What follows belongs to an exercise in optimizing a design on an open flow for small area, a short achievable clock period and few clock cycles per item; a production flow would make more cautious choices. At most, simulation tests tie the RTL to the original design; equivalence was not proved. Not every run is shown, and edits may drop behaviour that the tests do not exercise. No functional check of the RTL was part of run 5.

<file path="flow/run.sh">
#!/bin/bash
# synth_recipe.tcl (not shown) runs the flow's synth.tcl, then flattens the netlist and writes it again
# the make line also repeats each setting of config.mk as NAME=value (left out here)
make -C /OpenROAD-flow-scripts/flow DESIGN_CONFIG=/design/flow/config.mk WORK_HOME=/design/flow/orfs CLKGATE_MAP_FILE= SYNTH_SCRIPT=/design/flow/synth_recipe.tcl finish
</file>
<file path="flow/config.mk">
export PLATFORM = sky130hd
export DESIGN_NAME = crc_generator
export DESIGN_NICKNAME = crc_generator
export VERILOG_FILES = /design/flow/design.v
export SDC_FILE = /design/flow/constraint.sdc
export NUM_CORES = 8
export LEC_CHECK = 0
export CAP_MARGIN = 20
export CORE_MARGIN = 2
export CORE_UTILIZATION = 50
export SLEW_MARGIN = 20
</file>
<file path="flow/design.v">
`timescale 1ns / 1ps
module crc_generator(
input clk,reset,
input s_axis_input_tvalid,
output logic s_axis_input_tready,
input [7:0]s_axis_input_tdata,
input s_axis_input_tlast,
output logic m_axis_output_tvalid,
input  m_axis_output_tready,
output logic [7:0]m_axis_output_tdata,
output logic m_axis_output_tlast
    );
logic [23:0] crc;
logic [7:0]  skid_data;
logic        skid_valid;
logic        skid_last;
logic [1:0]  emit_cnt;       
wire s_fire  = s_axis_input_tvalid & s_axis_input_tready;
wire o_free  = ~m_axis_output_tvalid | m_axis_output_tready;
wire       ld_skid = skid_valid;
wire       ld_crc  = ~skid_valid & (emit_cnt != 2'd0);
wire       ld_in   = ~skid_valid & (emit_cnt == 2'd0) & s_fire;
wire       o_load  = o_free & (ld_skid | ld_crc | ld_in);
wire [7:0] o_byte  = ld_skid ? skid_data : (ld_crc ? crc[23:16] : s_axis_input_tdata);
wire       o_dlast = ld_skid ? skid_last : s_axis_input_tlast;    
wire [23:0] crc_next = crc24_d8(crc, o_byte);
function [23:0] crc24_d8(input [23:0] c, input [7:0] d);
    integer k;
    reg [23:0] r;
    begin
        r = c;
        for (k = 7; k >= 0; k = k - 1)
            r = {r[22:0], 1'b0} ^ ((d[k] ^ r[23]) ? 24'h864CFB : 24'h0);
        crc24_d8 = r;
    end
endfunction
wire skid_take = s_fire & ~(o_free & ~skid_valid & (emit_cnt == 2'd0));
wire       skid_valid_n = skid_take | (skid_valid & ~o_free);
wire [1:0] emit_n       = (o_load & ~ld_crc & o_dlast) ? 2'd3 :
                          (o_load & ld_crc) ? emit_cnt - 2'd1 : emit_cnt;
always @(posedge clk) begin
    if (reset) begin
        crc <= 24'h0;
        skid_valid <= 1'b0;
        emit_cnt <= 2'd0;
        m_axis_output_tvalid <= 1'b0;
        s_axis_input_tready <= 1'b1;
    end else begin
        if (o_load)
            crc <= crc_next;
        emit_cnt <= emit_n;
        skid_valid <= skid_valid_n;
        if (o_free)
            m_axis_output_tvalid <= ld_skid | ld_crc | ld_in;
        s_axis_input_tready <= ~skid_valid_n & (emit_n == 2'd0);
    end
end
always @(posedge clk) begin
    if (o_load) begin
        m_axis_output_tdata <= o_byte;
        m_axis_output_tlast <= ld_crc & (emit_cnt == 2'd1);
    end
    if (skid_take) begin
        skid_data <= s_axis_input_tdata;
        skid_last <= s_axis_input_tlast;
    end
end
endmodule
</file>
<file path="flow/constraint.sdc">
create_clock -name core_clock -period 5.5 [get_ports {clk}]
set_input_delay 1.1000 -clock core_clock [delete_from_list [all_inputs] [get_ports {clk}]]
set_output_delay 1.1000 -clock core_clock [all_outputs]
set_load 0.01 [all_outputs]
</file>
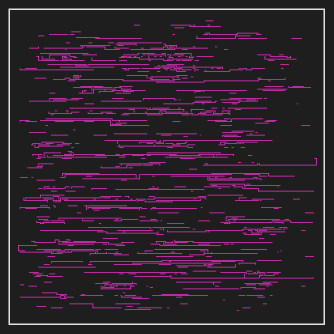
**Above:** run 1 (M1 wires).
Scale: 4 px per µm.
The wires run mostly horizontal. The layer carries 2,770 µm of wire. The layer holds 53% of the routed length.
Vias: 1,827
final WL: 5.24 mm
GR Util met1: 0.293

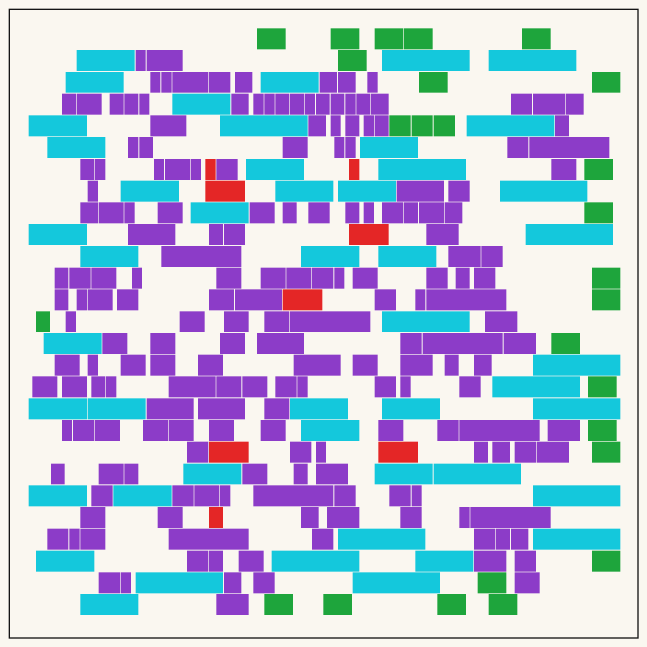
**Above:** run 1 (cells coloured by class).
Scale: 8 px per µm.
Key: clock drivers and dummy loads = red [cells 8]; registers = cyan [cells 47]; remaining buffers and delay cells = green [cells 26]; remaining logic cells = purple [cells 191]

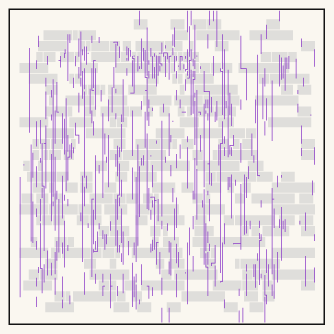
**Above:** run 1 (metal 2).
Scale: 4 px per µm.
The wires run mostly vertical. The longest straight run is 32.3 µm. The layer carries 2,200 µm of wire. 231 nets have wire on it.
met2 GRT Util: 0.248

run 1: worst max-delay path: stages (launching register included):
cell	delay, ps
dfxtp_1	370
inv_1	70
ha_1	820
nor2b_1	360
nand2_1	90
nand2_1	330
clkinv_1	260
buf_4	330
nand2b_1	250
o21ai_0	130
run 1: sequential cells by signal, summed over array words and instances (netlist names):
register and cells:
crc 24, m_axis_output_tdata 8, skid_data 8, emit_cnt 2, m_axis_output_tlast 1, m_axis_output_tvalid 1, s_axis_input_tready 1, skid_last 1
skid_valid 1
run 1: Yosys cell counts (2+ instances only):
cell	instances
xnor2_1	33
dfxtp_1	29
a21oi_1	20
edfxtp_1	18
nand2_1	17
nor2_1	16
a211oi_1	13
nand3b_1	13
nand2b_1	9
o21a_1	9
clkbuf_1	8
mux2_2	8
a32oi_4	7
xor2_1	7
o21ai_0	6
xnor2_2	6
buf_2	4
or3b_1	4
or3b_4	4
a31oi_1	2
buf_1	2
ha_1	2
inv_1	2
nor2b_1	2
nor3_1	2
run 1: layout make-up:
| class | count | area, µm² | area share |
|---|---|---|---|
| timing repair buffer | 26 | 248 | 0.0795 |
| clock buffer | 7 | 76.3 | 0.0245 |
| tap | 72 | 90.1 | 0.0289 |
| multi-input combinational | 188 | 1570 | 0.502 |
| sequential | 47 | 1120 | 0.360 |
| clock inverter | 1 | 5.00 | 0.00161 |
| inverter | 3 | 11.3 | 0.00361 |
run 1: placed cells by master (no fill, tap or decap), types with 13 or more instances in the layout:
master	n
xnor2_1	33
clkdlybuf4s50_1	22
nand3b_1	13
dfxtp_1	29
a21oi_1	20
nor2_1	16
a211oi_1	13
edfxtp_1	18
nand2_1	17
run 1: metrics by stage:
stage | area [µm²] | hold WS (ps)
2_1_floorplan | 2770 | 444
3_3_place_gp | 3040 | 453
3_5_place_dp | 3040 | 461
4_1_cts | 3120 | 473
5_1_grt | 3120 | 488
6_report | 3120 | 467
run 1: routing by layer:
| layer | vias to the layer above | track usage | wire (µm) |
|---|---|---|---|
| li1 | 931 | - | - |
| met1 | 859 | 0.293 | 2770 |
| met2 | 33 | 0.248 | 2200 |
| met3 | 4 | 0.0391 | 180 |
| met4 | 0 | 0.0614 | 80 |
| met5 | - | 0 | 0 |
run 1: cell families (layout without fill, tap and decap cells):
group | after synthesis | after routing | synth area share
xor+xnor | 49 | 49 | 0.188
fa+ha+maj | 2 | 2 | 0.00904
flops | 47 | 47 | 0.405
simple gates | 69 | 69 | 0.142
compound gates | 60 | 60 | 0.194
buf+inv | 18 | 37 | 0.0289
mux | 8 | 8 | 0.0326
run 1: worst paths after layout:
kind                                from                    to  slack (ps)  cells after the start
setup / recovery  emit_cnt[0]$_SDFF_PP0_  crc[14]$_SDFFE_PP0P_        2360                      9
hold / removal      crc[13]$_SDFFE_PP0P_  crc[13]$_SDFFE_PP0P_         470                      2
setup reg to reg  emit_cnt[0]$_SDFF_PP0_  crc[14]$_SDFFE_PP0P_        2360                      9
hold reg to reg     crc[13]$_SDFFE_PP0P_  crc[13]$_SDFFE_PP0P_         470                      2
==> reports/metrics.yaml, run 1 <==
outcome:
  outcome: "finished clean"
sta:
  fin_tns_setup_ps: 0
  period_needed_ps: 3140
  fmax_mhz: 318
  rsz0062_at_grt: "no"
  maxSlewViolCount: 0
  finalCritPeriodShare: 0.571
  tightest_slew_ps: 1010
  finalSetupViolCount: 0
  slew_headroom: 0.324
  fin_worst_skew_ps: 3.07
  hold_violations: 0
  worst_slack_ps: 2360
clock_tree:
  clk_pin_slew_worst_paths_ps: 80
  cts.sinks: 47
  clockRootBuffer: "clkbuf_8"
  clockBufferDepth: 2
  postCtsSetupRepairBufs: 0
  ctsHoldBuffers: 0
  cts_buffers: 5
  cts_tree: "done"
  clkLatencyLatePin_ps: 290
  cts_resized: 0
  htree_levels: 2
setup_path:
  worstSetupStartpointType: "flop"
  setup.worst_path.end_class: "flop"
  crit_type: "flop to flop"
  cp_max_fo: 41
  cp.arrival_ps: 3320
  critical_path_required_ps: 5670
final_layout:
  fin_nets: 286
  nFillCells: 463
  utilization: 0.573
  fin_cells: 344
  antenna_cells: 0
  area_delta_synth_final_pct: 12.7
  drive_above_1_share: 0.147
min_path:
  holdCritPathClass: "flop to flop"
routing:
  routedWlPerCell_um: 15.2
  drtIter0Drc: 87
  route.detailed.drc: 0
  via_per_inst: 5.31
  antenna_left: 0
  firstDrtPassIters: 4
synth:
  ys_ff_latch: 47
  synth_warnings: 1
  synth-main-ff-cell: "dfxtp_1"
  yosysTopAreaCellShare: 0.210
  synth_area_leaders: "dfxtp_1 21%, edfxtp_1 20%, xnor2_1 10%, a32oi_4 7.0%, a21oi_1 3.6%"
  synth_area_leader_cell: "dfxtp_1"
  syn_nets: 268
  syn_area_mm2: 0.00277
  ys_types: 35
  syn_inst: 253
  synth_edf_count: 18
  postSynth.asyncResetShare: 0
  syn_area_per_cell_um2: 10.9
  synth-seq-area-share: 0.405
placed_design:
  pre_cts_ws_ps: 2120
  placed_cells_incl_taps: 336
  place_congestion: 0.761
  hpwl_mm: 3.66
  io_buffers: 23
flow_run:
  cap_violations: 0
floorplan:
  die_x_um: 78.4
  row_count: 27
  io_pins: 24
  start_util: 0.509
  core_area_mm2: 0.00544
  dieHeight_um: 78.4
  die-area_mm2: 0.00615
global_routing:
  overflow: 0
  grt_pass1_vias: 1657
  antenna_found_initial: 0
  grtUsageTotal: 0.186
  grt_pass1_wl_mm: 8.74
  grt_max_degree: 42
Testbench counts for the RTL of run 1, summed over its fixed seeds: cycles 15,304, blocks 64.
==> run 2: changes to the inputs <==
--- a/flow/config.mk
+++ b/flow/config.mk
@@ -10,2 +10,3 @@
 export CORE_UTILIZATION = 50
+export SETUP_SLACK_MARGIN = 3.0
 export SLEW_MARGIN = 20
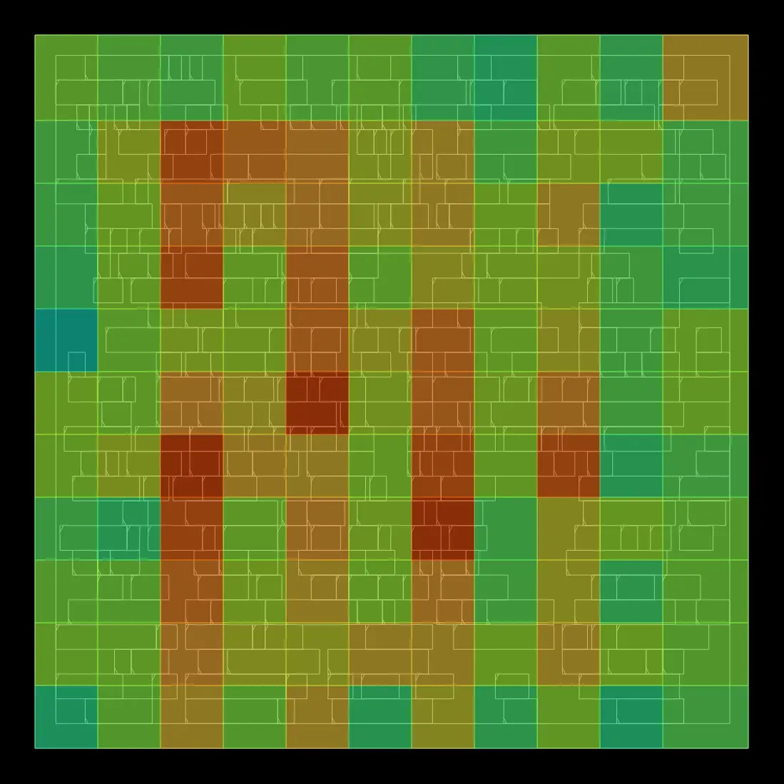
**Above:** run 2 (routing congestion map).
total track usage: 0.216
layer with the highest usage: met1
met3 Use GR: 0.0241

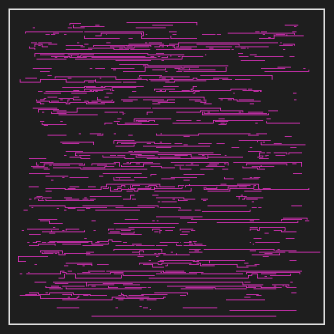
**Above:** run 2 (M1 wires).
Scale: 4 px per µm.
287 nets have wire on it. The longest straight run is 47.4 µm. The layer carries 3,200 µm of wire. The layer holds 50% of the routed length. The wires run mostly horizontal.
final WL: 6.35 mm
Vias: 2,033
GR Util met1: 0.325

==> reports/metrics.yaml, run 2 <==
outcome:
  outcome: "finished clean"
flow_run:
  cap_violations: 0  # unchanged
min_path:
  hold_end: "crc[4]$_SDFFE_PP0P_"
  whs_path_depth: 2  # unchanged
  min-delay-start: "crc[4]$_SDFFE_PP0P_"
  holdCritPathClass: "flop to flop"
sta:
  finalSetupViolCount: 0  # unchanged
  period_needed_ps: 2480  # -666 ps
  rsz0062_at_grt: "yes"
  fin_tns_setup_ps: 0  # unchanged
  hold_violations: 0  # unchanged
  maxSlewViolCount: 0  # unchanged
  slew_headroom: 0.604  # +0.280
  finalCritPeriodShare: 0.450  # -0.121
  holdWs_ps: 473  # +6.31 ps
  fmax_mhz: 404  # +27%
  tightest_slew_ps: 594  # -420 ps
  fin_worst_skew_ps: 8.48  # +5.41 ps
synth:
  syn_area_per_cell_um2: 10.9  # unchanged
  ys_types: 35  # unchanged
  yosysTopAreaCellShare: 0.210  # unchanged
  ys_ff_latch: 47  # unchanged
  synth-seq-area-share: 0.405  # unchanged
  synth_area_leaders: "dfxtp_1 21%, edfxtp_1 20%, xnor2_1 10%, a32oi_4 7.0%, a21oi_1 3.6%"
  postSynth.asyncResetShare: 0  # unchanged
  synth_common_cells: "33 x xnor2_1, 29 x dfxtp_1, 20 x a21oi_1, 18 x edfxtp_1, 17 x nand2_1"
  syn_inst: 253  # unchanged
  syn_area_mm2: 0.00277  # unchanged
  synth_area_leader_cell: "dfxtp_1"
  synth_edf_count: 18  # unchanged
  synth_warnings: 1  # unchanged
  syn_nets: 268  # unchanged
  yosysMostFrequentCell: "xnor2_1"
  synth-main-ff-cell: "dfxtp_1"
placed_design:
  hpwl_mm: 3.82  # +4.5%
  io_buffers: 23  # unchanged
  place_congestion: 0.735  # -3.5%
final_layout:
  final_common_cell: "dfxtp_1"
  utilization: 0.691  # +0.118
  antenna_cells: 0  # unchanged
  largest_register_ffs: 24  # unchanged
  reg.largest.list: "crc: 24 flops, m_axis_output_tdata: 8 flops, skid_data: 8 flops"
  drive_above_1_share: 0.349  # +0.201
  final_cell_mix: "29 x dfxtp_1, 25 x buf_4, 24 x xnor2_1"
  regMostFlops: "crc"
  fin_nets: 321  # +12%
  area_delta_synth_final_pct: 35.8
floorplan:
  io_pins: 24  # unchanged
  start_util: 0.509  # unchanged
  core_area_mm2: 0.00544  # unchanged
  die_x_um: 78.4  # unchanged
  dieHeight_um: 78.4  # unchanged
  die-area_mm2: 0.00615  # unchanged
  row_count: 27  # unchanged
setup_path:
  worstRegToRegCells: 9  # unchanged
  path_cells: "buf_6 -> or3b_4 -> a32oi_4 -> xnor2_4 -> xnor2_4 -> xnor2_1 -> a211oi_1"
  critPathMostFrequentCell: "xnor2_4"
  crit_slowest_cell: "or3b_4"
  setup.worst_path.end_class: "flop"
  slowest_delay_ps: 370  # -450 ps
  r2r_slack_ps: 3130  # +770 ps
  crit_type: "input pin to flop"
  critical_path_required_ps: 5710  # +40 ps
  cp.arrival_ps: 2680  # -640 ps
  reg2reg_to: "crc[18]$_SDFFE_PP0P_"
  worstSetupStartpointType: "input pin"
  cp_max_fo: 4  # -90%
  r2r_start: "emit_cnt[0]$_SDFF_PP0_"
global_routing:
  grt_pass1_vias: 1895  # +14%
  grt_pass1_wl_mm: 10.0  # +15%
  grt_max_degree: 47  # +12%
  antenna_found_initial: 0  # unchanged
  overflow: 0  # unchanged
routing:
  antenna_left: 0  # unchanged
  firstDrtPassIters: 4  # unchanged
  route.detailed.drc: 0  # unchanged
  drtIter0Drc: 73  # -16%
  via_per_inst: 5.36  # +1.0%
  routedWlPerCell_um: 16.8  # +10%
clock_tree:
  clkLatencyLatePin_ps: 300  # about the same
  htree_levels: 2  # unchanged
  ctsHoldBuffers: 0  # unchanged
  cts.sinks: 47  # unchanged
  clockBufferDepth: 2  # unchanged
  clk_pin_slew_worst_paths_ps: 80  # about the same
  clockRootBuffer: "clkbuf_8"
  cts_buffers: 5  # unchanged
  cts_tree: "done"
[run 2: cell types whose count changed in the layout (fill, tap and decap cells not counted), sizes merged]
| cell | before | now |
|---|---|---|
| buf | 4 | 45 |
| clkbuf | 7 | 9 |
| clkdlybuf4s50 | 22 | 14 |
| clkinv | 2 | 1 |
| inv | 2 | 3 |
[run 2: timing repair]
action	4_1_cts	5_1_grt
cloned	0	2
endpoints found under the setup margin	36	32
pin swaps	39	34
buffers inserted	29	4
gates resized for setup	64	22
[run 2: cells by family after synthesis]
logic type	count (synthesis)	synth area share
flops	47	0.405
simple gates	69	0.142
xor+xnor	49	0.188
mux	8	0.0326
compound gates	60	0.194
fa+ha+maj	2	0.00904
buf+inv	18	0.0289
[run 2: critical path, delay by kind of cell]
family	cells	cell delay (ps)
AO/OA/AOI/OAI	2	550
buffers and inverters	1	100
AND/OR/NAND/NOR	1	370
XOR/XNOR	3	560
[run 2: through the flow]
step | cells | area (µm²) | setup WS, ps
2_1_floorplan | 253 | 2830 | 2870
3_3_place_gp | 336 | 3100 | 1850
3_5_place_dp | 336 | 3110 | 1770
4_1_cts | 373 | 3580 | 2970
5_1_grt | 379 | 3760 | 2940
6_report | 379 | 3760 | 3020
[run 2: layer usage]
| metal | vias to the layer above | track usage | wire length (µm) |
|---|---|---|---|
| met5 | - | 0 | 0 |
| met4 | 0 | 0.0684 | 64 |
| met3 | 6 | 0.0241 | 222 |
| met2 | 35 | 0.324 | 2860 |
| met1 | 991 | 0.325 | 3200 |
| li1 | 1001 | - | - |
[run 2: how the worst max path moves through the flow]
| stage | end | startpoint | cells after the start |
|---|---|---|---|
| 6_report | crc[18]$_SDFFE_PP0P_ | s_axis_input_tdata[0] | 7 |
| 5_1_grt | crc[8]$_SDFFE_PP0P_ | s_axis_input_tdata[7] | 8 |
| 4_1_cts | crc[18]$_SDFFE_PP0P_ | s_axis_input_tdata[4] | 7 |
| 3_5_place_dp | crc[7]$_SDFFE_PP0P_ | s_axis_input_tvalid | 7 |
| 3_3_place_gp | crc[7]$_SDFFE_PP0P_ | s_axis_input_tvalid | 7 |
| 2_1_floorplan | crc[8]$_SDFFE_PP0P_ | s_axis_input_tdata[7] | 6 |
[run 2: area by class of cell]
class                           instances  area [µm²]
Sequential cell                        47        1120
Timing Repair Buffer                   60         646
Timing Repair inverter                  1        8.76
Fill cell                             423        1680
Clock buffer                            8        80.1
Inverter                                3        23.8
Multi-Input combinational cell        188        1790
Tap cell                               72        90.1
==> run 3: changes to the inputs <==
==> flow/design.v (replaced) <==
`timescale 1ns / 1ps
module crc_generator(
input clk,reset,
input s_axis_input_tvalid,
output logic s_axis_input_tready,
input [7:0]s_axis_input_tdata,
input s_axis_input_tlast,
output logic m_axis_output_tvalid,
input  m_axis_output_tready,
output logic [7:0]m_axis_output_tdata,
output logic m_axis_output_tlast
    );
logic [23:0] crc;
logic [1:0]  emit_cnt;       
wire o_free  = ~m_axis_output_tvalid | m_axis_output_tready;
wire ld_crc  = (emit_cnt != 2'd0);
assign s_axis_input_tready = o_free & ~ld_crc;
wire ld_in   = s_axis_input_tvalid & s_axis_input_tready;
wire o_load  = ld_in | (o_free & ld_crc);
wire [7:0] o_byte = ld_crc ? crc[23:16] : s_axis_input_tdata;
wire [23:0] crc_next = crc24_d8(crc, o_byte);
function [23:0] crc24_d8(input [23:0] c, input [7:0] d);
    integer k;
    reg [23:0] r;
    begin
        r = c;
        for (k = 7; k >= 0; k = k - 1)
            r = {r[22:0], 1'b0} ^ ((d[k] ^ r[23]) ? 24'h864CFB : 24'h0);
        crc24_d8 = r;
    end
endfunction
always @(posedge clk) begin
    if (reset) begin
        crc <= 24'h0;
        emit_cnt <= 2'd0;
        m_axis_output_tvalid <= 1'b0;
    end else begin
        if (o_load)
            crc <= crc_next;
        if (ld_in & s_axis_input_tlast)
            emit_cnt <= 2'd3;
        else if (o_free & ld_crc)
            emit_cnt <= emit_cnt - 2'd1;
        if (o_free)
            m_axis_output_tvalid <= o_load;
    end
end
always @(posedge clk) begin
    if (o_load) begin
        m_axis_output_tdata <= o_byte;
        m_axis_output_tlast <= ld_crc & (emit_cnt == 2'd1);
    end
end
endmodule
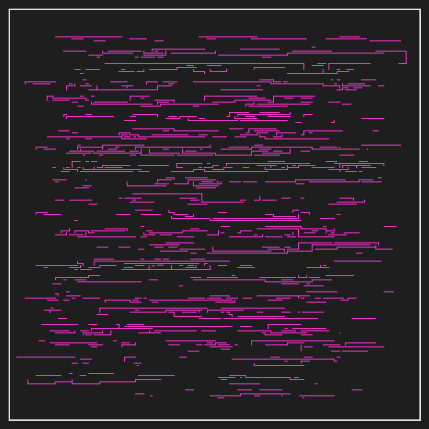
**Above:** run 3 (M1 wires).
Scale: 6 px per µm.
The layer holds 38% of the routed length. The wires run mostly horizontal. The longest straight run is 33.1 µm.

==> reports/metrics.yaml, run 3 <==
clock_tree:
  clockBufferDepth: 2  # unchanged
  clk_pin_slew_worst_paths_ps: 80  # about the same
  htree_levels: 2  # unchanged
  cts_buffers: 5  # unchanged
  clkLatencyLatePin_ps: 290  # about the same
  cts.sinks: 36  # -23%
  cts_tree: "done"
  clockRootBuffer: "clkbuf_8"
synth:
  synth_warnings: 1  # unchanged
  yosysTopAreaCellShare: 0.262  # +0.0522
  synth_common_cells: "29 x xnor2_1, 28 x nor2_1, 27 x dfxtp_1, 23 x nand2_1, 16 x xor2_1"
  synth_area_leader_cell: "dfxtp_1"
  yosysMostFrequentCell: "xnor2_1"
  syn_nets: 221  # -18%
  syn_inst: 206  # -19%
  syn_area_mm2: 0.00206  # -25%
  syn_area_per_cell_um2: 10.0  # -8.4%
  ys_types: 34  # -2.9%
  ys_ff_latch: 36  # -23%
  synth-seq-area-share: 0.393  # -0.0121
  synth_area_leaders: "dfxtp_1 26%, edfxtp_1 13%, xnor2_1 12%, xor2_1 6.8%, nor2_1 5.1%"
  synth-main-ff-cell: "dfxtp_1"
  postSynth.asyncResetShare: 0  # unchanged
  synth_edf_count: 9  # -9
routing:
  routedWlPerCell_um: 17.4  # +3.5%
  drt-total-wl_mm: 5.40  # -15%
  route.detailed.drc: 0  # unchanged
  num_vias: 1668  # -18%
  firstDrtPassIters: 4  # unchanged
  via_per_inst: 5.36  # about the same
  antenna_left: 0  # unchanged
  drtIter0Drc: 126  # +73%
setup_path:
  worstRegToRegCells: 7  # -2
  worstSetupStartpointType: "input pin"
  cp.arrival_ps: 2930  # +250 ps
  critical_path_required_ps: 5680  # -30 ps
  crit_type: "input pin to flop"
  r2r_start: "crc[21]$_SDFFE_PP0P_"
  r2r_slack_ps: 3190  # +60 ps
  reg2reg_to: "crc[23]$_SDFFE_PP0P_"
  cp_max_fo: 3  # -1
  setup.worst_path.end_class: "flop"
final_layout:
  final_common_cell: "nor2_1"
  fin_cells: 311  # -18%
  area_delta_synth_final_pct: 46.7
  largest_register_ffs: 24  # unchanged
  finalInstanceArea_mm2: 0.00303  # -19%
  drive_above_1_share: 0.395  # +0.0461
  antenna_cells: 0  # unchanged
  regMostFlops: "crc"
  fin_nets: 275  # -14%
  final_cell_mix: "27 x nor2_1, 26 x dfxtp_1, 25 x buf_4"
  reg.largest.list: "crc: 24 flops, m_axis_output_tdata: 8 flops, emit_cnt: 2 flops"
global_routing:
  grt_max_degree: 43  # -8.5%
  grt_pass1_wl_mm: 7.73  # -23%
  overflow: 0  # unchanged
  antenna_found_initial: 0  # unchanged
  grt_pass1_vias: 1610  # -15%
floorplan:
  io_pins: 24  # unchanged
  die_x_um: 68.2  # -13%
  row_count: 23  # -15%
  dieHeight_um: 68.2  # -13%
  core_area_mm2: 0.00397  # -27%
  start_util: 0.520  # +0.0107
  die-area_mm2: 0.00466  # -24%
placed_design:
  io_buffers: 23  # unchanged
  hpwl_mm: 2.91  # -24%
  place_area_mm2: 0.00236  # -24%
  pre_cts_ws_ps: 1800  # +33.3 ps
  placed_cells_incl_taps: 272  # -19%
  place_congestion: 0.811  # +10%
sta:
  fin_worst_skew_ps: 7.67  # -0.812 ps
  finalCritPeriodShare: 0.500  # +0.0498
  holdWs_ps: 470  # -3.28 ps
  fmax_mhz: 364  # -10%
  period_needed_ps: 2750  # +274 ps
  finalSetupViolCount: 0  # unchanged
  tightest_slew_ps: 592  # -2.02 ps
  hold_violations: 0  # unchanged
  fin_tns_setup_ps: 0  # unchanged
  slew_headroom: 0.606  # +0.00135
  maxSlewViolCount: 0  # unchanged
  rsz0062_at_grt: "yes"
  worst_slack_ps: 2750  # -274 ps
outcome:
  outcome: "finished clean"
min_path:
  min-delay-start: "crc[7]$_SDFFE_PP0P_"
  hold_end: "crc[7]$_SDFFE_PP0P_"
  whs_path_depth: 2  # unchanged
  holdCritPathClass: "flop to flop"
flow_run:
  cap_violations: 0  # unchanged
Testbench counts for the RTL of run 3, summed over its fixed seeds: cycles 15,304, blocks 64.
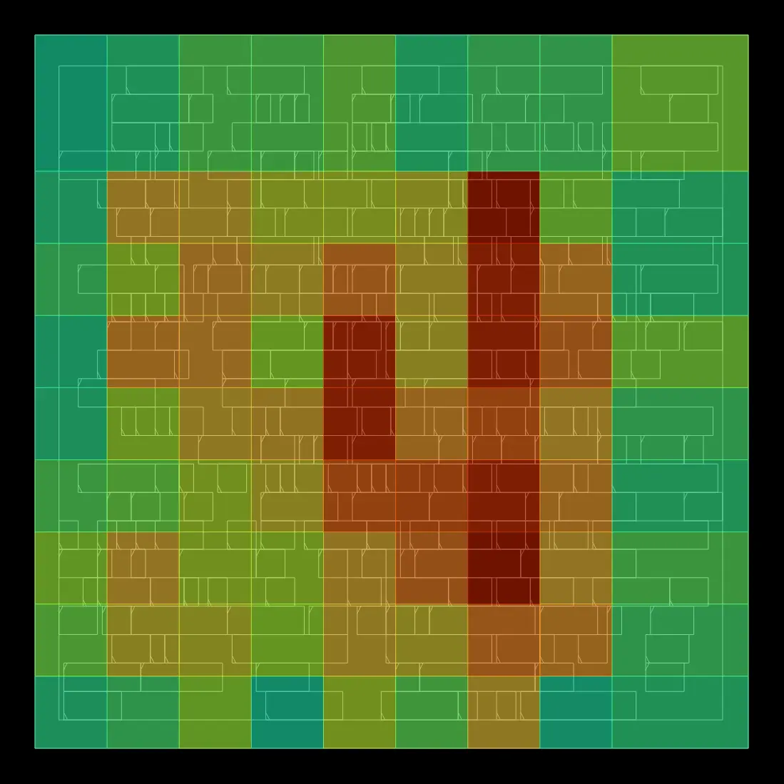
**Above:** run 3 (routing congestion map).
total track usage: 0.236
met3 Use GR: 0.0724
met2 GRT Util: 0.365
Layout Utilization: 0.762
GR Util met1: 0.293

[run 3: logic make-up (layout without fill, tap and decap cells)]
logic type	after synthesis	count (layout)	share of synthesized area
buffers and inverters	15	70	0.0485
adder cells (fa/ha/maj)	2	2	0.0121
flip-flops	36	36	0.393
multiplexers	9	9	0.0546
AND/OR/NAND/NOR	61	61	0.123
XOR/XNOR	54	54	0.271
AO/OA/AOI/OAI	29	29	0.0982
[run 3: how the worst max path moves through the flow]
| stage | startpoint | to | slack (ps) |
|---|---|---|---|
| 2_1_floorplan | s_axis_input_tdata[5] | crc[17]$_SDFFE_PP0P_ | 2610 |
| 3_3_place_gp | s_axis_input_tdata[5] | crc[17]$_SDFFE_PP0P_ | 1900 |
| 3_5_place_dp | s_axis_input_tdata[5] | crc[17]$_SDFFE_PP0P_ | 1800 |
| 4_1_cts | s_axis_input_tdata[5] | crc[23]$_SDFFE_PP0P_ | 2710 |
| 5_1_grt | s_axis_input_tdata[6] | crc[23]$_SDFFE_PP0P_ | 2710 |
| 6_report | s_axis_input_tdata[5] | crc[23]$_SDFFE_PP0P_ | 2750 |
[run 3: timing repair]
item	in CTS	in global routing
endpoints found under the setup margin	23	18
gates cloned	0	1
buffers inserted	20	10
gates resized for setup	52	42
hold buffers	0	0
pin swaps	22	32
[run 3: area by class of cell]
class,instances,area (µm²)
Multi-Input combinational cell,155,1480
Clock buffer,6,93.8
Inverter,5,22.5
Clock inverter,2,12.5
Timing Repair Buffer,57,539
Sequential cell,36,812
Fill cell,246,945
Tap cell,50,62.6
[run 3: layer usage]
layer | part of all wire | GRT usage | up-vias
met2 | 0.53 | 0.365 | 67
li1 | - | - | 792
met1 | 0.38 | 0.293 | 794
met3 | 0.070 | 0.0724 | 15
met5 | 0 | 0 | -
met4 | 0.025 | 0.128 | 0
[run 3: critical path, cell delays in order]
cell and delay [ps]:
buf_8 110, xor2_4 250, xor2_4 280, xor2_4 240, mux2i_4 280, xnor3_2 340
xnor2_2 160, a22o_1 180
==> run 4: changes to the inputs <==
--- a/flow/config.mk
+++ b/flow/config.mk
@@ -10,3 +10,2 @@
 export CORE_UTILIZATION = 50
-export SETUP_SLACK_MARGIN = 3.0
 export SLEW_MARGIN = 20
==> reports/metrics.yaml, run 4 <==
sta:
  tightest_slew_ps: 590  # -1.57 ps
  fin_tns_setup_ps: 0  # unchanged
  slew_headroom: 0.604  # -0.00178
  maxSlewViolCount: 0  # unchanged
  fin_worst_skew_ps: 1.80  # -5.87 ps
  finalSetupViolCount: 0  # unchanged
  period_needed_ps: 3490  # +736 ps
  fmax_mhz: 287  # -21%
  finalCritPeriodShare: 0.634  # +0.134
  rsz0062_at_grt: "no"
  hold_violations: 0  # unchanged
placed_design:
  io_buffers: 23  # unchanged
  placed_cells_incl_taps: 272  # unchanged
  hpwl_mm: 2.87  # -1.5%
  place_congestion: 0.816  # +0.62%
global_routing:
  overflow: 0  # unchanged
  grt_max_degree: 30  # -30%
  grt_pass1_vias: 1346  # -16%
  antenna_found_initial: 0  # unchanged
  grt_pass1_wl_mm: 6.33  # -18%
routing:
  route.detailed.drc: 0  # unchanged
  antenna_left: 0  # unchanged
  via_per_inst: 4.96  # -7.4%
  firstDrtPassIters: 4  # unchanged
  dr_wl_met2_mm: 1.85  # -35%
  drtIter0Drc: 29  # -77%
  route.met3.wl_um: 121  # -68%
  top_layer_used: "met4"
clock_tree:
  postCtsSetupRepairBufs: 0  # -100%
  clockRootBuffer: "clkbuf_8"
  cts_resized: 0  # -100%
  htree_levels: 2  # unchanged
  cts_tree: "done"
  clockBufferDepth: 2  # unchanged
  ctsHoldBuffers: 0  # unchanged
  cts_buffers: 5  # unchanged
  clkLatencyLatePin_ps: 290  # about the same
  cts.sinks: 36  # unchanged
  clk_pin_slew_worst_paths_ps: 70  # about the same
floorplan:
  row_count: 23  # unchanged
  core_area_mm2: 0.00397  # unchanged
  start_util: 0.520  # unchanged
  io_pins: 24  # unchanged
  die-area_mm2: 0.00466  # unchanged
  die_x_um: 68.2  # unchanged
  dieHeight_um: 68.2  # unchanged
outcome:
  outcome: "finished clean"
synth:
  ys_types: 34  # unchanged
  synth-seq-area-share: 0.393  # unchanged
  synth_common_cells: "29 x xnor2_1, 28 x nor2_1, 27 x dfxtp_1, 23 x nand2_1, 16 x xor2_1"
  synth-main-ff-cell: "dfxtp_1"
  syn_inst: 206  # unchanged
  ys_ff_latch: 36  # unchanged
  synth_area_leader_cell: "dfxtp_1"
  synth_edf_count: 9  # unchanged
  synth_area_leaders: "dfxtp_1 26%, edfxtp_1 13%, xnor2_1 12%, xor2_1 6.8%, nor2_1 5.1%"
  syn_area_per_cell_um2: 10.0  # unchanged
  syn_area_mm2: 0.00206  # unchanged
  synth_warnings: 1  # unchanged
  postSynth.asyncResetShare: 0  # unchanged
  syn_nets: 221  # unchanged
  yosysMostFrequentCell: "xnor2_1"
  yosysTopAreaCellShare: 0.262  # unchanged
setup_path:
  cp_max_fo: 4  # +1
  setup.worst_path.end_class: "flop"
  worstSetupStartpointType: "input pin"
  crit_type: "input pin to flop"
  cp.arrival_ps: 3670  # +740 ps
  critical_path_required_ps: 5680  # about the same
final_layout:
  reg.largest.list: "crc: 24 flops, m_axis_output_tdata: 8 flops, emit_cnt: 2 flops"
  area_delta_synth_final_pct: 16.4
  regMostFlops: "crc"
  drive_above_1_share: 0.126  # -0.269
  fin_nets: 244  # -11%
  largest_register_ffs: 24  # unchanged
  fin_cells: 280  # -10%
  final_cell_mix: "29 x xnor2_1, 28 x nor2_1, 27 x dfxtp_1"
  utilization: 0.605  # -0.157
  antenna_cells: 0  # unchanged
  final_common_cell: "xnor2_1"
min_path:
  holdCritPathClass: "flop to flop"
flow_run:
  cap_violations: 0  # unchanged
==> run 4: critical path, stage by stage <==
cell and delay [ps]:
clkdlybuf4s50_1 520, xor2_2 350, xnor2_2 240, xor2_2 330, mux2i_4 370, xnor3_2 430
xnor2_1 150, a22o_1 190
==> run 4: worst paths after layout <==
path                            start                   end  depth (start not counted)  slack (ps)
max             s_axis_input_tdata[7]  crc[10]$_SDFFE_PP0P_                          8        2010
min               crc[0]$_SDFFE_PP0P_   crc[0]$_SDFFE_PP0P_                          2         470
max reg2reg  emit_cnt[0]$_SDFFE_PP0P_  crc[14]$_SDFFE_PP0P_                         10        2780
min reg2reg       crc[0]$_SDFFE_PP0P_   crc[0]$_SDFFE_PP0P_                          2         470
==> run 4: layout make-up <==
cell class | count | area [µm²]
timing repair buffer | 26 | 268
sequential | 36 | 811
multi-input combinational | 155 | 1150
fill | 346 | 1570
clock buffer | 8 | 90.1
tap | 50 | 62.6
inverter | 5 | 18.8
==> run 4: cells by family (layout without fill, tap and decap cells) <==
group	after synthesis	in the layout	share of synthesized area
buffers and inverters	15	39	0.0485
multiplexers	9	9	0.0546
XOR/XNOR	54	54	0.271
AND/OR/NAND/NOR	61	61	0.123
flip-flops	36	36	0.393
adder cells (fa/ha/maj)	2	2	0.0121
AO/OA/AOI/OAI	29	29	0.0982
==> run 4: layer usage <==
layer	vias to the layer above	track usage
met3	8	0.0411
met4	0	0.0900
met1	635	0.245
met5	-	0
li1	727	-
met2	20	0.308
==> run 4: per-stage QoR <==
| step | hold WS, ps | setup WS (ps) | instance area [µm²] |
|---|---|---|---|
| floorplan | 444 | 2340 | 2060 |
| global placement | 453 | 1760 | 2290 |
| detailed placement | 474 | 1690 | 2320 |
| CTS | 483 | 1990 | 2410 |
| global route | 500 | 1860 | 2400 |
| finish | 475 | 2010 | 2400 |
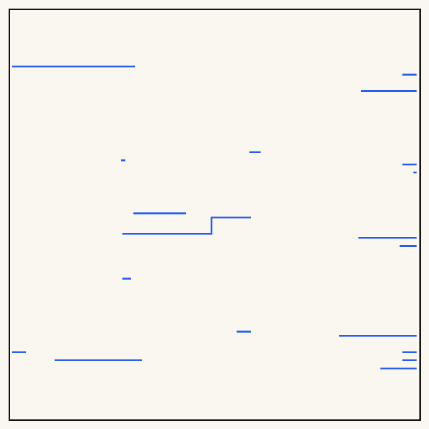
**Above:** run 4 (signal wires on met3).
Scale: 6 px per µm.
14 nets have wire on it. The layer carries 122 µm of wire. The wires run mostly horizontal. The layer holds 3.1% of the routed length. The longest straight run is 20.2 µm.
Vias: 1,390
met3 Use GR: 0.0411
final WL: 3.97 mm

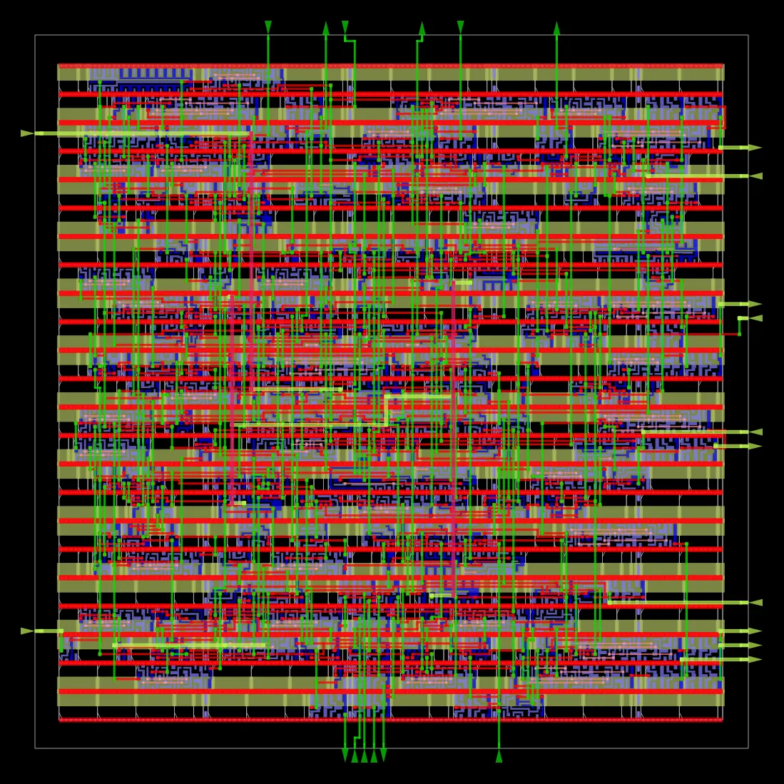
**Above:** run 4 (the routed nets).
WL met1: 1.92 mm
total track usage: 0.192
drt wl/cell: 14.2 µm

==> run 5: changes to the inputs <==
==> flow/design.v (replaced) <==
`timescale 1ns / 1ps
module crc_generator(
input clk,reset,
input s_axis_input_tvalid,
output logic s_axis_input_tready,
input [7:0]s_axis_input_tdata,
input s_axis_input_tlast,
output logic m_axis_output_tvalid,
input  m_axis_output_tready,
output logic [7:0]m_axis_output_tdata,
output logic m_axis_output_tlast
    );
logic [23:0] crc;
logic [1:0]  emit_cnt;       
logic        emit;           
wire o_free  = ~m_axis_output_tvalid | m_axis_output_tready;
assign s_axis_input_tready = o_free & ~emit;
wire ld_in   = s_axis_input_tvalid & s_axis_input_tready;
wire o_load  = o_free & (s_axis_input_tvalid | emit);
wire [23:0] crc_next = crc24_d8(crc, m_axis_output_tdata);
function [23:0] crc24_d8(input [23:0] c, input [7:0] d);
    integer k;
    reg [23:0] r;
    begin
        r = c;
        for (k = 7; k >= 0; k = k - 1)
            r = {r[22:0], 1'b0} ^ ((d[k] ^ r[23]) ? 24'h864CFB : 24'h0);
        crc24_d8 = r;
    end
endfunction
wire [1:0] emit_cnt_n = (ld_in & s_axis_input_tlast) ? 2'd3 :
                        (o_free & emit) ? emit_cnt - 2'd1 : emit_cnt;
always @(posedge clk) begin
    if (reset) begin
        crc <= 24'h0;
        m_axis_output_tdata <= 8'h0;
        emit_cnt <= 2'd0;
        emit <= 1'b0;
        m_axis_output_tvalid <= 1'b0;
    end else begin
        if (o_load) begin
            crc <= crc_next;
            m_axis_output_tdata <= emit ? crc_next[23:16] : s_axis_input_tdata;
        end
        emit_cnt <= emit_cnt_n;
        emit <= (emit_cnt_n != 2'd0);
        if (o_free)
            m_axis_output_tvalid <= o_load;
    end
end
always @(posedge clk) begin
    if (o_load)
        m_axis_output_tlast <= emit & (emit_cnt == 2'd1);
end
endmodule
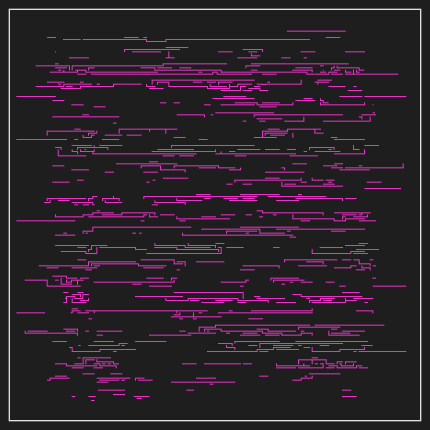
**Above:** run 5 (M1 wires).
Scale: 6 px per µm.
The layer carries 1,960 µm of wire. 231 nets have wire on it. The longest straight run is 23.9 µm. The layer holds 49% of the routed length. The wires run mostly horizontal.

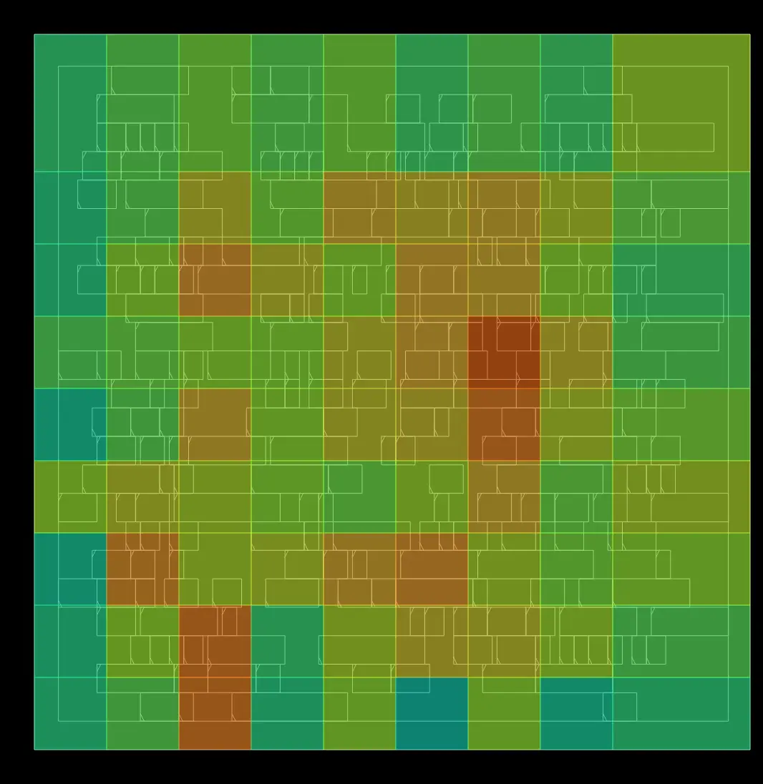
**Above:** run 5 (routing congestion map).
met2 GRT Util: 0.320
total track usage: 0.202

==> reports/metrics.yaml, run 5 <==
outcome:
  outcome: "finished clean"
synth:
  synth_area_leader_cell: "dfxtp_1"
  syn_area_mm2: 0.00207  # +0.24%
  syn_nets: 233  # +5.4%
  yosysMostFrequentCell: "dfxtp_1"
  synth_top_family_by_area: "XOR/XNOR gates"
  synth_mux_area_frac: 0.0194  # -0.0352
  syn_area_per_cell_um2: 9.44  # -5.7%
  synth_edf_count: 1  # -8
  synth_compound_gate_area_share: 0.122  # +0.0234
  synth_warnings: 1  # unchanged
  syn_inst: 219  # +6.3%
  synth_common_cells: "36 x dfxtp_1, 33 x xnor2_1, 27 x nand2_1, 23 x nor2_1, 21 x a21oi_1"
  synth-simple-area-share: 0.123  # +0.000309
  ys_types: 30  # -12%
  synth-main-ff-cell: "dfxtp_1"
  yosysTopAreaCellShare: 0.348  # +0.0865
  synth-seq-area-share: 0.363  # -0.0300
  synth_fa_ha_area_frac: 0.00605  # -0.00608
  ys_ff_latch: 37  # +2.8%
  postSynth.asyncResetShare: 0  # unchanged
  synthXorXnorAreaFrac: 0.341  # +0.0701
  synth_area_leaders: "dfxtp_1 35%, xnor2_1 14%, xor2_1 6.8%, a21oi_1 5.1%, nand2_1 4.9%"
sta:
  finalSetupViolCount: 0  # unchanged
  tightest_slew_ps: 862  # +271 ps
  hold_violations: 0  # unchanged
  maxSlewViolCount: 0  # unchanged
  fmax_mhz: 270  # -5.9%
  period_needed_ps: 3700  # +217 ps
  fin_worst_skew_ps: 5.78  # +3.98 ps
  slew_headroom: 0.422  # -0.182
  holdWs_ps: 462  # -12.6 ps
  finalCritPeriodShare: 0.673  # +0.0395
  fin_tns_setup_ps: 0  # unchanged
  rsz0062_at_grt: "no"
setup_path:
  reg2reg_to: "crc[10]$_SDFFE_PP0P_"
  crit_type: "input pin to primary output"
  critical_path_required_ps: 4400  # -1280 ps
  setup.worst_path.end_class: "primary output"
  cp.arrival_ps: 2600  # -1070 ps
  worstRegToRegCells: 6  # -4
  r2r_start: "crc[19]$_SDFFE_PP0P_"
  critPathCapture: "s_axis_input_tready"
  crit_start: "m_axis_output_tready"
  cp_max_fo: 4  # unchanged
  worstSetupStartpointType: "input pin"
  r2r_slack_ps: 3190  # +410 ps
final_layout:
  reg.largest.list: "crc: 24 flops, m_axis_output_tdata: 8 flops, emit_cnt: 2 flops"
  finalInstanceArea_mm2: 0.00248  # +3.3%
  final_cell_mix: "36 x dfxtp_1, 33 x xnor2_1, 27 x nand2_1"
  fin_cells: 292  # +4.3%
  utilization: 0.620  # +0.0154
  final_common_cell: "dfxtp_1"
  fin_nets: 255  # +4.5%
  drive_above_1_share: 0.0909  # -0.0352
  nFillCells: 338  # -2.3%
  antenna_cells: 0  # unchanged
  regMostFlops: "crc"
  area_delta_synth_final_pct: 20.0
  largest_register_ffs: 24  # unchanged
placed_design:
  placed_cells_incl_taps: 284  # +4.4%
  hpwl_mm: 2.82  # -1.7%
  place_area_mm2: 0.00236  # +1.9%
  place_congestion: 0.789  # -3.3%
  io_buffers: 23  # unchanged
clock_tree:
  cts_tree: "done"
  ctsHoldBuffers: 0  # unchanged
  cts.sinks: 37  # +2.8%
  htree_levels: 2  # unchanged
  clockBufferDepth: 2  # unchanged
  clockRootBuffer: "clkbuf_8"
  clkLatencyLatePin_ps: 290  # about the same
  clk_pin_slew_worst_paths_ps: 80  # about the same
  cts_resized: 0  # unchanged
  cts_buffers: 5  # unchanged
  postCtsSetupRepairBufs: 0  # unchanged
global_routing:
  overflow: 0  # unchanged
  grt_pass1_vias: 1463  # +8.7%
  grt_max_degree: 37  # +23%
  antenna_found_initial: 0  # unchanged
  grt_pass1_wl_mm: 6.80  # +7.5%
routing:
  via_per_inst: 5.14  # +3.6%
  drt-total-wl_mm: 4.02  # +1.4%
  antenna_left: 0  # unchanged
  num_vias: 1502  # +8.1%
  drtIter0Drc: 88  # +200%
  route.detailed.drc: 0  # unchanged
  routedWlPerCell_um: 13.8  # -2.8%
  firstDrtPassIters: 4  # unchanged
min_path:
  holdCritPathClass: "flop to flop"
floorplan:
  die-area_mm2: 0.00467  # +0.23%
  io_pins: 24  # unchanged
  row_count: 23  # unchanged
  start_util: 0.517  # -0.00249
  core_area_mm2: 0.00400  # +0.72%
  dieHeight_um: 68.3  # +0.12%
  die_x_um: 68.3  # +0.12%
flow_run:
  cap_violations: 0  # unchanged
-- run 5: per-layer routing --
metal / up-vias / part of all wire / routed length (µm) / track usage
met4: 0 / 0.016 / 64 / 0.0750
met5: - / 0 / 0 / 0
met1: 699 / 0.49 / 1960 / 0.259
met2: 31 / 0.45 / 1810 / 0.320
li1: 766 / - / - / -
met3: 6 / 0.045 / 181 / 0.0592
-- run 5: worst min-delay path by stage --
| stage | slack [ps] | cells past startpoint | to | from |
|---|---|---|---|---|
| 2_1_floorplan | 430 | 2 | crc[9]$_SDFFE_PP0P_ | crc[9]$_SDFFE_PP0P_ |
| 3_3_place_gp | 440 | 2 | crc[9]$_SDFFE_PP0P_ | crc[9]$_SDFFE_PP0P_ |
| 3_5_place_dp | 460 | 2 | crc[11]$_SDFFE_PP0P_ | crc[11]$_SDFFE_PP0P_ |
| 4_1_cts | 470 | 2 | crc[11]$_SDFFE_PP0P_ | crc[11]$_SDFFE_PP0P_ |
| 5_1_grt | 480 | 2 | crc[9]$_SDFFE_PP0P_ | crc[9]$_SDFFE_PP0P_ |
| 6_report | 460 | 2 | crc[11]$_SDFFE_PP0P_ | crc[11]$_SDFFE_PP0P_ |
-- run 5: worst max-delay path, stage by stage --
cell and delay (ps):
clkdlybuf4s50_1 450, nand2b_1 160, nor2b_1 290, clkdlybuf4s50_1 600
-- run 5: cell type report --
class	count	area [µm²]	area share
clock buffer	6	82.6	0.0333
clock inverter	2	37.5	0.0151
inverter	3	11.3	0.00454
multi-input combinational	168	1260	0.509
sequential	37	751	0.303
tap	50	62.6	0.0252
timing repair buffer	26	273	0.110
-- run 5: cells by family (layout without fill, tap and decap cells) --
kind of cell / count (synthesis) / in the layout
flip-flops: 37 / 37
adder cells (fa/ha/maj): 1 / 1
AND/OR/NAND/NOR: 61 / 61
AO/OA/AOI/OAI: 40 / 40
XOR/XNOR: 62 / 62
buffers and inverters: 14 / 37
multiplexers: 4 / 4
-- run 5: stage by stage --
stage | worst slack [ps]
global route | 1740
finish | 1800
detailed placement | 1810
floorplan | 2860
global placement | 1890
CTS | 1800
**Run 5: the routed nets**

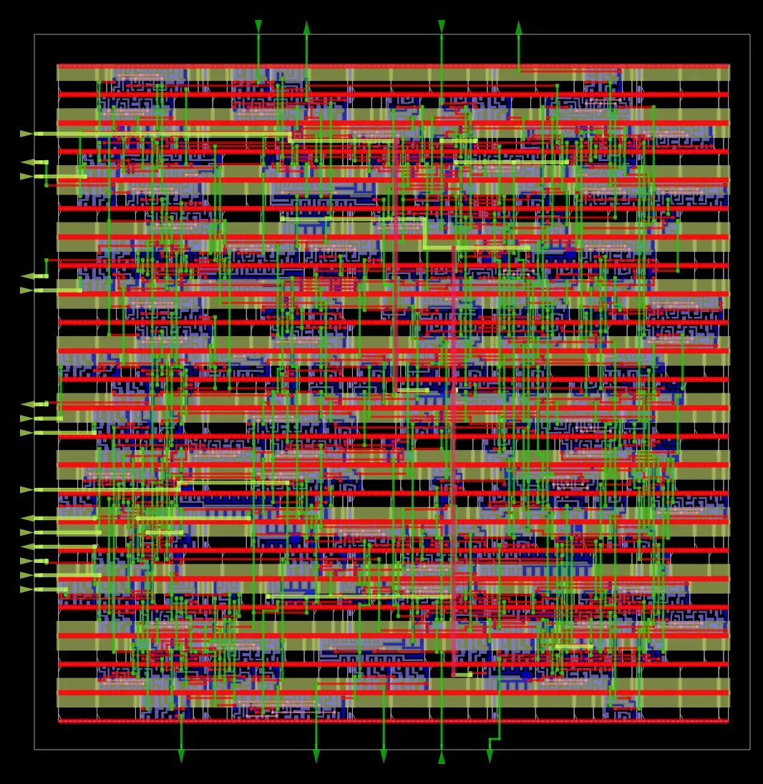

==> run 6: changes to the inputs <==
--- a/flow/design.v
+++ b/flow/design.v
@@ -13,8 +13,11 @@
 logic [23:0] crc;
+logic [7:0]  skid_data;
+logic        skid_valid;
 logic [1:0]  emit_cnt;       
 logic        emit;           
+wire s_fire  = s_axis_input_tvalid & s_axis_input_tready;
 wire o_free  = ~m_axis_output_tvalid | m_axis_output_tready;
-assign s_axis_input_tready = o_free & ~emit;
-wire ld_in   = s_axis_input_tvalid & s_axis_input_tready;
-wire o_load  = o_free & (s_axis_input_tvalid | emit);
+wire ld_crc  = emit & ~skid_valid;
+wire o_load  = o_free & (skid_valid | emit | s_axis_input_tvalid);
+wire skid_take = s_fire & (skid_valid | emit | ~o_free);
 wire [23:0] crc_next = crc24_d8(crc, m_axis_output_tdata);
@@ -30,4 +33,5 @@
 endfunction
-wire [1:0] emit_cnt_n = (ld_in & s_axis_input_tlast) ? 2'd3 :
-                        (o_free & emit) ? emit_cnt - 2'd1 : emit_cnt;
+wire [1:0] emit_cnt_n = (s_fire & s_axis_input_tlast) ? 2'd3 :
+                        (o_free & ld_crc) ? emit_cnt - 2'd1 : emit_cnt;
+wire       skid_valid_n = skid_take | (skid_valid & ~o_free);
 always @(posedge clk) begin
@@ -36,2 +40,3 @@
         m_axis_output_tdata <= 8'h0;
+        skid_valid <= 1'b0;
         emit_cnt <= 2'd0;
@@ -39,2 +44,3 @@
         m_axis_output_tvalid <= 1'b0;
+        s_axis_input_tready <= 1'b1;
     end else begin
@@ -42,4 +48,6 @@
             crc <= crc_next;
-            m_axis_output_tdata <= emit ? crc_next[23:16] : s_axis_input_tdata;
+            m_axis_output_tdata <= skid_valid ? skid_data :
+                                   emit ? crc_next[23:16] : s_axis_input_tdata;
         end
+        skid_valid <= skid_valid_n;
         emit_cnt <= emit_cnt_n;
@@ -48,2 +56,3 @@
             m_axis_output_tvalid <= o_load;
+        s_axis_input_tready <= ~skid_valid_n & (emit_cnt_n == 2'd0);
     end
@@ -52,3 +61,5 @@
     if (o_load)
-        m_axis_output_tlast <= emit & (emit_cnt == 2'd1);
+        m_axis_output_tlast <= ld_crc & (emit_cnt == 2'd1);
+    if (skid_take)
+        skid_data <= s_axis_input_tdata;
 end
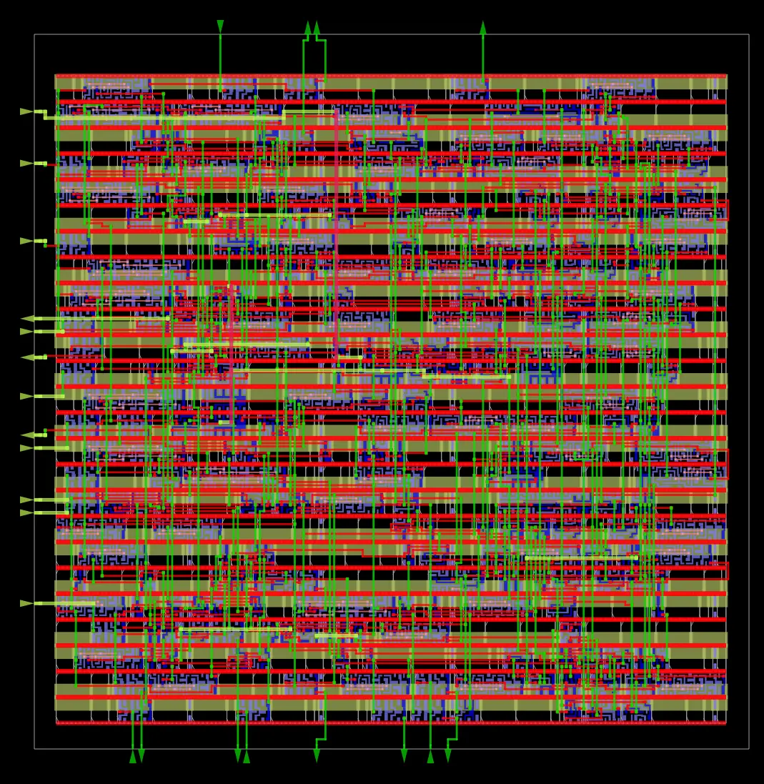
**Above:** run 6 (the routed nets).
metal3 WL: 160 µm
drt wl/cell: 15.1 µm
Vias: 1,749
total track usage: 0.200

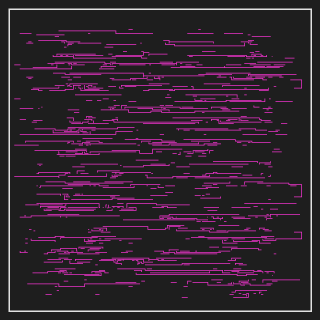
**Above:** run 6 (M1 wires).
Scale: 4 px per µm.
265 nets have wire on it. The layer holds 51% of the routed length. The layer carries 2,590 µm of wire.

==> reports/metrics.yaml, run 6 <==
placed_design:
  pre_cts_ws_ps: 1840  # +24.4 ps
  place_congestion: 0.791  # +0.19%
  hpwl_mm: 3.56  # +26%
  io_buffers: 23  # unchanged
routing:
  drt-total-wl_mm: 5.09  # +27%
  firstDrtPassIters: 4  # unchanged
  antenna_left: 0  # unchanged
  via_per_inst: 5.21  # +1.2%
  drtIter0Drc: 79  # -10%
  route.detailed.drc: 0  # unchanged
clock_tree:
  ctsHoldBuffers: 0  # unchanged
  htree_levels: 2  # unchanged
  postCtsSetupRepairBufs: 0  # unchanged
  clk_pin_slew_worst_paths_ps: 90  # about the same
  cts_buffers: 5  # unchanged
  cts_resized: 0  # unchanged
  cts.sinks: 47  # +27%
  clockBufferDepth: 2  # unchanged
  clockRootBuffer: "clkbuf_8"
  cts_tree: "done"
  clkLatencyLatePin_ps: 300  # about the same
setup_path:
  cp_max_fo: 33  # +29
  crit_type: "input pin to flop"
  r2r_slack_ps: 2830  # -360 ps
  critical_path_required_ps: 5740  # +1340 ps
  worst-path-buf-inv: 2  # unchanged
  worst_path_dominant_cell_family: "buffers and inverters"
  path_cells: "clkdlybuf4s50_1 -> nor3_1 -> or2_2 -> inv_1 -> o21ai_0 -> a21o_1 -> a21oi_1"
  cp.arrival_ps: 3570  # +970 ps
  worstSetupStartpointType: "input pin"
  reg2reg_to: "m_axis_output_tdata[6]$_SDFFE_PP0P_"
  crit_slowest_cell: "inv_1"
  r2r_start: "skid_valid$_SDFF_PP0_"
  setup.worst_path.end_class: "flop"
  worstRegToRegCells: 6  # unchanged
  slowest_delay_ps: 810  # +210 ps
sta:
  finalCritPeriodShare: 0.605  # -0.0680
  worst_slack_ps: 2170  # +374 ps
  period_needed_ps: 3330  # -374 ps
  fin_worst_skew_ps: 8.87  # +3.08 ps
  fmax_mhz: 300  # +11%
  maxSlewViolCount: 0  # unchanged
  slew_headroom: 0.348  # -0.0738
  fin_tns_setup_ps: 0  # unchanged
  tightest_slew_ps: 977  # +116 ps
  rsz0062_at_grt: "no"
  hold_violations: 0  # unchanged
  finalSetupViolCount: 0  # unchanged
  holdWs_ps: 466  # +3.92 ps
flow_run:
  cap_violations: 0  # unchanged
global_routing:
  grt_max_degree: 43  # +16%
  grt_pass1_wl_mm: 8.34  # +23%
  overflow: 0  # unchanged
  top_usage_layer: "met2"
  gr-usage-met2: 0.302  # -0.0182
  grtUsageMet1: 0.297  # +0.0386
  grt_pass1_vias: 1623  # +11%
  use_met3: 0.0388  # -0.0204
  antenna_found_initial: 0  # unchanged
floorplan:
  io_pins: 24  # unchanged
  die_x_um: 75.1  # +9.9%
  row_count: 25  # +8.7%
  die-area_mm2: 0.00564  # +21%
  start_util: 0.528  # +0.0111
  core_area_mm2: 0.00479  # +20%
  dieHeight_um: 75.1  # +9.9%
final_layout:
  fin_nets: 282  # +11%
  area_delta_synth_final_pct: 14.7
  drive_above_1_share: 0.0669  # -0.0240
  final_cell_mix: "38 x dfxtp_1, 29 x nand2_1, 29 x xnor2_1"
  nFillCells: 426  # +26%
  reg.largest.list: "crc: 24 flops, m_axis_output_tdata: 8 flops, skid_data: 8 flops"
  antenna_cells: 0  # unchanged
  utilization: 0.606  # -0.0145
  final_common_cell: "dfxtp_1"
  regMostFlops: "crc"
  largest_register_ffs: 24  # unchanged
synth:
  synth-seq-area-share: 0.408  # +0.0449
  synth_area_leaders: "dfxtp_1 30%, edfxtp_1 11%, xnor2_1 10%, xnor3_1 7.1%, a21oi_1 4.6%"
  synth-main-ff-cell: "dfxtp_1"
  syn_area_mm2: 0.00253  # +22%
  yosysMostFrequentCell: "dfxtp_1"
  syn_nets: 264  # +13%
  synth_area_leader_cell: "dfxtp_1"
  ys_ff_latch: 47  # +27%
  ys_types: 39  # +30%
  yosysTopAreaCellShare: 0.301  # -0.0475
  synth_common_cells: "38 x dfxtp_1, 29 x nand2_1, 29 x xnor2_1, 23 x a21oi_1, 16 x nor2_1"
  synth_edf_count: 9  # +8
  syn_area_per_cell_um2: 10.1  # +7.0%
  syn_inst: 250  # +14%
  synth_warnings: 1  # unchanged
  postSynth.asyncResetShare: 0  # unchanged
min_path:
  holdCritPathClass: "flop to flop"
  whs_path_depth: 2  # unchanged
  min-delay-start: "crc[13]$_SDFFE_PP0P_"
  hold_end: "crc[13]$_SDFFE_PP0P_"
outcome:
  outcome: "finished clean"
Testbench counts for the RTL of run 6, summed over its fixed seeds: cycles 15,304, blocks 64.
run 6: cell types whose count changed after synthesis, moves of 6 or more:
| cell | change |
|---|---|
| edfxtp_1 | +8 |
| nand3b_1 | +7 |
| nor2_1 | -7 |
| nand2b_1 | -6 |
| o21ai_0 | +6 |
| xnor3_1 | +6 |
run 6: worst max path at each step:
| stage | start | endpoint | slack (ps) | cells past startpoint |
|---|---|---|---|---|
| after floorplan | s_axis_input_tvalid | m_axis_output_tdata[5]$_SDFFE_PP0P_ | 3250 | 6 |
| after global placement | s_axis_input_tvalid | m_axis_output_tdata[6]$_SDFFE_PP0P_ | 1910 | 7 |
| after detailed placement | s_axis_input_tvalid | m_axis_output_tdata[6]$_SDFFE_PP0P_ | 1840 | 7 |
| after CTS | s_axis_input_tvalid | m_axis_output_tdata[6]$_SDFFE_PP0P_ | 2150 | 7 |
| after global routing | s_axis_input_tvalid | m_axis_output_tdata[6]$_SDFFE_PP0P_ | 1930 | 7 |
| final | s_axis_input_tvalid | m_axis_output_tdata[6]$_SDFFE_PP0P_ | 2170 | 7 |
run 6: per-layer routing:
| metal | routed length (µm) | part of all wire | up-vias |
|---|---|---|---|
| met5 | 0 | 0 | - |
| met4 | 40 | 0.0079 | 0 |
| met3 | 160 | 0.031 | 5 |
| met2 | 2300 | 0.45 | 31 |
| met1 | 2590 | 0.51 | 807 |
| li1 | - | - | 906 |
run 6: cell families (layout without fill, tap and decap cells):
kind of cell | count (synthesis) | in the layout | synth area share
adder cells (fa/ha/maj) | 1 | 1 | 0.00495
XOR/XNOR | 57 | 57 | 0.285
flip-flops | 47 | 47 | 0.408
multiplexers | 2 | 2 | 0.00792
AND/OR/NAND/NOR | 69 | 69 | 0.129
buffers and inverters | 19 | 38 | 0.0282
AO/OA/AOI/OAI | 55 | 55 | 0.138
run 6: layout make-up:
type                       instances  area, µm²  area share
clock buffer                       6       82.6      0.0285
clock inverter                     2       16.3     0.00561
inverter                           6       22.5     0.00777
multi-input combinational        184       1430       0.492
sequential                        47       1030       0.356
tap                               67       83.8      0.0289
timing repair buffer              24        238      0.0820
run 6: stage by stage:
| stage | area (µm²) | std cells |
|---|---|---|
| finish | 2900 | 336 |
| global route | 2900 | 336 |
| global placement | 2800 | 328 |
| detailed placement | 2800 | 328 |
| floorplan | 2530 | 250 |
| CTS | 2900 | 336 |
run 6: worst register-to-register path, cell delays in order, from the launching register on:
cell	delay, ps
dfxtp_1	610
nor3_1	140
or2_2	530
inv_1	810
o21ai_0	210
a21o_1	210
a21oi_1	110
==> run 7: changes to the inputs <==
--- a/flow/config.mk
+++ b/flow/config.mk
@@ -10,2 +10,3 @@
 export CORE_UTILIZATION = 50
+export SETUP_SLACK_MARGIN = 3.3
 export SLEW_MARGIN = 20
==> reports/metrics.yaml, run 7 <==
outcome:
  outcome: "finished clean"
sta:
  period_needed_ps: 2160  # -1170 ps
  tightest_slew_ps: 507  # -471 ps
  fin_worst_skew_ps: 8.23  # -0.643 ps
  slew_headroom: 0.661  # +0.313
  hold_violations: 0  # unchanged
  fmax_mhz: 462  # +54%
  rsz0062_at_grt: "yes"
  holdWs_ps: 465  # -1.10 ps
  maxSlewViolCount: 0  # unchanged
  finalCritPeriodShare: 0.393  # -0.212
  fin_tns_setup_ps: 0  # unchanged
  finalSetupViolCount: 0  # unchanged
routing:
  routedWlPerCell_um: 16.4  # +8.2%
  route.detailed.drc: 0  # unchanged
  drtIter0Drc: 93  # +18%
  antenna_left: 0  # unchanged
  firstDrtPassIters: 4  # unchanged
  num_vias: 1852  # +5.9%
  via_per_inst: 5.29  # +1.7%
clock_tree:
  cts_buffers: 5  # unchanged
  cts.sinks: 47  # unchanged
  clk_pin_slew_worst_paths_ps: 80  # about the same
  cts_tree: "done"
  clkLatencyLatePin_ps: 300  # about the same
  htree_levels: 2  # unchanged
  clockBufferDepth: 2  # unchanged
  clockRootBuffer: "clkbuf_8"
min_path:
  hold_end: "crc[13]$_SDFFE_PP0P_"
  whs_path_depth: 2  # unchanged
  holdCritPathClass: "flop to flop"
  min-delay-start: "crc[13]$_SDFFE_PP0P_"
floorplan:
  core_area_mm2: 0.00479  # unchanged
  row_count: 25  # unchanged
  die_x_um: 75.1  # unchanged
  start_util: 0.528  # unchanged
  dieHeight_um: 75.1  # unchanged
  io_pins: 24  # unchanged
  die-area_mm2: 0.00564  # unchanged
global_routing:
  grtUsageTotal: 0.224  # +0.0239
  grt_max_degree: 22  # -49%
  overflow: 0  # unchanged
  grt_pass1_wl_mm: 9.25  # +11%
  antenna_found_initial: 0  # unchanged
  grt_pass1_vias: 1801  # +11%
setup_path:
  r2r_slack_ps: 3370  # +540 ps
  cp_max_fo: 11  # -67%
  crit_type: "input pin to flop"
  setup.worst_path.end_class: "flop"
  cp.arrival_ps: 2410  # -1160 ps
  r2r_start: "crc[22]$_SDFFE_PP0P_"
  critical_path_required_ps: 5740  # about the same
  reg2reg_to: "crc[23]$_SDFFE_PP0P_"
  worstRegToRegCells: 5  # -1
  worstSetupStartpointType: "input pin"
final_layout:
  final_common_cell: "dfxtp_1"
  drive_above_1_share: 0.177  # +0.110
  final_cell_mix: "32 x dfxtp_1, 29 x nand2_1, 25 x xnor2_1"
  antenna_cells: 0  # unchanged
  reg.largest.list: "crc: 24 flops, m_axis_output_tdata: 8 flops, skid_data: 8 flops"
  fin_nets: 296  # +5.0%
  area_delta_synth_final_pct: 25.9
  largest_register_ffs: 24  # unchanged
  nFillCells: 391  # -8.2%
  regMostFlops: "crc"
synth:
  syn_inst: 250  # unchanged
  synth_edf_count: 9  # unchanged
  synth_common_cells: "38 x dfxtp_1, 29 x nand2_1, 29 x xnor2_1, 23 x a21oi_1, 16 x nor2_1"
  yosysMostFrequentCell: "dfxtp_1"
  ys_ff_latch: 47  # unchanged
  synth_warnings: 1  # unchanged
  postSynth.asyncResetShare: 0  # unchanged
  syn_area_mm2: 0.00253  # unchanged
  syn_area_per_cell_um2: 10.1  # unchanged
  synth-main-ff-cell: "dfxtp_1"
  synth-seq-area-share: 0.408  # unchanged
  synth_area_leaders: "dfxtp_1 30%, edfxtp_1 11%, xnor2_1 10%, xnor3_1 7.1%, a21oi_1 4.6%"
  syn_nets: 264  # unchanged
  synth_area_leader_cell: "dfxtp_1"
  yosysTopAreaCellShare: 0.301  # unchanged
  ys_types: 39  # unchanged
placed_design:
  hpwl_mm: 3.46  # -2.9%
  io_buffers: 23  # unchanged
  place_congestion: 0.821  # +3.8%
flow_run:
  cap_violations: 0  # unchanged
==> run 7: layout make-up <==
cell class              count  area, µm²  area share
repair inverters            1       7.51     0.00236
clock buffers               6       72.6      0.0228
well taps                  67       83.8      0.0263
repair buffers             36        379       0.119
multi-input cells         185       1530       0.481
clock inverters             2       37.5      0.0118
flip-flops and latches     47       1040       0.328
inverters                   6       26.3     0.00826
==> run 7: per-layer routing <==
metal,up-vias,share of wire,GRT usage
met5,-,0,0
met4,0,0.021,0.0833
met3,9,0.039,0.0388
met2,53,0.47,0.356
met1,852,0.47,0.308
li1,938,-,-
==> run 7: worst max path at each step <==
stage | end | cells after the start | startpoint
after global routing | m_axis_output_tdata[4]$_SDFFE_PP0P_ | 5 | crc[18]$_SDFFE_PP0P_
after global placement | m_axis_output_tdata[6]$_SDFFE_PP0P_ | 7 | s_axis_input_tvalid
after floorplan | crc[23]$_SDFFE_PP0P_ | 5 | m_axis_output_tdata[4]$_SDFFE_PP0P_
after CTS | crc[23]$_SDFFE_PP0P_ | 5 | crc[22]$_SDFFE_PP0P_
after detailed placement | m_axis_output_tdata[6]$_SDFFE_PP0P_ | 7 | s_axis_input_tvalid
final | crc[23]$_SDFFE_PP0P_ | 5 | reset
==> run 7: what timing repair did <==
action | CTS | global route
setup buffers | 10 | 0
hold buffers | 0 | 0
setup endpoints to repair | 53 | 8
cloned | 4 | 0
gates resized for setup | 41 | 4
pin swaps | 4 | 0
==> run 7: stage by stage <==
stage	instance area, µm²	cells	setup slack, ps	util
2_1_floorplan	2560	250	3300	-
3_3_place_gp	2830	328	1910	0.591
3_5_place_dp	2830	328	1850	0.591
4_1_cts	3170	350	3320	0.662
5_1_grt	3180	350	3250	0.665
6_report	3180	350	3340	0.665
==> run 7: critical path, cell delays in order <==
cell and delay (ps):
clkdlybuf4s15_2 240, buf_12 160, or3_4 410, or4_1 400
nand4_1 80
==> run 7: logic make-up after synthesis <==
| logic type | Yosys count | share of synthesized area |
|---|---|---|
| simple gates | 69 | 0.129 |
| xor+xnor | 57 | 0.285 |
| compound gates | 55 | 0.138 |
| flops | 47 | 0.408 |
| buf+inv | 19 | 0.0282 |
| mux | 2 | 0.00792 |
| fa+ha+maj | 1 | 0.00495 |
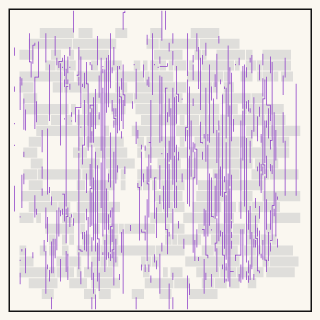
**Above:** run 7 (metal 2).
Scale: 4 px per µm.
The wires run mostly vertical. The layer holds 47% of the routed length. The layer carries 2,700 µm of wire.
met2 GRT Util: 0.356
final WL: 5.74 mm

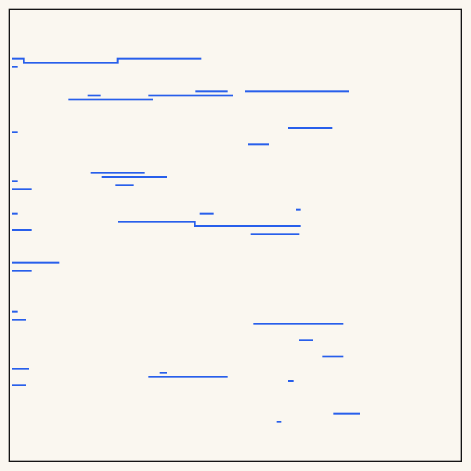
**Above:** run 7 (signal wires on met3).
Scale: 6 px per µm.
30 nets have wire on it. The layer holds 3.9% of the routed length. The layer carries 223 µm of wire. The longest straight run is 17.5 µm. The wires run mostly horizontal.

**Run 7: routing congestion map**

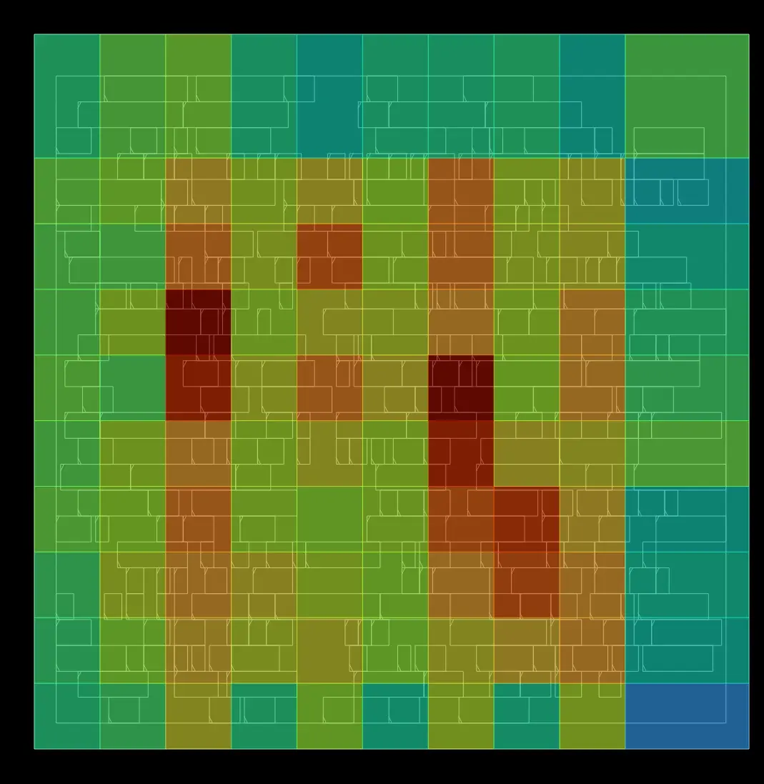

==> run 8: changes to the inputs <==
--- a/flow/config.mk
+++ b/flow/config.mk
@@ -10,3 +10,3 @@
 export CORE_UTILIZATION = 50
-export SETUP_SLACK_MARGIN = 3.3
+export SETUP_SLACK_MARGIN = 3.0
 export SLEW_MARGIN = 20
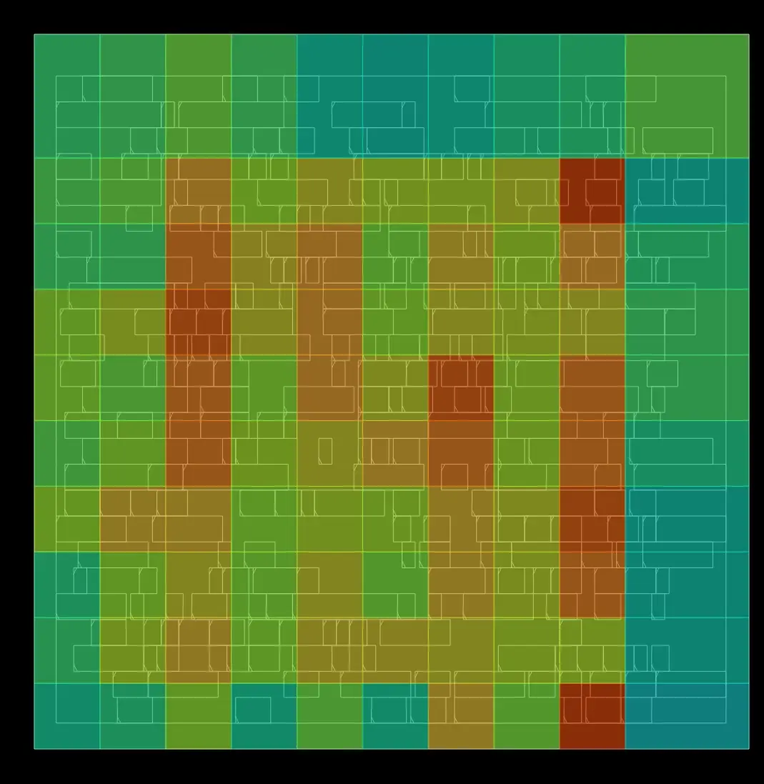
**Above:** run 8 (routing congestion map).
total track usage: 0.214
drt wl/cell: 15.7 µm
met2 GRT Util: 0.348
GR Util met1: 0.300
Layout Utilization: 0.635

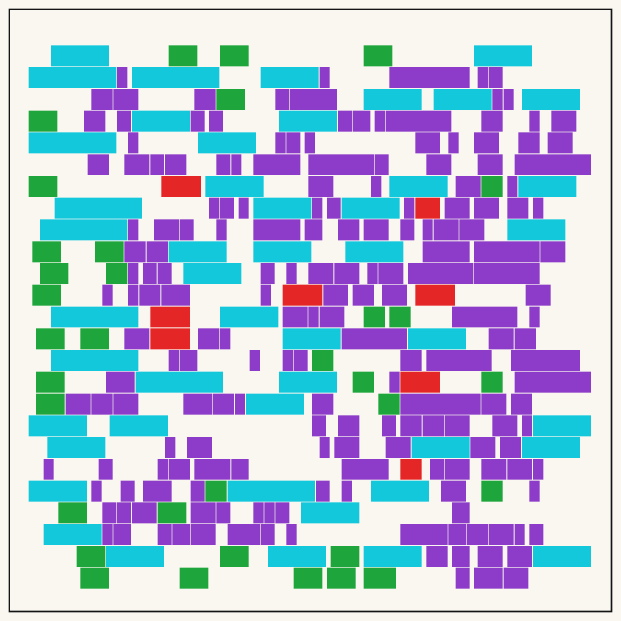
**Above:** run 8 (cells coloured by class).
Scale: 8 px per µm.
Key: remaining logic cells = purple [cells 192]; clock drivers and dummy loads = red [cells 8]; remaining buffers and delay cells = green [cells 34]; registers = cyan [cells 47]

==> reports/metrics.yaml, run 8 <==
outcome:
  outcome: "finished clean"
setup_path:
  reg2reg_to: "crc[23]$_SDFFE_PP0P_"
  cp.arrival_ps: 2650  # +240 ps
  setup.worst_path.end_class: "flop"
  worstRegToRegCells: 5  # unchanged
  worstSetupStartpointType: "input pin"
  r2r_slack_ps: 3190  # -180 ps
  cp_max_fo: 5  # -6
  crit_type: "input pin to flop"
  r2r_start: "m_axis_output_tdata[5]$_SDFFE_PP0P_"
  crit_start: "s_axis_input_tvalid"
  critical_path_required_ps: 5690  # -50 ps
synth:
  yosysTopAreaCellShare: 0.301  # unchanged
  ys_ff_latch: 47  # unchanged
  syn_area_mm2: 0.00253  # unchanged
  synth_edf_count: 9  # unchanged
  yosysMostFrequentCell: "dfxtp_1"
  syn_inst: 250  # unchanged
  synth_warnings: 1  # unchanged
  postSynth.asyncResetShare: 0  # unchanged
  synth-main-ff-cell: "dfxtp_1"
  ys_types: 39  # unchanged
  syn_nets: 264  # unchanged
  syn_area_per_cell_um2: 10.1  # unchanged
  synth-seq-area-share: 0.408  # unchanged
  synth_area_leader_cell: "dfxtp_1"
  synth_area_leaders: "dfxtp_1 30%, edfxtp_1 11%, xnor2_1 10%, xnor3_1 7.1%, a21oi_1 4.6%"
  synth_common_cells: "38 x dfxtp_1, 29 x nand2_1, 29 x xnor2_1, 23 x a21oi_1, 16 x nor2_1"
final_layout:
  drive_above_1_share: 0.135  # -0.0414
  area_delta_synth_final_pct: 20.1
  nFillCells: 414  # +5.9%
  final_common_cell: "dfxtp_1"
  largest_register_ffs: 24  # unchanged
  finalInstanceArea_mm2: 0.00304  # -4.6%
  reg.largest.list: "crc: 24 flops, m_axis_output_tdata: 8 flops, skid_data: 8 flops"
  antenna_cells: 0  # unchanged
  final_cell_mix: "38 x dfxtp_1, 29 x nand2_1, 27 x xnor2_1"
  fin_nets: 294  # -0.68%
  regMostFlops: "crc"
sta:
  maxSlewViolCount: 0  # unchanged
  slew_headroom: 0.519  # -0.142
  fin_worst_skew_ps: 5.16  # -3.06 ps
  tightest_slew_ps: 717  # +210 ps
  holdWs_ps: 468  # +2.91 ps
  hold_violations: 0  # unchanged
  worst_slack_ps: 3040  # -293 ps
  rsz0062_at_grt: "no"
  finalCritPeriodShare: 0.447  # +0.0532
  fin_tns_setup_ps: 0  # unchanged
  fmax_mhz: 407  # -12%
  finalSetupViolCount: 0  # unchanged
  period_needed_ps: 2460  # +293 ps
global_routing:
  overflow: 0  # unchanged
  grt_max_degree: 43  # +95%
  grt_pass1_vias: 1732  # -3.8%
  grt_pass1_wl_mm: 8.89  # -3.9%
  antenna_found_initial: 0  # unchanged
routing:
  firstDrtPassIters: 4  # unchanged
  drt-total-wl_mm: 5.48  # -4.5%
  num_vias: 1815  # -2.0%
  route.detailed.drc: 0  # unchanged
  antenna_left: 0  # unchanged
  via_per_inst: 5.22  # -1.4%
  drtIter0Drc: 62  # -33%
min_path:
  min-delay-start: "crc[13]$_SDFFE_PP0P_"
  hold_end: "crc[13]$_SDFFE_PP0P_"
  holdCritPathClass: "flop to flop"
  whs_path_depth: 2  # unchanged
clock_tree:
  cts_buffers: 5  # unchanged
  cts_tree: "done"
  htree_levels: 2  # unchanged
  clockBufferDepth: 2  # unchanged
  clkLatencyLatePin_ps: 300  # about the same
  clk_pin_slew_worst_paths_ps: 90  # about the same
  cts.sinks: 47  # unchanged
  clockRootBuffer: "clkbuf_8"
floorplan:
  row_count: 25  # unchanged
  die-area_mm2: 0.00564  # unchanged
  io_pins: 24  # unchanged
  start_util: 0.528  # unchanged
  core_area_mm2: 0.00479  # unchanged
  dieHeight_um: 75.1  # unchanged
  die_x_um: 75.1  # unchanged
placed_design:
  hpwl_mm: 3.56  # +3.0%
  pre_cts_ws_ps: 1840  # -16.6 ps
  place_congestion: 0.791  # -3.7%
  io_buffers: 23  # unchanged
  place_area_mm2: 0.00280  # -0.97%
flow_run:
  cap_violations: 0  # unchanged
-- run 8: cell types whose count changed in the layout (fill, tap and decap cells not counted), sizes merged --
cell           change
clkdlybuf4s15      -1
clkinv             +1
clkdlybuf4s50     +14
clkbuf             -1
bufinv             -1
bufbuf             -2
dlygate4sd2       -12
-- run 8: metrics by stage --
stage | instances
2_1_floorplan | 250
3_3_place_gp | 328
3_5_place_dp | 328
4_1_cts | 345
5_1_grt | 348
6_report | 348
-- run 8: repair_timing --
item                                    in CTS  in global routing
setup buffers                                7                  3
endpoints found under the setup margin      26                 12
gates cloned                                 2                  0
hold endpoints to repair                     0                  0
resized for setup                            6                  5
hold buffers                                 0                  0
pin swaps                                    1                  1
-- run 8: cell type report --
type                       instances  area [µm²]  area share
sequential                        47        1030       0.340
tap                               67        83.8      0.0276
inverter                           6        26.3     0.00865
timing repair buffer              34         317       0.104
timing repair inverter             1        7.51     0.00247
clock inverter                     2        16.3     0.00536
multi-input combinational        185        1470       0.485
clock buffer                       6        82.6      0.0272
-- run 8: layer usage --
layer / share of wire / track usage / routed length, µm / vias to the layer above
met5: 0 / 0 / 0 / -
met4: 0.0073 / 0.0476 / 40 / 0
met3: 0.034 / 0.0388 / 184 / 5
met2: 0.47 / 0.348 / 2590 / 33
met1: 0.49 / 0.300 / 2660 / 852
li1: - / - / - / 925
-- run 8: logic make-up (layout without fill, tap and decap cells) --
family | Yosys count | after routing | share of synthesized area
buf+inv | 19 | 49 | 0.0282
xor+xnor | 57 | 57 | 0.285
flops | 47 | 47 | 0.408
fa+ha+maj | 1 | 1 | 0.00495
simple gates | 69 | 70 | 0.129
compound gates | 55 | 55 | 0.138
mux | 2 | 2 | 0.00792
-- run 8: how the worst max path moves through the flow --
stage | to | slack [ps] | cells after the start
after global routing | crc[4]$_SDFFE_PP0P_ | 3000 | 6
after detailed placement | m_axis_output_tdata[6]$_SDFFE_PP0P_ | 1840 | 7
after floorplan | m_axis_output_tdata[5]$_SDFFE_PP0P_ | 3250 | 6
final | m_axis_output_tdata[7]$_SDFFE_PP0P_ | 3040 | 7
after global placement | m_axis_output_tdata[6]$_SDFFE_PP0P_ | 1910 | 7
after CTS | crc[23]$_SDFFE_PP0P_ | 3010 | 5
-- run 8: worst max-delay path, cell delays in order --
cell and delay, ps:
clkdlybuf4s50_1 540, nor3_2 100, or2_4 320, buf_4 170, a221o_1 290, nand2_1 70
o21ai_0 60
==> run 9: changes to the inputs <==
--- a/flow/config.mk
+++ b/flow/config.mk
@@ -7,2 +7,3 @@
 export LEC_CHECK = 0
+export ABC_CLOCK_PERIOD_IN_PS = 2000
 export CAP_MARGIN = 20
@@ -10,3 +11,3 @@
 export CORE_UTILIZATION = 50
-export SETUP_SLACK_MARGIN = 3.0
+export SETUP_SLACK_MARGIN = 3.3
 export SLEW_MARGIN = 20
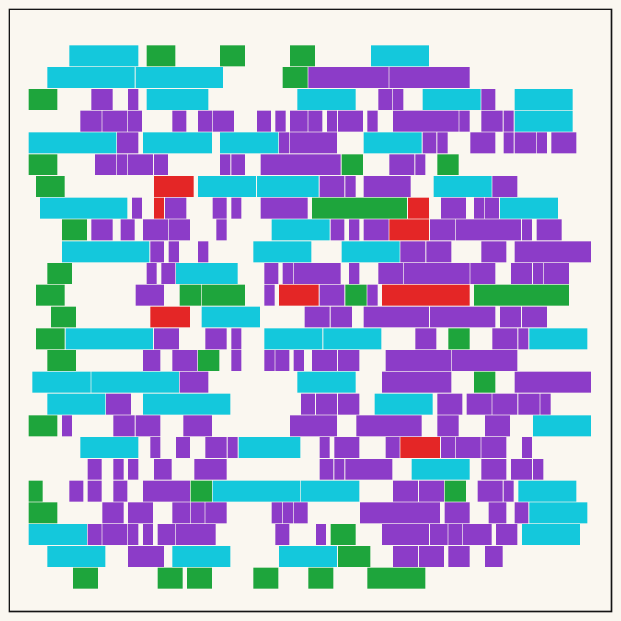
**Above:** run 9 (cells coloured by class).
Scale: 8 px per µm.
Key: remaining logic cells = purple [cells 192]; remaining buffers and delay cells = green [cells 36]; registers = cyan [cells 47]; clock drivers and dummy loads = red [cells 8]

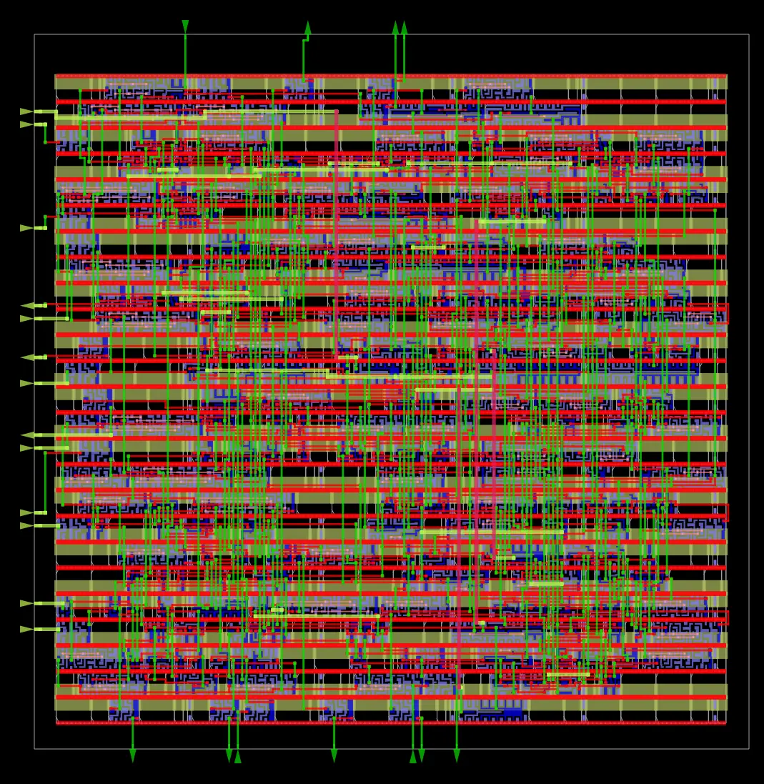
**Above:** run 9 (the routed nets).
Vias: 1,852
uppermost layer routed: met4
met2 WL: 2.70 mm

==> reports/metrics.yaml, run 9 <==
outcome:
  outcome: "finished clean"
sta:
  fin_worst_skew_ps: 8.23  # +3.06 ps
  fmax_mhz: 462  # +14%
  maxSlewViolCount: 0  # unchanged
  slew_headroom: 0.661  # +0.142
  finalCritPeriodShare: 0.393  # -0.0532
  holdWs_ps: 465  # -2.91 ps
  fin_tns_setup_ps: 0  # unchanged
  period_needed_ps: 2160  # -293 ps
global_routing:
  grt_pass1_wl_mm: 9.25  # +4.1%
  overflow: 0  # unchanged
  antenna_found_initial: 0  # unchanged
  grtUsageTotal: 0.224  # +0.00985
  grt_pass1_vias: 1801  # +4.0%
  grt_max_degree: 22  # -49%
synth:
  synth_top_family_by_area: "XOR/XNOR gates"
  synth_warnings: 1  # unchanged
  synth_edf_count: 9  # unchanged
  synth-main-ff-cell: "dfxtp_1"
  syn_area_per_cell_um2: 10.1  # unchanged
  synth_fa_ha_area_frac: 0.00495  # unchanged
  yosysMostFrequentCell: "dfxtp_1"
  ys_types: 39  # unchanged
  postSynth.asyncResetShare: 0  # unchanged
  synth-seq-area-share: 0.408  # unchanged
  synth_common_cells: "38 x dfxtp_1, 29 x nand2_1, 29 x xnor2_1, 23 x a21oi_1, 16 x nor2_1"
  synth_area_leader_cell: "dfxtp_1"
  synth_compound_gate_area_share: 0.138  # unchanged
setup_path:
  worstSetupStartpointType: "input pin"
  cp.arrival_ps: 2410  # -240 ps
  worstRegToRegCells: 5  # unchanged
  cp_max_fo: 11  # +6
  worst-path-buf-inv: 2  # unchanged
  slowest_delay_ps: 410  # -130 ps
  worst_path_dominant_cell_family: "simple AND/OR/NAND/NOR gates"
  reg2reg_to: "crc[23]$_SDFFE_PP0P_"
  path_cells: "clkdlybuf4s15_2 -> buf_12 -> or3_4 -> or4_1 -> nand4_1"
  critical_path_required_ps: 5740  # +50 ps
  setup.worst_path.end_class: "flop"
floorplan:
  dieHeight_um: 75.1  # unchanged
  core_area_mm2: 0.00479  # unchanged
  start_util: 0.528  # unchanged
  row_count: 25  # unchanged
  die_x_um: 75.1  # unchanged
clock_tree:
  clockBufferDepth: 2  # unchanged
  clkLatencyLatePin_ps: 300  # about the same
  cts_buffers: 5  # unchanged
  clockRootBuffer: "clkbuf_8"
  ctsHoldBuffers: 0  # unchanged
final_layout:
  fin_cells: 350  # +0.57%
  reg.largest.list: "crc: 24 flops, m_axis_output_tdata: 8 flops, skid_data: 8 flops"
  multi_input_area_mm2: 0.00153  # +4.0%
  area_delta_synth_final_pct: 25.9
  drive_above_1_share: 0.177  # +0.0414
  nFillCells: 391  # -5.6%
  regArea_mm2: 0.00104  # +1.2%
  final_common_cell: "dfxtp_1"
  final_cell_mix: "32 x dfxtp_1, 29 x nand2_1, 25 x xnor2_1"
flow_run:
  cap_violations: 0  # unchanged
routing:
  firstDrtPassIters: 4  # unchanged
  via_per_inst: 5.29  # +1.5%
  drtIter0Drc: 93  # +50%
  routedWlPerCell_um: 16.4  # +4.2%
placed_design:
  hpwl_mm: 3.46  # -2.9%
min_path:
  whs_path_depth: 2  # unchanged
  min-delay-start: "crc[13]$_SDFFE_PP0P_"
  holdCritPathClass: "flop to flop"
run 9: cell counts after synthesis:
No cell type changed its count.
run 9: routing by layer:
| metal | global-route usage | vias up | share of wire |
|---|---|---|---|
| met5 | 0 | - | 0 |
| met4 | 0.0833 | 0 | 0.021 |
| met3 | 0.0388 | 9 | 0.039 |
| met2 | 0.356 | 53 | 0.47 |
| met1 | 0.308 | 852 | 0.47 |
| li1 | - | 938 | - |
run 9: how the worst max path moves through the flow:
stage                     slack (ps)  cells after the start                                  end
after floorplan                 3300                      5                 crc[23]$_SDFFE_PP0P_
after global placement          1910                      7  m_axis_output_tdata[6]$_SDFFE_PP0P_
after global routing            3250                      5  m_axis_output_tdata[4]$_SDFFE_PP0P_
after detailed placement        1850                      7  m_axis_output_tdata[6]$_SDFFE_PP0P_
after CTS                       3320                      5                 crc[23]$_SDFFE_PP0P_
final                           3340                      5                 crc[23]$_SDFFE_PP0P_
run 9: cell families after synthesis:
group / after synthesis
buffers and inverters: 19
and+or+nand+nor: 69
DFF: 47
AOI/OAI and AO/OA: 55
adders and majority gates: 1
muxes: 2
xor gates and xnor gates: 57
run 9: worst register-to-register path: stages, from the launching register on:
cell and delay, ps:
dfxtp_1 450, xnor2_2 160, xnor2_2 370, xnor3_2 480, or4_1 530, nand4_1 80
run 9: what timing repair did:
| item | 4_1_cts | 5_1_grt |
|---|---|---|
| gates cloned | 4 | 0 |
| pin swaps | 4 | 0 |
| setup buffers | 10 | 0 |
| endpoints found under the setup margin | 53 | 8 |
| gates resized for setup | 41 | 4 |
run 9: layout make-up:
class	instances	area share
Multi-Input combinational cell	185	0.481
Sequential cell	47	0.328
Timing Repair Buffer	36	0.119
Tap cell	67	0.0263
Clock buffer	6	0.0228
Clock inverter	2	0.0118
Inverter	6	0.00826
Timing Repair inverter	1	0.00236
run 9: per-stage QoR:
stage / worst slack, ps / area [µm²]
final: 3340 / 3180
after global routing: 3250 / 3180
after CTS: 3320 / 3170
after detailed placement: 1850 / 2830
after global placement: 1910 / 2830
after floorplan: 3300 / 2560
==> run 10: changes to the inputs <==
--- a/flow/config.mk
+++ b/flow/config.mk
@@ -11,3 +11,2 @@
 export CORE_UTILIZATION = 50
-export SETUP_SLACK_MARGIN = 3.3
 export SLEW_MARGIN = 20
==> reports/metrics.yaml, run 10 <==
routing:
  num_vias: 1749  # -5.6%
  drtIter0Drc: 79  # -15%
  firstDrtPassIters: 4  # unchanged
  antenna_left: 0
  routedWlPerCell_um: 15.1  # -7.6%
  route.detailed.drc: 0
  via_per_inst: 5.21  # -1.6%
  drt-total-wl_mm: 5.09
floorplan:
  row_count: 25  # unchanged
  io_pins: 24
  start_util: 0.528  # unchanged
  die-area_mm2: 0.00564
  die_x_um: 75.1  # unchanged
  dieHeight_um: 75.1  # unchanged
  core_area_mm2: 0.00479  # unchanged
synth:
  synth_area_leaders: "dfxtp_1 30%, edfxtp_1 11%, xnor2_1 10%, xnor3_1 7.1%, a21oi_1 4.6%"
  synth-main-ff-cell: "dfxtp_1"
  syn_area_mm2: 0.00253
  synth-seq-area-share: 0.408  # unchanged
  synth_common_cells: "38 x dfxtp_1, 29 x nand2_1, 29 x xnor2_1, 23 x a21oi_1, 16 x nor2_1"
  yosysMostFrequentCell: "dfxtp_1"
  syn_nets: 264
  syn_area_per_cell_um2: 10.1  # unchanged
  synth_edf_count: 9  # unchanged
  synth_area_leader_cell: "dfxtp_1"
  syn_inst: 250
  synth_warnings: 1  # unchanged
  postSynth.asyncResetShare: 0  # unchanged
  ys_types: 39  # unchanged
  yosysTopAreaCellShare: 0.301
  ys_ff_latch: 47
setup_path:
  crit_slowest_cell: "inv_1"
  r2r_slack_ps: 2830
  worstRegToRegCells: 6  # +1
  r2r_start: "skid_valid$_SDFF_PP0_"
  cp_max_fo: 33  # +22
  worst_path_dominant_cell_family: "buffers and inverters"
  cp.arrival_ps: 3570  # +1160 ps
  path_cells: "clkdlybuf4s50_1 -> nor3_1 -> or2_2 -> inv_1 -> o21ai_0 -> a21o_1 -> a21oi_1"
  crit_type: "input pin to flop"
  worst-path-buf-inv: 2  # unchanged
  reg2reg_to: "m_axis_output_tdata[6]$_SDFFE_PP0P_"
  critical_path_required_ps: 5740  # about the same
  slowest_delay_ps: 810  # +400 ps
  setup.worst_path.end_class: "flop"
  worstSetupStartpointType: "input pin"
  cp.depth: 7  # +2
global_routing:
  grt_max_degree: 43  # +95%
  grt_pass1_vias: 1623  # -9.9%
  overflow: 0  # unchanged
  grt_pass1_wl_mm: 8.34  # -9.9%
  antenna_found_initial: 0  # unchanged
sta:
  fmax_mhz: 300  # -35%
  fin_worst_skew_ps: 8.87  # +0.643 ps
  tightest_slew_ps: 977
  period_needed_ps: 3330  # +1170 ps
  slew_headroom: 0.348  # -0.313
  rsz0062_at_grt: "no"
  hold_violations: 0
  maxSlewViolCount: 0  # unchanged
  fin_tns_setup_ps: 0  # unchanged
  finalSetupViolCount: 0
  finalCritPeriodShare: 0.605  # +0.212
clock_tree:
  clk_pin_slew_worst_paths_ps: 90
  cts.sinks: 47
  cts_tree: "done"
  cts_resized: 0  # -100%
  ctsHoldBuffers: 0  # unchanged
  clkLatencyLatePin_ps: 300  # about the same
  cts_buffers: 5  # unchanged
  clockRootBuffer: "clkbuf_8"
  htree_levels: 2
  clockBufferDepth: 2  # unchanged
  postCtsSetupRepairBufs: 0  # -10
placed_design:
  place_congestion: 0.791
  io_buffers: 23
  hpwl_mm: 3.56  # +3.0%
final_layout:
  drive_above_1_share: 0.0669  # -0.110
  final_common_cell: "dfxtp_1"
  fin_nets: 282
  regMostFlops: "crc"
  reg.largest.list: "crc: 24 flops, m_axis_output_tdata: 8 flops, skid_data: 8 flops"
  largest_register_ffs: 24
  final_cell_mix: "38 x dfxtp_1, 29 x nand2_1, 29 x xnor2_1"
  area_delta_synth_final_pct: 14.7
  antenna_cells: 0
min_path:
  holdCritPathClass: "flop to flop"
  whs_path_depth: 2  # unchanged
  hold_end: "crc[13]$_SDFFE_PP0P_"
  min-delay-start: "crc[13]$_SDFFE_PP0P_"
flow_run:
  cap_violations: 0  # unchanged
outcome:
  outcome: "finished clean"
run 10: cell counts after synthesis:
No cell type changed its count.
run 10: cells by family after synthesis:
logic type	Yosys count	share of synthesized area
and+or+nand+nor	69	0.129
xor gates and xnor gates	57	0.285
AOI/OAI and AO/OA	55	0.138
DFF	47	0.408
buffers and inverters	19	0.0282
muxes	2	0.00792
adders and majority gates	1	0.00495
run 10: area by class of cell:
class / instances / area [µm²]
Fill cell: 426 / 1890
Multi-Input combinational cell: 184 / 1430
Sequential cell: 47 / 1030
Timing Repair Buffer: 24 / 238
Tap cell: 67 / 83.8
Clock buffer: 6 / 82.6
Inverter: 6 / 22.5
Clock inverter: 2 / 16.3
run 10: stage by stage:
| step | hold slack (ps) | cell area [µm²] | setup slack, ps | instances |
|---|---|---|---|---|
| after floorplan | 432 | 2530 | 3250 | 250 |
| after CTS | 471 | 2900 | 2150 | 336 |
| after global routing | 489 | 2900 | 1930 | 336 |
| after detailed placement | 456 | 2800 | 1840 | 328 |
| after global placement | 453 | 2800 | 1910 | 328 |
| final | 466 | 2900 | 2170 | 336 |
run 10: layer usage:
layer,GRT usage,vias to the layer above,wire (µm)
met1,0.297,807,2590
li1,-,906,-
met5,0,-,0
met3,0.0388,5,160
met4,0.0476,0,40
met2,0.302,31,2300
run 10: how the worst max path moves through the flow:
stage / from / slack, ps / to
finish: s_axis_input_tvalid / 2170 / m_axis_output_tdata[6]$_SDFFE_PP0P_
global route: s_axis_input_tvalid / 1930 / m_axis_output_tdata[6]$_SDFFE_PP0P_
CTS: s_axis_input_tvalid / 2150 / m_axis_output_tdata[6]$_SDFFE_PP0P_
detailed placement: s_axis_input_tvalid / 1840 / m_axis_output_tdata[6]$_SDFFE_PP0P_
global placement: s_axis_input_tvalid / 1910 / m_axis_output_tdata[6]$_SDFFE_PP0P_
floorplan: s_axis_input_tvalid / 3250 / m_axis_output_tdata[5]$_SDFFE_PP0P_
run 10: worst min-delay path: stages, from the launching register on:
cell,delay [ps]
dfxtp_1,320
nand2_1,50
a21oi_1,50
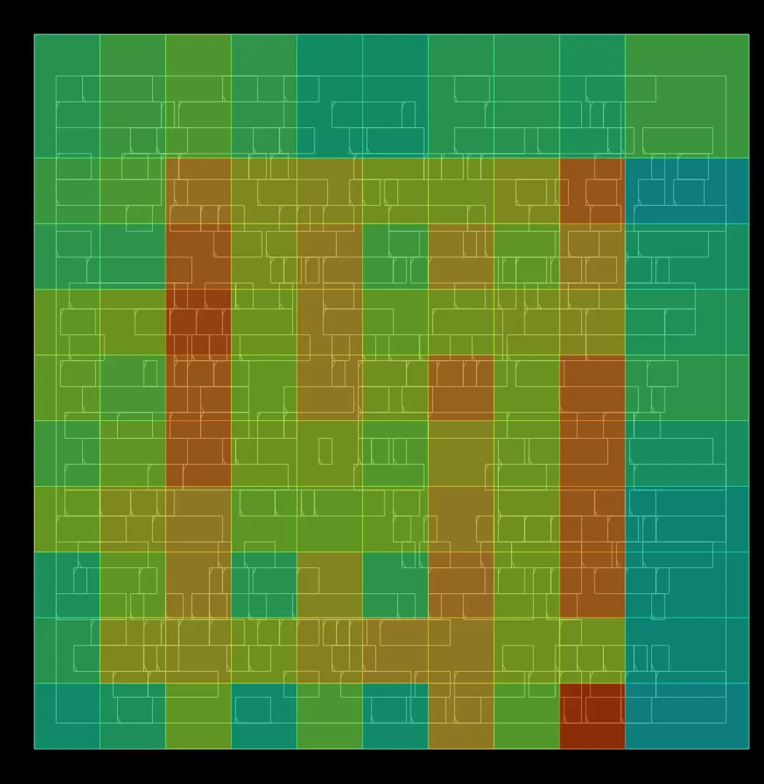
**Above:** run 10 (routing congestion map).
Layout Utilization: 0.606
layer with the highest usage: met2
total track usage: 0.200

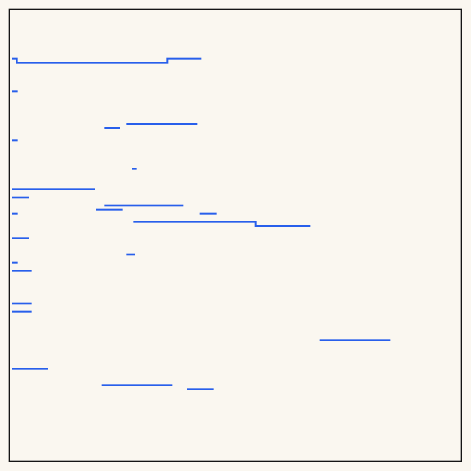
**Above:** run 10 (signal wires on met3).
Scale: 6 px per µm.
The layer carries 161 µm of wire. The longest straight run is 25.1 µm. 19 nets have wire on it.

**Run 10: metal 2**

Scale: 4 px per µm.
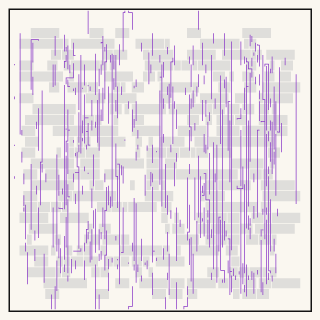

==> run 11: changes to the inputs <==
--- a/flow/config.mk
+++ b/flow/config.mk
@@ -7,3 +7,2 @@
 export LEC_CHECK = 0
-export ABC_CLOCK_PERIOD_IN_PS = 2000
 export CAP_MARGIN = 20
@@ -11,2 +10,3 @@
 export CORE_UTILIZATION = 50
+export SETUP_SLACK_MARGIN = 3.5
 export SLEW_MARGIN = 20
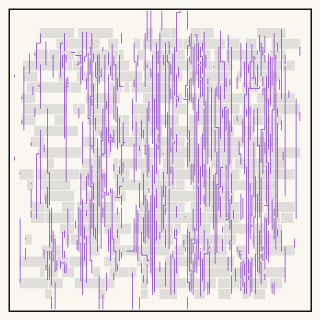
**Above:** run 11 (metal 2).
Scale: 4 px per µm.
The longest straight run is 48.5 µm. The layer holds 51% of the routed length. 257 nets have wire on it. The layer carries 3,270 µm of wire. The wires run mostly vertical.
final WL: 6.40 mm
Vias: 1,956

==> reports/metrics.yaml, run 11 <==
clock_tree:
  htree_levels: 2  # unchanged
  cts_buffers: 5  # unchanged
  clockBufferDepth: 2  # unchanged
  clk_pin_slew_worst_paths_ps: 90  # about the same
  cts_tree: "done"
  clkLatencyLatePin_ps: 300  # about the same
  clockRootBuffer: "clkbuf_8"
  cts.sinks: 47  # unchanged
floorplan:
  die-area_mm2: 0.00564  # unchanged
  start_util: 0.528  # unchanged
  io_pins: 24  # unchanged
  core_area_mm2: 0.00479  # unchanged
  row_count: 25  # unchanged
  die_x_um: 75.1  # unchanged
  dieHeight_um: 75.1  # unchanged
sta:
  tightest_slew_ps: 500  # -478 ps
  hold_violations: 0  # unchanged
  finalCritPeriodShare: 0.368  # -0.237
  rsz0062_at_grt: "yes"
  period_needed_ps: 2020  # -1310 ps
  slew_headroom: 0.664  # +0.317
  fmax_mhz: 494  # +64%
  maxSlewViolCount: 0  # unchanged
  finalSetupViolCount: 0  # unchanged
  fin_tns_setup_ps: 0  # unchanged
  fin_worst_skew_ps: 2.62  # -6.24 ps
routing:
  drtIter0Drc: 165  # +110%
  firstDrtPassIters: 4  # unchanged
  route.detailed.drc: 0  # unchanged
  antenna_left: 0  # unchanged
  via_per_inst: 5.30  # +1.8%
synth:
  yosysTopAreaCellShare: 0.301  # unchanged
  synth-seq-area-share: 0.408  # unchanged
  syn_area_per_cell_um2: 10.1  # unchanged
  synth_edf_count: 9  # unchanged
  syn_nets: 264  # unchanged
  synth-main-ff-cell: "dfxtp_1"
  syn_area_mm2: 0.00253  # unchanged
  yosysMostFrequentCell: "dfxtp_1"
  postSynth.asyncResetShare: 0  # unchanged
  synth_warnings: 1  # unchanged
  synth_area_leaders: "dfxtp_1 30%, edfxtp_1 11%, xnor2_1 10%, xnor3_1 7.1%, a21oi_1 4.6%"
  ys_ff_latch: 47  # unchanged
  synth_area_leader_cell: "dfxtp_1"
  syn_inst: 250  # unchanged
  synth_common_cells: "38 x dfxtp_1, 29 x nand2_1, 29 x xnor2_1, 23 x a21oi_1, 16 x nor2_1"
  ys_types: 39  # unchanged
flow_run:
  cap_violations: 0  # unchanged
final_layout:
  drive_above_1_share: 0.315  # +0.248
  utilization: 0.707  # +0.102
  reg.largest.list: "crc: 24 flops, m_axis_output_tdata: 8 flops, skid_data: 8 flops"
  regMostFlops: "crc"
  nFillCells: 379  # -11%
  final_common_cell: "nand2_1"
  final_cell_mix: "29 x nand2_1, 27 x buf_4, 24 x xnor2_1, 24 x dfxtp_1, 22 x a21oi_1"
  area_delta_synth_final_pct: 34.0
  finalInstanceArea_mm2: 0.00339  # +17%
  fin_cells: 369  # +9.8%
  antenna_cells: 0  # unchanged
  fin_nets: 315  # +12%
  largest_register_ffs: 24  # unchanged
setup_path:
  cp_max_fo: 11  # -67%
  worstSetupStartpointType: "input pin"
  setup.worst_path.end_class: "flop"
  critical_path_required_ps: 5740  # about the same
  crit_type: "input pin to flop"
  cp.arrival_ps: 2270  # -1300 ps
global_routing:
  grt_pass1_wl_mm: 9.91  # +19%
  grt_pass1_vias: 1905  # +17%
  antenna_found_initial: 0  # unchanged
  grt_max_degree: 22  # -49%
  overflow: 0  # unchanged
min_path:
  holdCritPathClass: "flop to flop"
placed_design:
  placed_cells_incl_taps: 328  # unchanged
  hpwl_mm: 3.61  # +1.6%
  place_congestion: 0.807  # +2.1%
  place_area_mm2: 0.00287  # +2.4%
  io_buffers: 23  # unchanged
outcome:
  outcome: "finished clean"
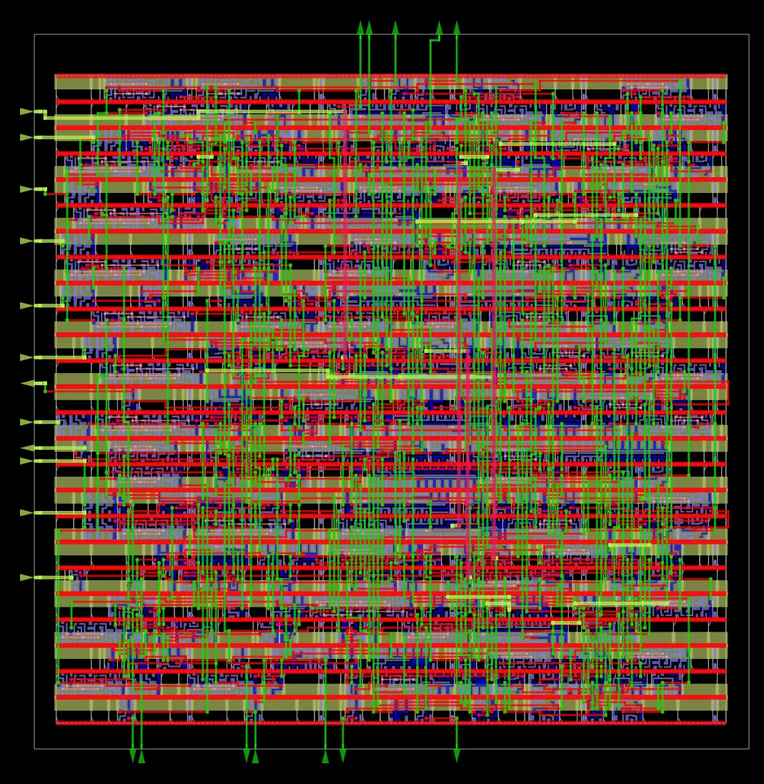
**Above:** run 11 (the routed nets).
total track usage: 0.244
drt wl/cell: 17.3 µm
WL met1: 2.82 mm
met2 WL: 3.27 mm
metal3 WL: 179 µm

==> run 11: worst paths after layout <==
path	start	end	slack, ps	depth (start not counted)
min	crc[13]$_SDFFE_PP0P_	crc[13]$_SDFFE_PP0P_	470	2
max	reset	crc[23]$_SDFFE_PP0P_	3480	5
max reg2reg	m_axis_output_tdata[5]$_SDFFE_PP0P_	crc[23]$_SDFFE_PP0P_	3500	5
min reg2reg	crc[13]$_SDFFE_PP0P_	crc[13]$_SDFFE_PP0P_	470	2
==> run 11: stage by stage <==
step | setup slack (ps) | hold slack [ps]
5_1_grt | 3430 | 495
6_report | 3480 | 467
2_1_floorplan | 3370 | 432
3_5_place_dp | 2020 | 459
3_3_place_gp | 2070 | 454
4_1_cts | 3420 | 471
==> run 11: per-layer routing <==
layer  share of wire  global-route usage  vias to the layer above
met5               0                   0                        -
met2            0.51               0.411                       41
met1            0.44               0.319                      932
met4           0.020              0.0853                        0
li1                -                   -                      974
met3           0.028              0.0388                        9
==> run 11: what timing repair did <==
item,in CTS,in global routing
setup endpoints to repair,57,23
cloned,4,0
pin swaps,8,16
endpoints found under the hold margin,0,0
setup buffers,14,15
resized for setup,90,12
hold buffers,0,0
==> run 11: area by class of cell <==
| cell class | instances | area, µm² | share of cell area |
|---|---|---|---|
| repair buffers | 55 | 470 | 0.139 |
| multi-input cells | 185 | 1640 | 0.484 |
| clock buffers | 6 | 72.6 | 0.0214 |
| repair inverters | 1 | 7.51 | 0.00222 |
| well taps | 67 | 83.8 | 0.0248 |
| flip-flops and latches | 47 | 1070 | 0.316 |
| inverters | 6 | 26.3 | 0.00776 |
| clock inverters | 2 | 17.5 | 0.00517 |
==> run 11: critical path, stage by stage <==
cell	delay [ps]
buf_2	140
buf_12	140
or3_4	390
or4_4	410
nand4_1	80
==> run 11: logic make-up (layout without fill, tap and decap cells) <==
group,after synthesis,after routing,synth area share
multiplexers,2,2,0.00792
buffers and inverters,19,70,0.0282
AO/OA/AOI/OAI,55,55,0.138
AND/OR/NAND/NOR,69,70,0.129
flip-flops,47,47,0.408
XOR/XNOR,57,57,0.285
adder cells (fa/ha/maj),1,1,0.00495
==> run 12: changes to the inputs <==
--- a/flow/config.mk
+++ b/flow/config.mk
@@ -10,3 +10,3 @@
 export CORE_UTILIZATION = 50
-export SETUP_SLACK_MARGIN = 3.5
+export SETUP_SLACK_MARGIN = 3.7
 export SLEW_MARGIN = 20
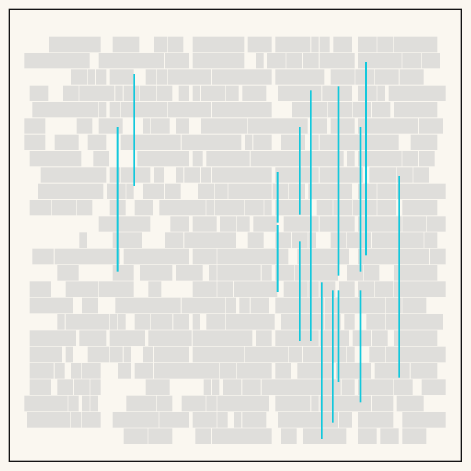
**Above:** run 12 (metal 4).
Scale: 6 px per µm.
15 nets have wire on it. The layer carries 335 µm of wire. The longest straight run is 41.5 µm. The layer holds 4.0% of the routed length.
final WL: 8.38 mm
Vias: 2,207

==> reports/metrics.yaml, run 12 <==
min_path:
  holdCritPathClass: "flop to flop"
  hold_end: "crc[14]$_SDFFE_PP0P_"
  min-delay-start: "crc[14]$_SDFFE_PP0P_"
  whs_path_depth: 2  # unchanged
synth:
  syn_area_mm2: 0.00253  # unchanged
  synth_warnings: 1  # unchanged
  ys_ff_latch: 47  # unchanged
  synth-main-ff-cell: "dfxtp_1"
  synth_common_cells: "38 x dfxtp_1, 29 x nand2_1, 29 x xnor2_1, 23 x a21oi_1, 16 x nor2_1"
  synth_area_leaders: "dfxtp_1 30%, edfxtp_1 11%, xnor2_1 10%, xnor3_1 7.1%, a21oi_1 4.6%"
  syn_inst: 250  # unchanged
  yosysMostFrequentCell: "dfxtp_1"
  ys_types: 39  # unchanged
  synth_area_leader_cell: "dfxtp_1"
  synth_edf_count: 9  # unchanged
  postSynth.asyncResetShare: 0  # unchanged
  syn_area_per_cell_um2: 10.1  # unchanged
  yosysTopAreaCellShare: 0.301  # unchanged
  syn_nets: 264  # unchanged
  synth-seq-area-share: 0.408  # unchanged
clock_tree:
  clk_pin_slew_worst_paths_ps: 90  # about the same
  clockRootBuffer: "clkbuf_8"
  ctsHoldBuffers: 0  # unchanged
  clkLatencyLatePin_ps: 310  # about the same
  htree_levels: 2  # unchanged
  cts_tree: "done"
  cts_buffers: 5  # unchanged
  cts.sinks: 47  # unchanged
  clockBufferDepth: 2  # unchanged
floorplan:
  row_count: 25  # unchanged
  io_pins: 24  # unchanged
  die_x_um: 75.1  # unchanged
  core_area_mm2: 0.00479  # unchanged
  dieHeight_um: 75.1  # unchanged
  start_util: 0.528  # unchanged
  die-area_mm2: 0.00564  # unchanged
global_routing:
  grt_pass1_wl_mm: 11.1  # +12%
  grt_max_degree: 22  # unchanged
  overflow: 0  # unchanged
  antenna_found_initial: 0  # unchanged
  grtUsageTotal: 0.270  # +0.0262
  grt_pass1_vias: 2175  # +14%
setup_path:
  critical_path_required_ps: 4400  # -1340 ps
  worst_path_dominant_cell_family: "flip-flops"
  slowest_delay_ps: 370  # -40 ps
  r2r_slack_ps: 3480  # -20 ps
  crit_type: "flop to primary output"
  cp.arrival_ps: 930  # -1340 ps
  worstSetupStartpointType: "flop"
  worstRegToRegCells: 8  # +3
  reg2reg_to: "crc[10]$_SDFFE_PP0P_"
  cp_max_fo: 2  # -9
  crit_slowest_cell: "dfxtp_4"
  r2r_start: "m_axis_output_tdata[3]$_SDFFE_PP0P_"
  path_cells: "buf_4 -> buf_6"
  setup.worst_path.end_class: "primary output"
  worst-path-buf-inv: 2  # unchanged
routing:
  routedWlPerCell_um: 21.8  # +26%
  route.detailed.drc: 0  # unchanged
  firstDrtPassIters: 4  # unchanged
  drtIter0Drc: 124  # -25%
  via_per_inst: 5.73  # +8.1%
  antenna_left: 0  # unchanged
final_layout:
  final_common_cell: "buf_4"
  final_cell_mix: "31 x buf_4, 24 x dfxtp_1, 17 x nand2_1, 17 x buf_6, 14 x xnor2_1"
  largest_register_ffs: 24  # unchanged
  area_delta_synth_final_pct: 60.2
  nFillCells: 239  # -37%
  reg.largest.list: "crc: 24 flops, m_axis_output_tdata: 8 flops, skid_data: 8 flops"
  antenna_cells: 0  # unchanged
  utilization: 0.846  # +0.139
  drive_above_1_share: 0.516  # +0.201
  regMostFlops: "crc"
  fin_nets: 331  # +5.1%
sta:
  finalCritPeriodShare: 0.369  # +0.00150
  hold_violations: 0  # unchanged
  rsz0062_at_grt: "yes"
  tightest_slew_ps: 548  # +47.8 ps
  fmax_mhz: 492  # -0.40%
  period_needed_ps: 2030  # +8.23 ps
  finalSetupViolCount: 0  # unchanged
  slew_headroom: 0.634  # -0.0298
  holdWs_ps: 503  # +35.3 ps
  fin_tns_setup_ps: 0  # unchanged
  maxSlewViolCount: 0  # unchanged
  fin_worst_skew_ps: 10.3  # +7.66 ps
outcome:
  outcome: "finished clean"
placed_design:
  hpwl_mm: 3.61  # -0.15%
  io_buffers: 23  # unchanged
  place_congestion: 0.762  # -5.6%
flow_run:
  cap_violations: 0  # unchanged
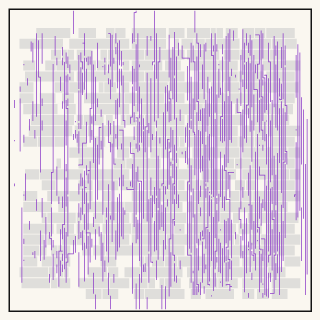
**Above:** run 12 (metal 2).
Scale: 4 px per µm.
The layer holds 51% of the routed length. The layer carries 4,240 µm of wire.
met2 GRT Util: 0.457

-- run 12: worst register-to-register path, stage by stage (launching register included) --
cell	delay, ps
dfxtp_4	360
buf_4	150
xnor2_4	180
xnor3_1	350
xnor3_2	290
buf_6	160
buf_4	140
xnor2_2	140
o21ai_1	180
-- run 12: cell type report --
class,instances,area [µm²],share of cell area
clock buffers,6,72.6,0.0179
clock inverters,2,12.5,0.00309
inverters,6,35.0,0.00865
multi-input cells,186,1990,0.491
flip-flops and latches,47,1070,0.264
well taps,67,83.8,0.0207
repair buffers,67,721,0.178
repair inverters,4,65.1,0.0161
-- run 12: worst max-delay path by stage --
stage | end | slack, ps | startpoint | cells after the start
2_1_floorplan | crc[23]$_SDFFE_PP0P_ | 3370 | m_axis_output_tdata[4]$_SDFFE_PP0P_ | 5
6_report | m_axis_output_tdata[5] | 3470 | m_axis_output_tdata[5]$_SDFFE_PP0P_ | 2
4_1_cts | crc[23]$_SDFFE_PP0P_ | 3480 | reset | 5
3_3_place_gp | m_axis_output_tdata[6]$_SDFFE_PP0P_ | 2580 | s_axis_input_tvalid | 7
3_5_place_dp | m_axis_output_tdata[6]$_SDFFE_PP0P_ | 2540 | s_axis_input_tvalid | 7
5_1_grt | crc[23]$_SDFFE_PP0P_ | 3430 | m_axis_output_tdata[0]$_SDFFE_PP0P_ | 6
-- run 12: metrics by stage --
step / worst slack [ps] / cells / instance area, µm²
final: 3470 / 385 / 4050
after global routing: 3430 / 385 / 4050
after CTS: 3480 / 373 / 3790
after detailed placement: 2540 / 328 / 2920
after global placement: 2580 / 328 / 2920
after floorplan: 3370 / 250 / 2710
-- run 12: timing repair --
item / CTS / global route
gates cloned: 7 / 1
pin swaps: 28 / 16
resized for setup: 168 / 30
setup buffers: 30 / 11
setup endpoints to repair: 58 / 45
-- run 12: per-layer routing --
| layer | vias to the layer above | share of wire | track usage | routed length (µm) |
|---|---|---|---|---|
| li1 | 1011 | - | - | - |
| met1 | 1081 | 0.40 | 0.346 | 3320 |
| met2 | 83 | 0.51 | 0.457 | 4240 |
| met3 | 32 | 0.057 | 0.0455 | 482 |
| met4 | 0 | 0.040 | 0.103 | 334 |
| met5 | - | 0 | 0 | 0 |
-- run 12: cell families after synthesis --
group                    after synthesis  share of synthesized area
adder cells (fa/ha/maj)                1                    0.00495
AND/OR/NAND/NOR                       69                      0.129
buffers and inverters                 19                     0.0282
multiplexers                           2                    0.00792
XOR/XNOR                              57                      0.285
flip-flops                            47                      0.408
AO/OA/AOI/OAI                         55                      0.138
==> run 13: changes to the inputs <==
--- a/flow/config.mk
+++ b/flow/config.mk
@@ -10,3 +10,3 @@
 export CORE_UTILIZATION = 50
-export SETUP_SLACK_MARGIN = 3.7
+export SETUP_SLACK_MARGIN = 3.9
 export SLEW_MARGIN = 20
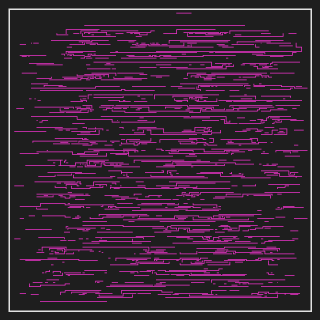
**Above:** run 13 (M1 wires).
Scale: 4 px per µm.
The layer carries 3,680 µm of wire. The wires run mostly horizontal.
final WL: 9.60 mm
GR Util met1: 0.388
Vias: 2,383

==> reports/metrics.yaml, run 13 <==
outcome:
  outcome: "finished clean"
sta:
  hold_violations: 0  # unchanged
  fin_tns_setup_ps: 0  # unchanged
  rsz0062_at_grt: "yes"
  period_needed_ps: 2080  # +46.7 ps
  finalCritPeriodShare: 0.378  # +0.00850
  tightest_slew_ps: 560  # +12.2 ps
  fmax_mhz: 481  # -2.2%
  fin_worst_skew_ps: 15.8  # +5.54 ps
  finalSetupViolCount: 0  # unchanged
  slew_headroom: 0.625  # -0.00901
  worst_slack_ps: 3420  # -46.7 ps
final_layout:
  largest_register_ffs: 24  # unchanged
  final_common_cell: "buf_4"
  fin_cells: 394  # +2.3%
  multi_input_area_mm2: 0.00215  # +8.2%
  final_cell_mix: "29 x buf_4, 23 x dfxtp_1, 22 x buf_6"
  regArea_mm2: 0.00107  # +0.35%
  area_delta_synth_final_pct: 71.9
  antenna_cells: 0  # unchanged
  regMostFlops: "crc"
  drive_above_1_share: 0.612  # +0.0959
synth:
  synth_area_leaders: "dfxtp_1 30%, edfxtp_1 11%, xnor2_1 10%, xnor3_1 7.1%, a21oi_1 4.6%"
  yosysMostFrequentCell: "dfxtp_1"
  postSynth.asyncResetShare: 0  # unchanged
  syn_inst: 250  # unchanged
  ys_ff_latch: 47  # unchanged
  syn_area_mm2: 0.00253  # unchanged
  synth_common_cells: "38 x dfxtp_1, 29 x nand2_1, 29 x xnor2_1, 23 x a21oi_1, 16 x nor2_1"
  syn_nets: 264  # unchanged
  synth_warnings: 1  # unchanged
  yosysTopAreaCellShare: 0.301  # unchanged
  synth_edf_count: 9  # unchanged
  syn_area_per_cell_um2: 10.1  # unchanged
setup_path:
  slowest_delay_ps: 500  # +130 ps
  reg2reg_to: "m_axis_output_tdata[1]$_SDFFE_PP0P_"
  crit_slowest_cell: "a222oi_1"
  path_cells: "buf_12 -> xnor2_4 -> buf_4 -> buf_4 -> xnor2_2 -> xor2_1 -> a222oi_1 -> a211oi_2"
  worstSetupStartpointType: "flop"
  worstRegToRegCells: 8  # unchanged
  crit_type: "flop to flop"
  setup.worst_path.end_class: "flop"
  r2r_slack_ps: 3420  # -60 ps
placed_design:
  hpwl_mm: 3.59  # -0.53%
  placed_cells_incl_taps: 328  # unchanged
  io_buffers: 23  # unchanged
clock_tree:
  cts_buffers: 5  # unchanged
  htree_levels: 2  # unchanged
  ctsHoldBuffers: 0  # unchanged
  cts.sinks: 47  # unchanged
  cts_tree: "done"
  clk_pin_slew_worst_paths_ps: 110  # +20 ps
routing:
  route.detailed.drc: 0  # unchanged
  drtIter0Drc: 289  # +130%
  firstDrtPassIters: 5  # +1
  antenna_left: 0  # unchanged
floorplan:
  row_count: 25  # unchanged
  core_area_mm2: 0.00479  # unchanged
  start_util: 0.528  # unchanged
  die_x_um: 75.1  # unchanged
  die-area_mm2: 0.00564  # unchanged
global_routing:
  grt_pass1_vias: 2373  # +9.1%
  grt_max_degree: 22  # unchanged
  grtUsageTotal: 0.319  # +0.0490
flow_run:
  cap_violations: 0  # unchanged
min_path:
  min-delay-start: "crc[13]$_SDFFE_PP0P_"
  whs_path_depth: 2  # unchanged
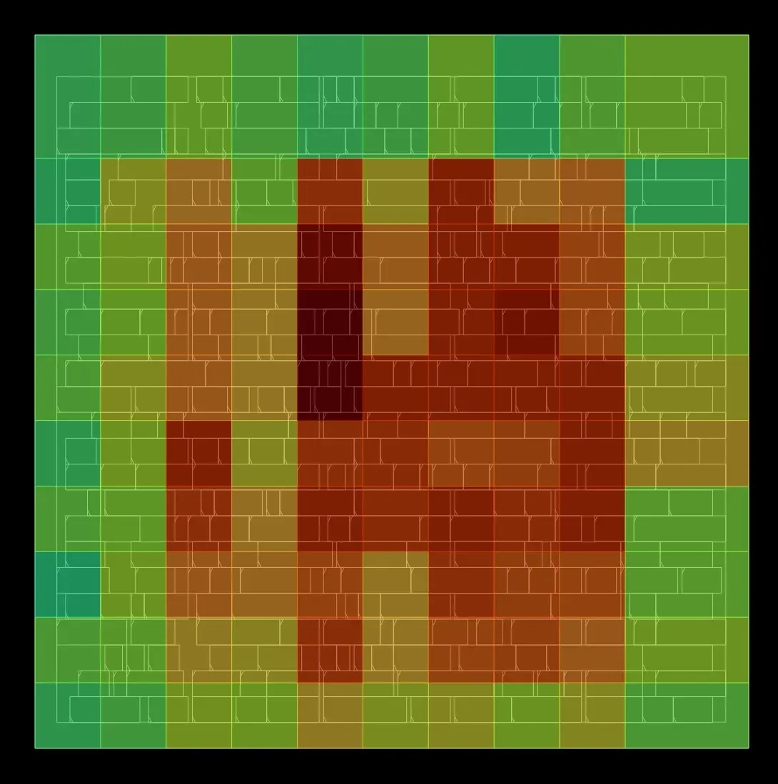
**Above:** run 13 (routing congestion map).
Layout Utilization: 0.908
drt wl/cell: 24.4 µm

## run 13: cell counts after synthesis
Identical to the previous run, type by type.
## run 13: worst max path at each step
stage / from / end / slack [ps]
2_1_floorplan: m_axis_output_tdata[4]$_SDFFE_PP0P_ / crc[23]$_SDFFE_PP0P_ / 3370
4_1_cts: m_axis_output_tdata[3]$_SDFFE_PP0P_ / crc[23]$_SDFFE_PP0P_ / 3510
3_3_place_gp: s_axis_input_tvalid / m_axis_output_tdata[6]$_SDFFE_PP0P_ / 2570
3_5_place_dp: s_axis_input_tvalid / m_axis_output_tdata[6]$_SDFFE_PP0P_ / 2530
5_1_grt: m_axis_output_tdata[7]$_SDFFE_PP0P_ / m_axis_output_tdata[1]$_SDFFE_PP0P_ / 3360
6_report: m_axis_output_tdata[7]$_SDFFE_PP0P_ / m_axis_output_tdata[1]$_SDFFE_PP0P_ / 3420
## run 13: through the flow
| step | instance area [µm²] | hold WS [ps] |
|---|---|---|
| floorplan | 2750 | 437 |
| global placement | 2940 | 464 |
| detailed placement | 2940 | 463 |
| CTS | 3950 | 478 |
| global route | 4350 | 507 |
| finish | 4350 | 486 |
## run 13: repair_timing
| action | in CTS | in global routing |
|---|---|---|
| pin swaps | 35 | 29 |
| buffers inserted | 38 | 12 |
| gates resized for setup | 178 | 63 |
| setup endpoints to repair | 58 | 57 |
| cloned | 8 | 0 |
## run 13: logic make-up after synthesis
group / Yosys count / synth area share
AO/OA/AOI/OAI: 55 / 0.138
XOR/XNOR: 57 / 0.285
adder cells (fa/ha/maj): 1 / 0.00495
buffers and inverters: 19 / 0.0282
flip-flops: 47 / 0.408
multiplexers: 2 / 0.00792
AND/OR/NAND/NOR: 69 / 0.129
## run 13: critical path, delay by kind of cell (launching register included)
kind	cells	cell delay [ps]
AOI/OAI and AO/OA	2	630
xor gates and xnor gates	3	540
buffers and inverters	3	420
DFF	1	370
## run 13: per-layer routing
layer	share of wire	vias up	wire, µm	global-route usage
li1	-	1029	-	-
met5	0	-	0	0
met2	0.50	140	4850	0.548
met3	0.070	49	673	0.0656
met1	0.38	1165	3680	0.388
met4	0.041	0	397	0.137
## run 13: final cells by class
class / count / area share
well taps: 67 / 0.0193
clock buffers: 5 / 0.0158
multi-input cells: 187 / 0.496
repair buffers: 76 / 0.196
clock inverters: 3 / 0.00461
inverters: 6 / 0.00893
repair inverters: 3 / 0.0121
flip-flops and latches: 47 / 0.247

## afterwards: timing with drivers on the ports
How much do the figures lean on ideal ports? The routed layouts below were timed once more, with nothing changed but the port constraints. Step 1, drivers: a clkbuf_16 drives clk and a buf_2 each remaining input, both assumed. Step 2 times the ports against the registers' clock, not the clock port: input delays grow and output delays shrink by t, the midpoint of the rising clock arrivals with the driver on. a / b / c = ideal ports / drivers / drivers and shift; a / b = the first two.
run	t (ns)	setup slack, ns	worst setup path after step 2	clock arrival spread, ns	worst data-port slew with drivers (ns)
run 1	0.317	2.358 / 2.358 / 2.154	input to register	0.004 / 0.003	0.03
run 2	0.324	3.024 / 3.008 / 2.684	input to register	0.008 / 0.008	0.08
run 3	0.318	2.750 / 2.736 / 2.418	input to register	0.008 / 0.007	0.05
run 4	0.312	2.014 / 2.016 / 1.704	input to register	0.002 / 0.002	0.04
run 5	0.315	1.796 / 1.767 / 1.767	input to output	0.005 / 0.006	0.04
run 6	0.322	2.171 / 2.173 / 1.851	input to register	0.009 / 0.009	0.03
run 7	0.323	3.336 / 3.342 / 3.019	input to register	0.009 / 0.008	0.03
run 8	0.323	3.044 / 3.039 / 2.723	input to register	0.005 / 0.006	0.03
run 9	0.323	3.336 / 3.342 / 3.019	input to register	0.009 / 0.008	0.03
run 10	0.322	2.171 / 2.173 / 1.851	input to register	0.009 / 0.009	0.03
run 11	0.331	3.476 / 3.476 / 3.152	input to register	0.002 / 0.003	0.03
run 12	0.337	3.468 / 3.440 / 3.144	input to register	0.010 / 0.011	0.05
run 13	0.339	3.421 / 3.421 / 3.083	input to register	0.016 / 0.016	0.05
After both steps setup and hold are still met in every run listed. The setup slack of run 2, which loses most, moves by -0.016 ns with the drivers and by -0.340 ns with both steps.
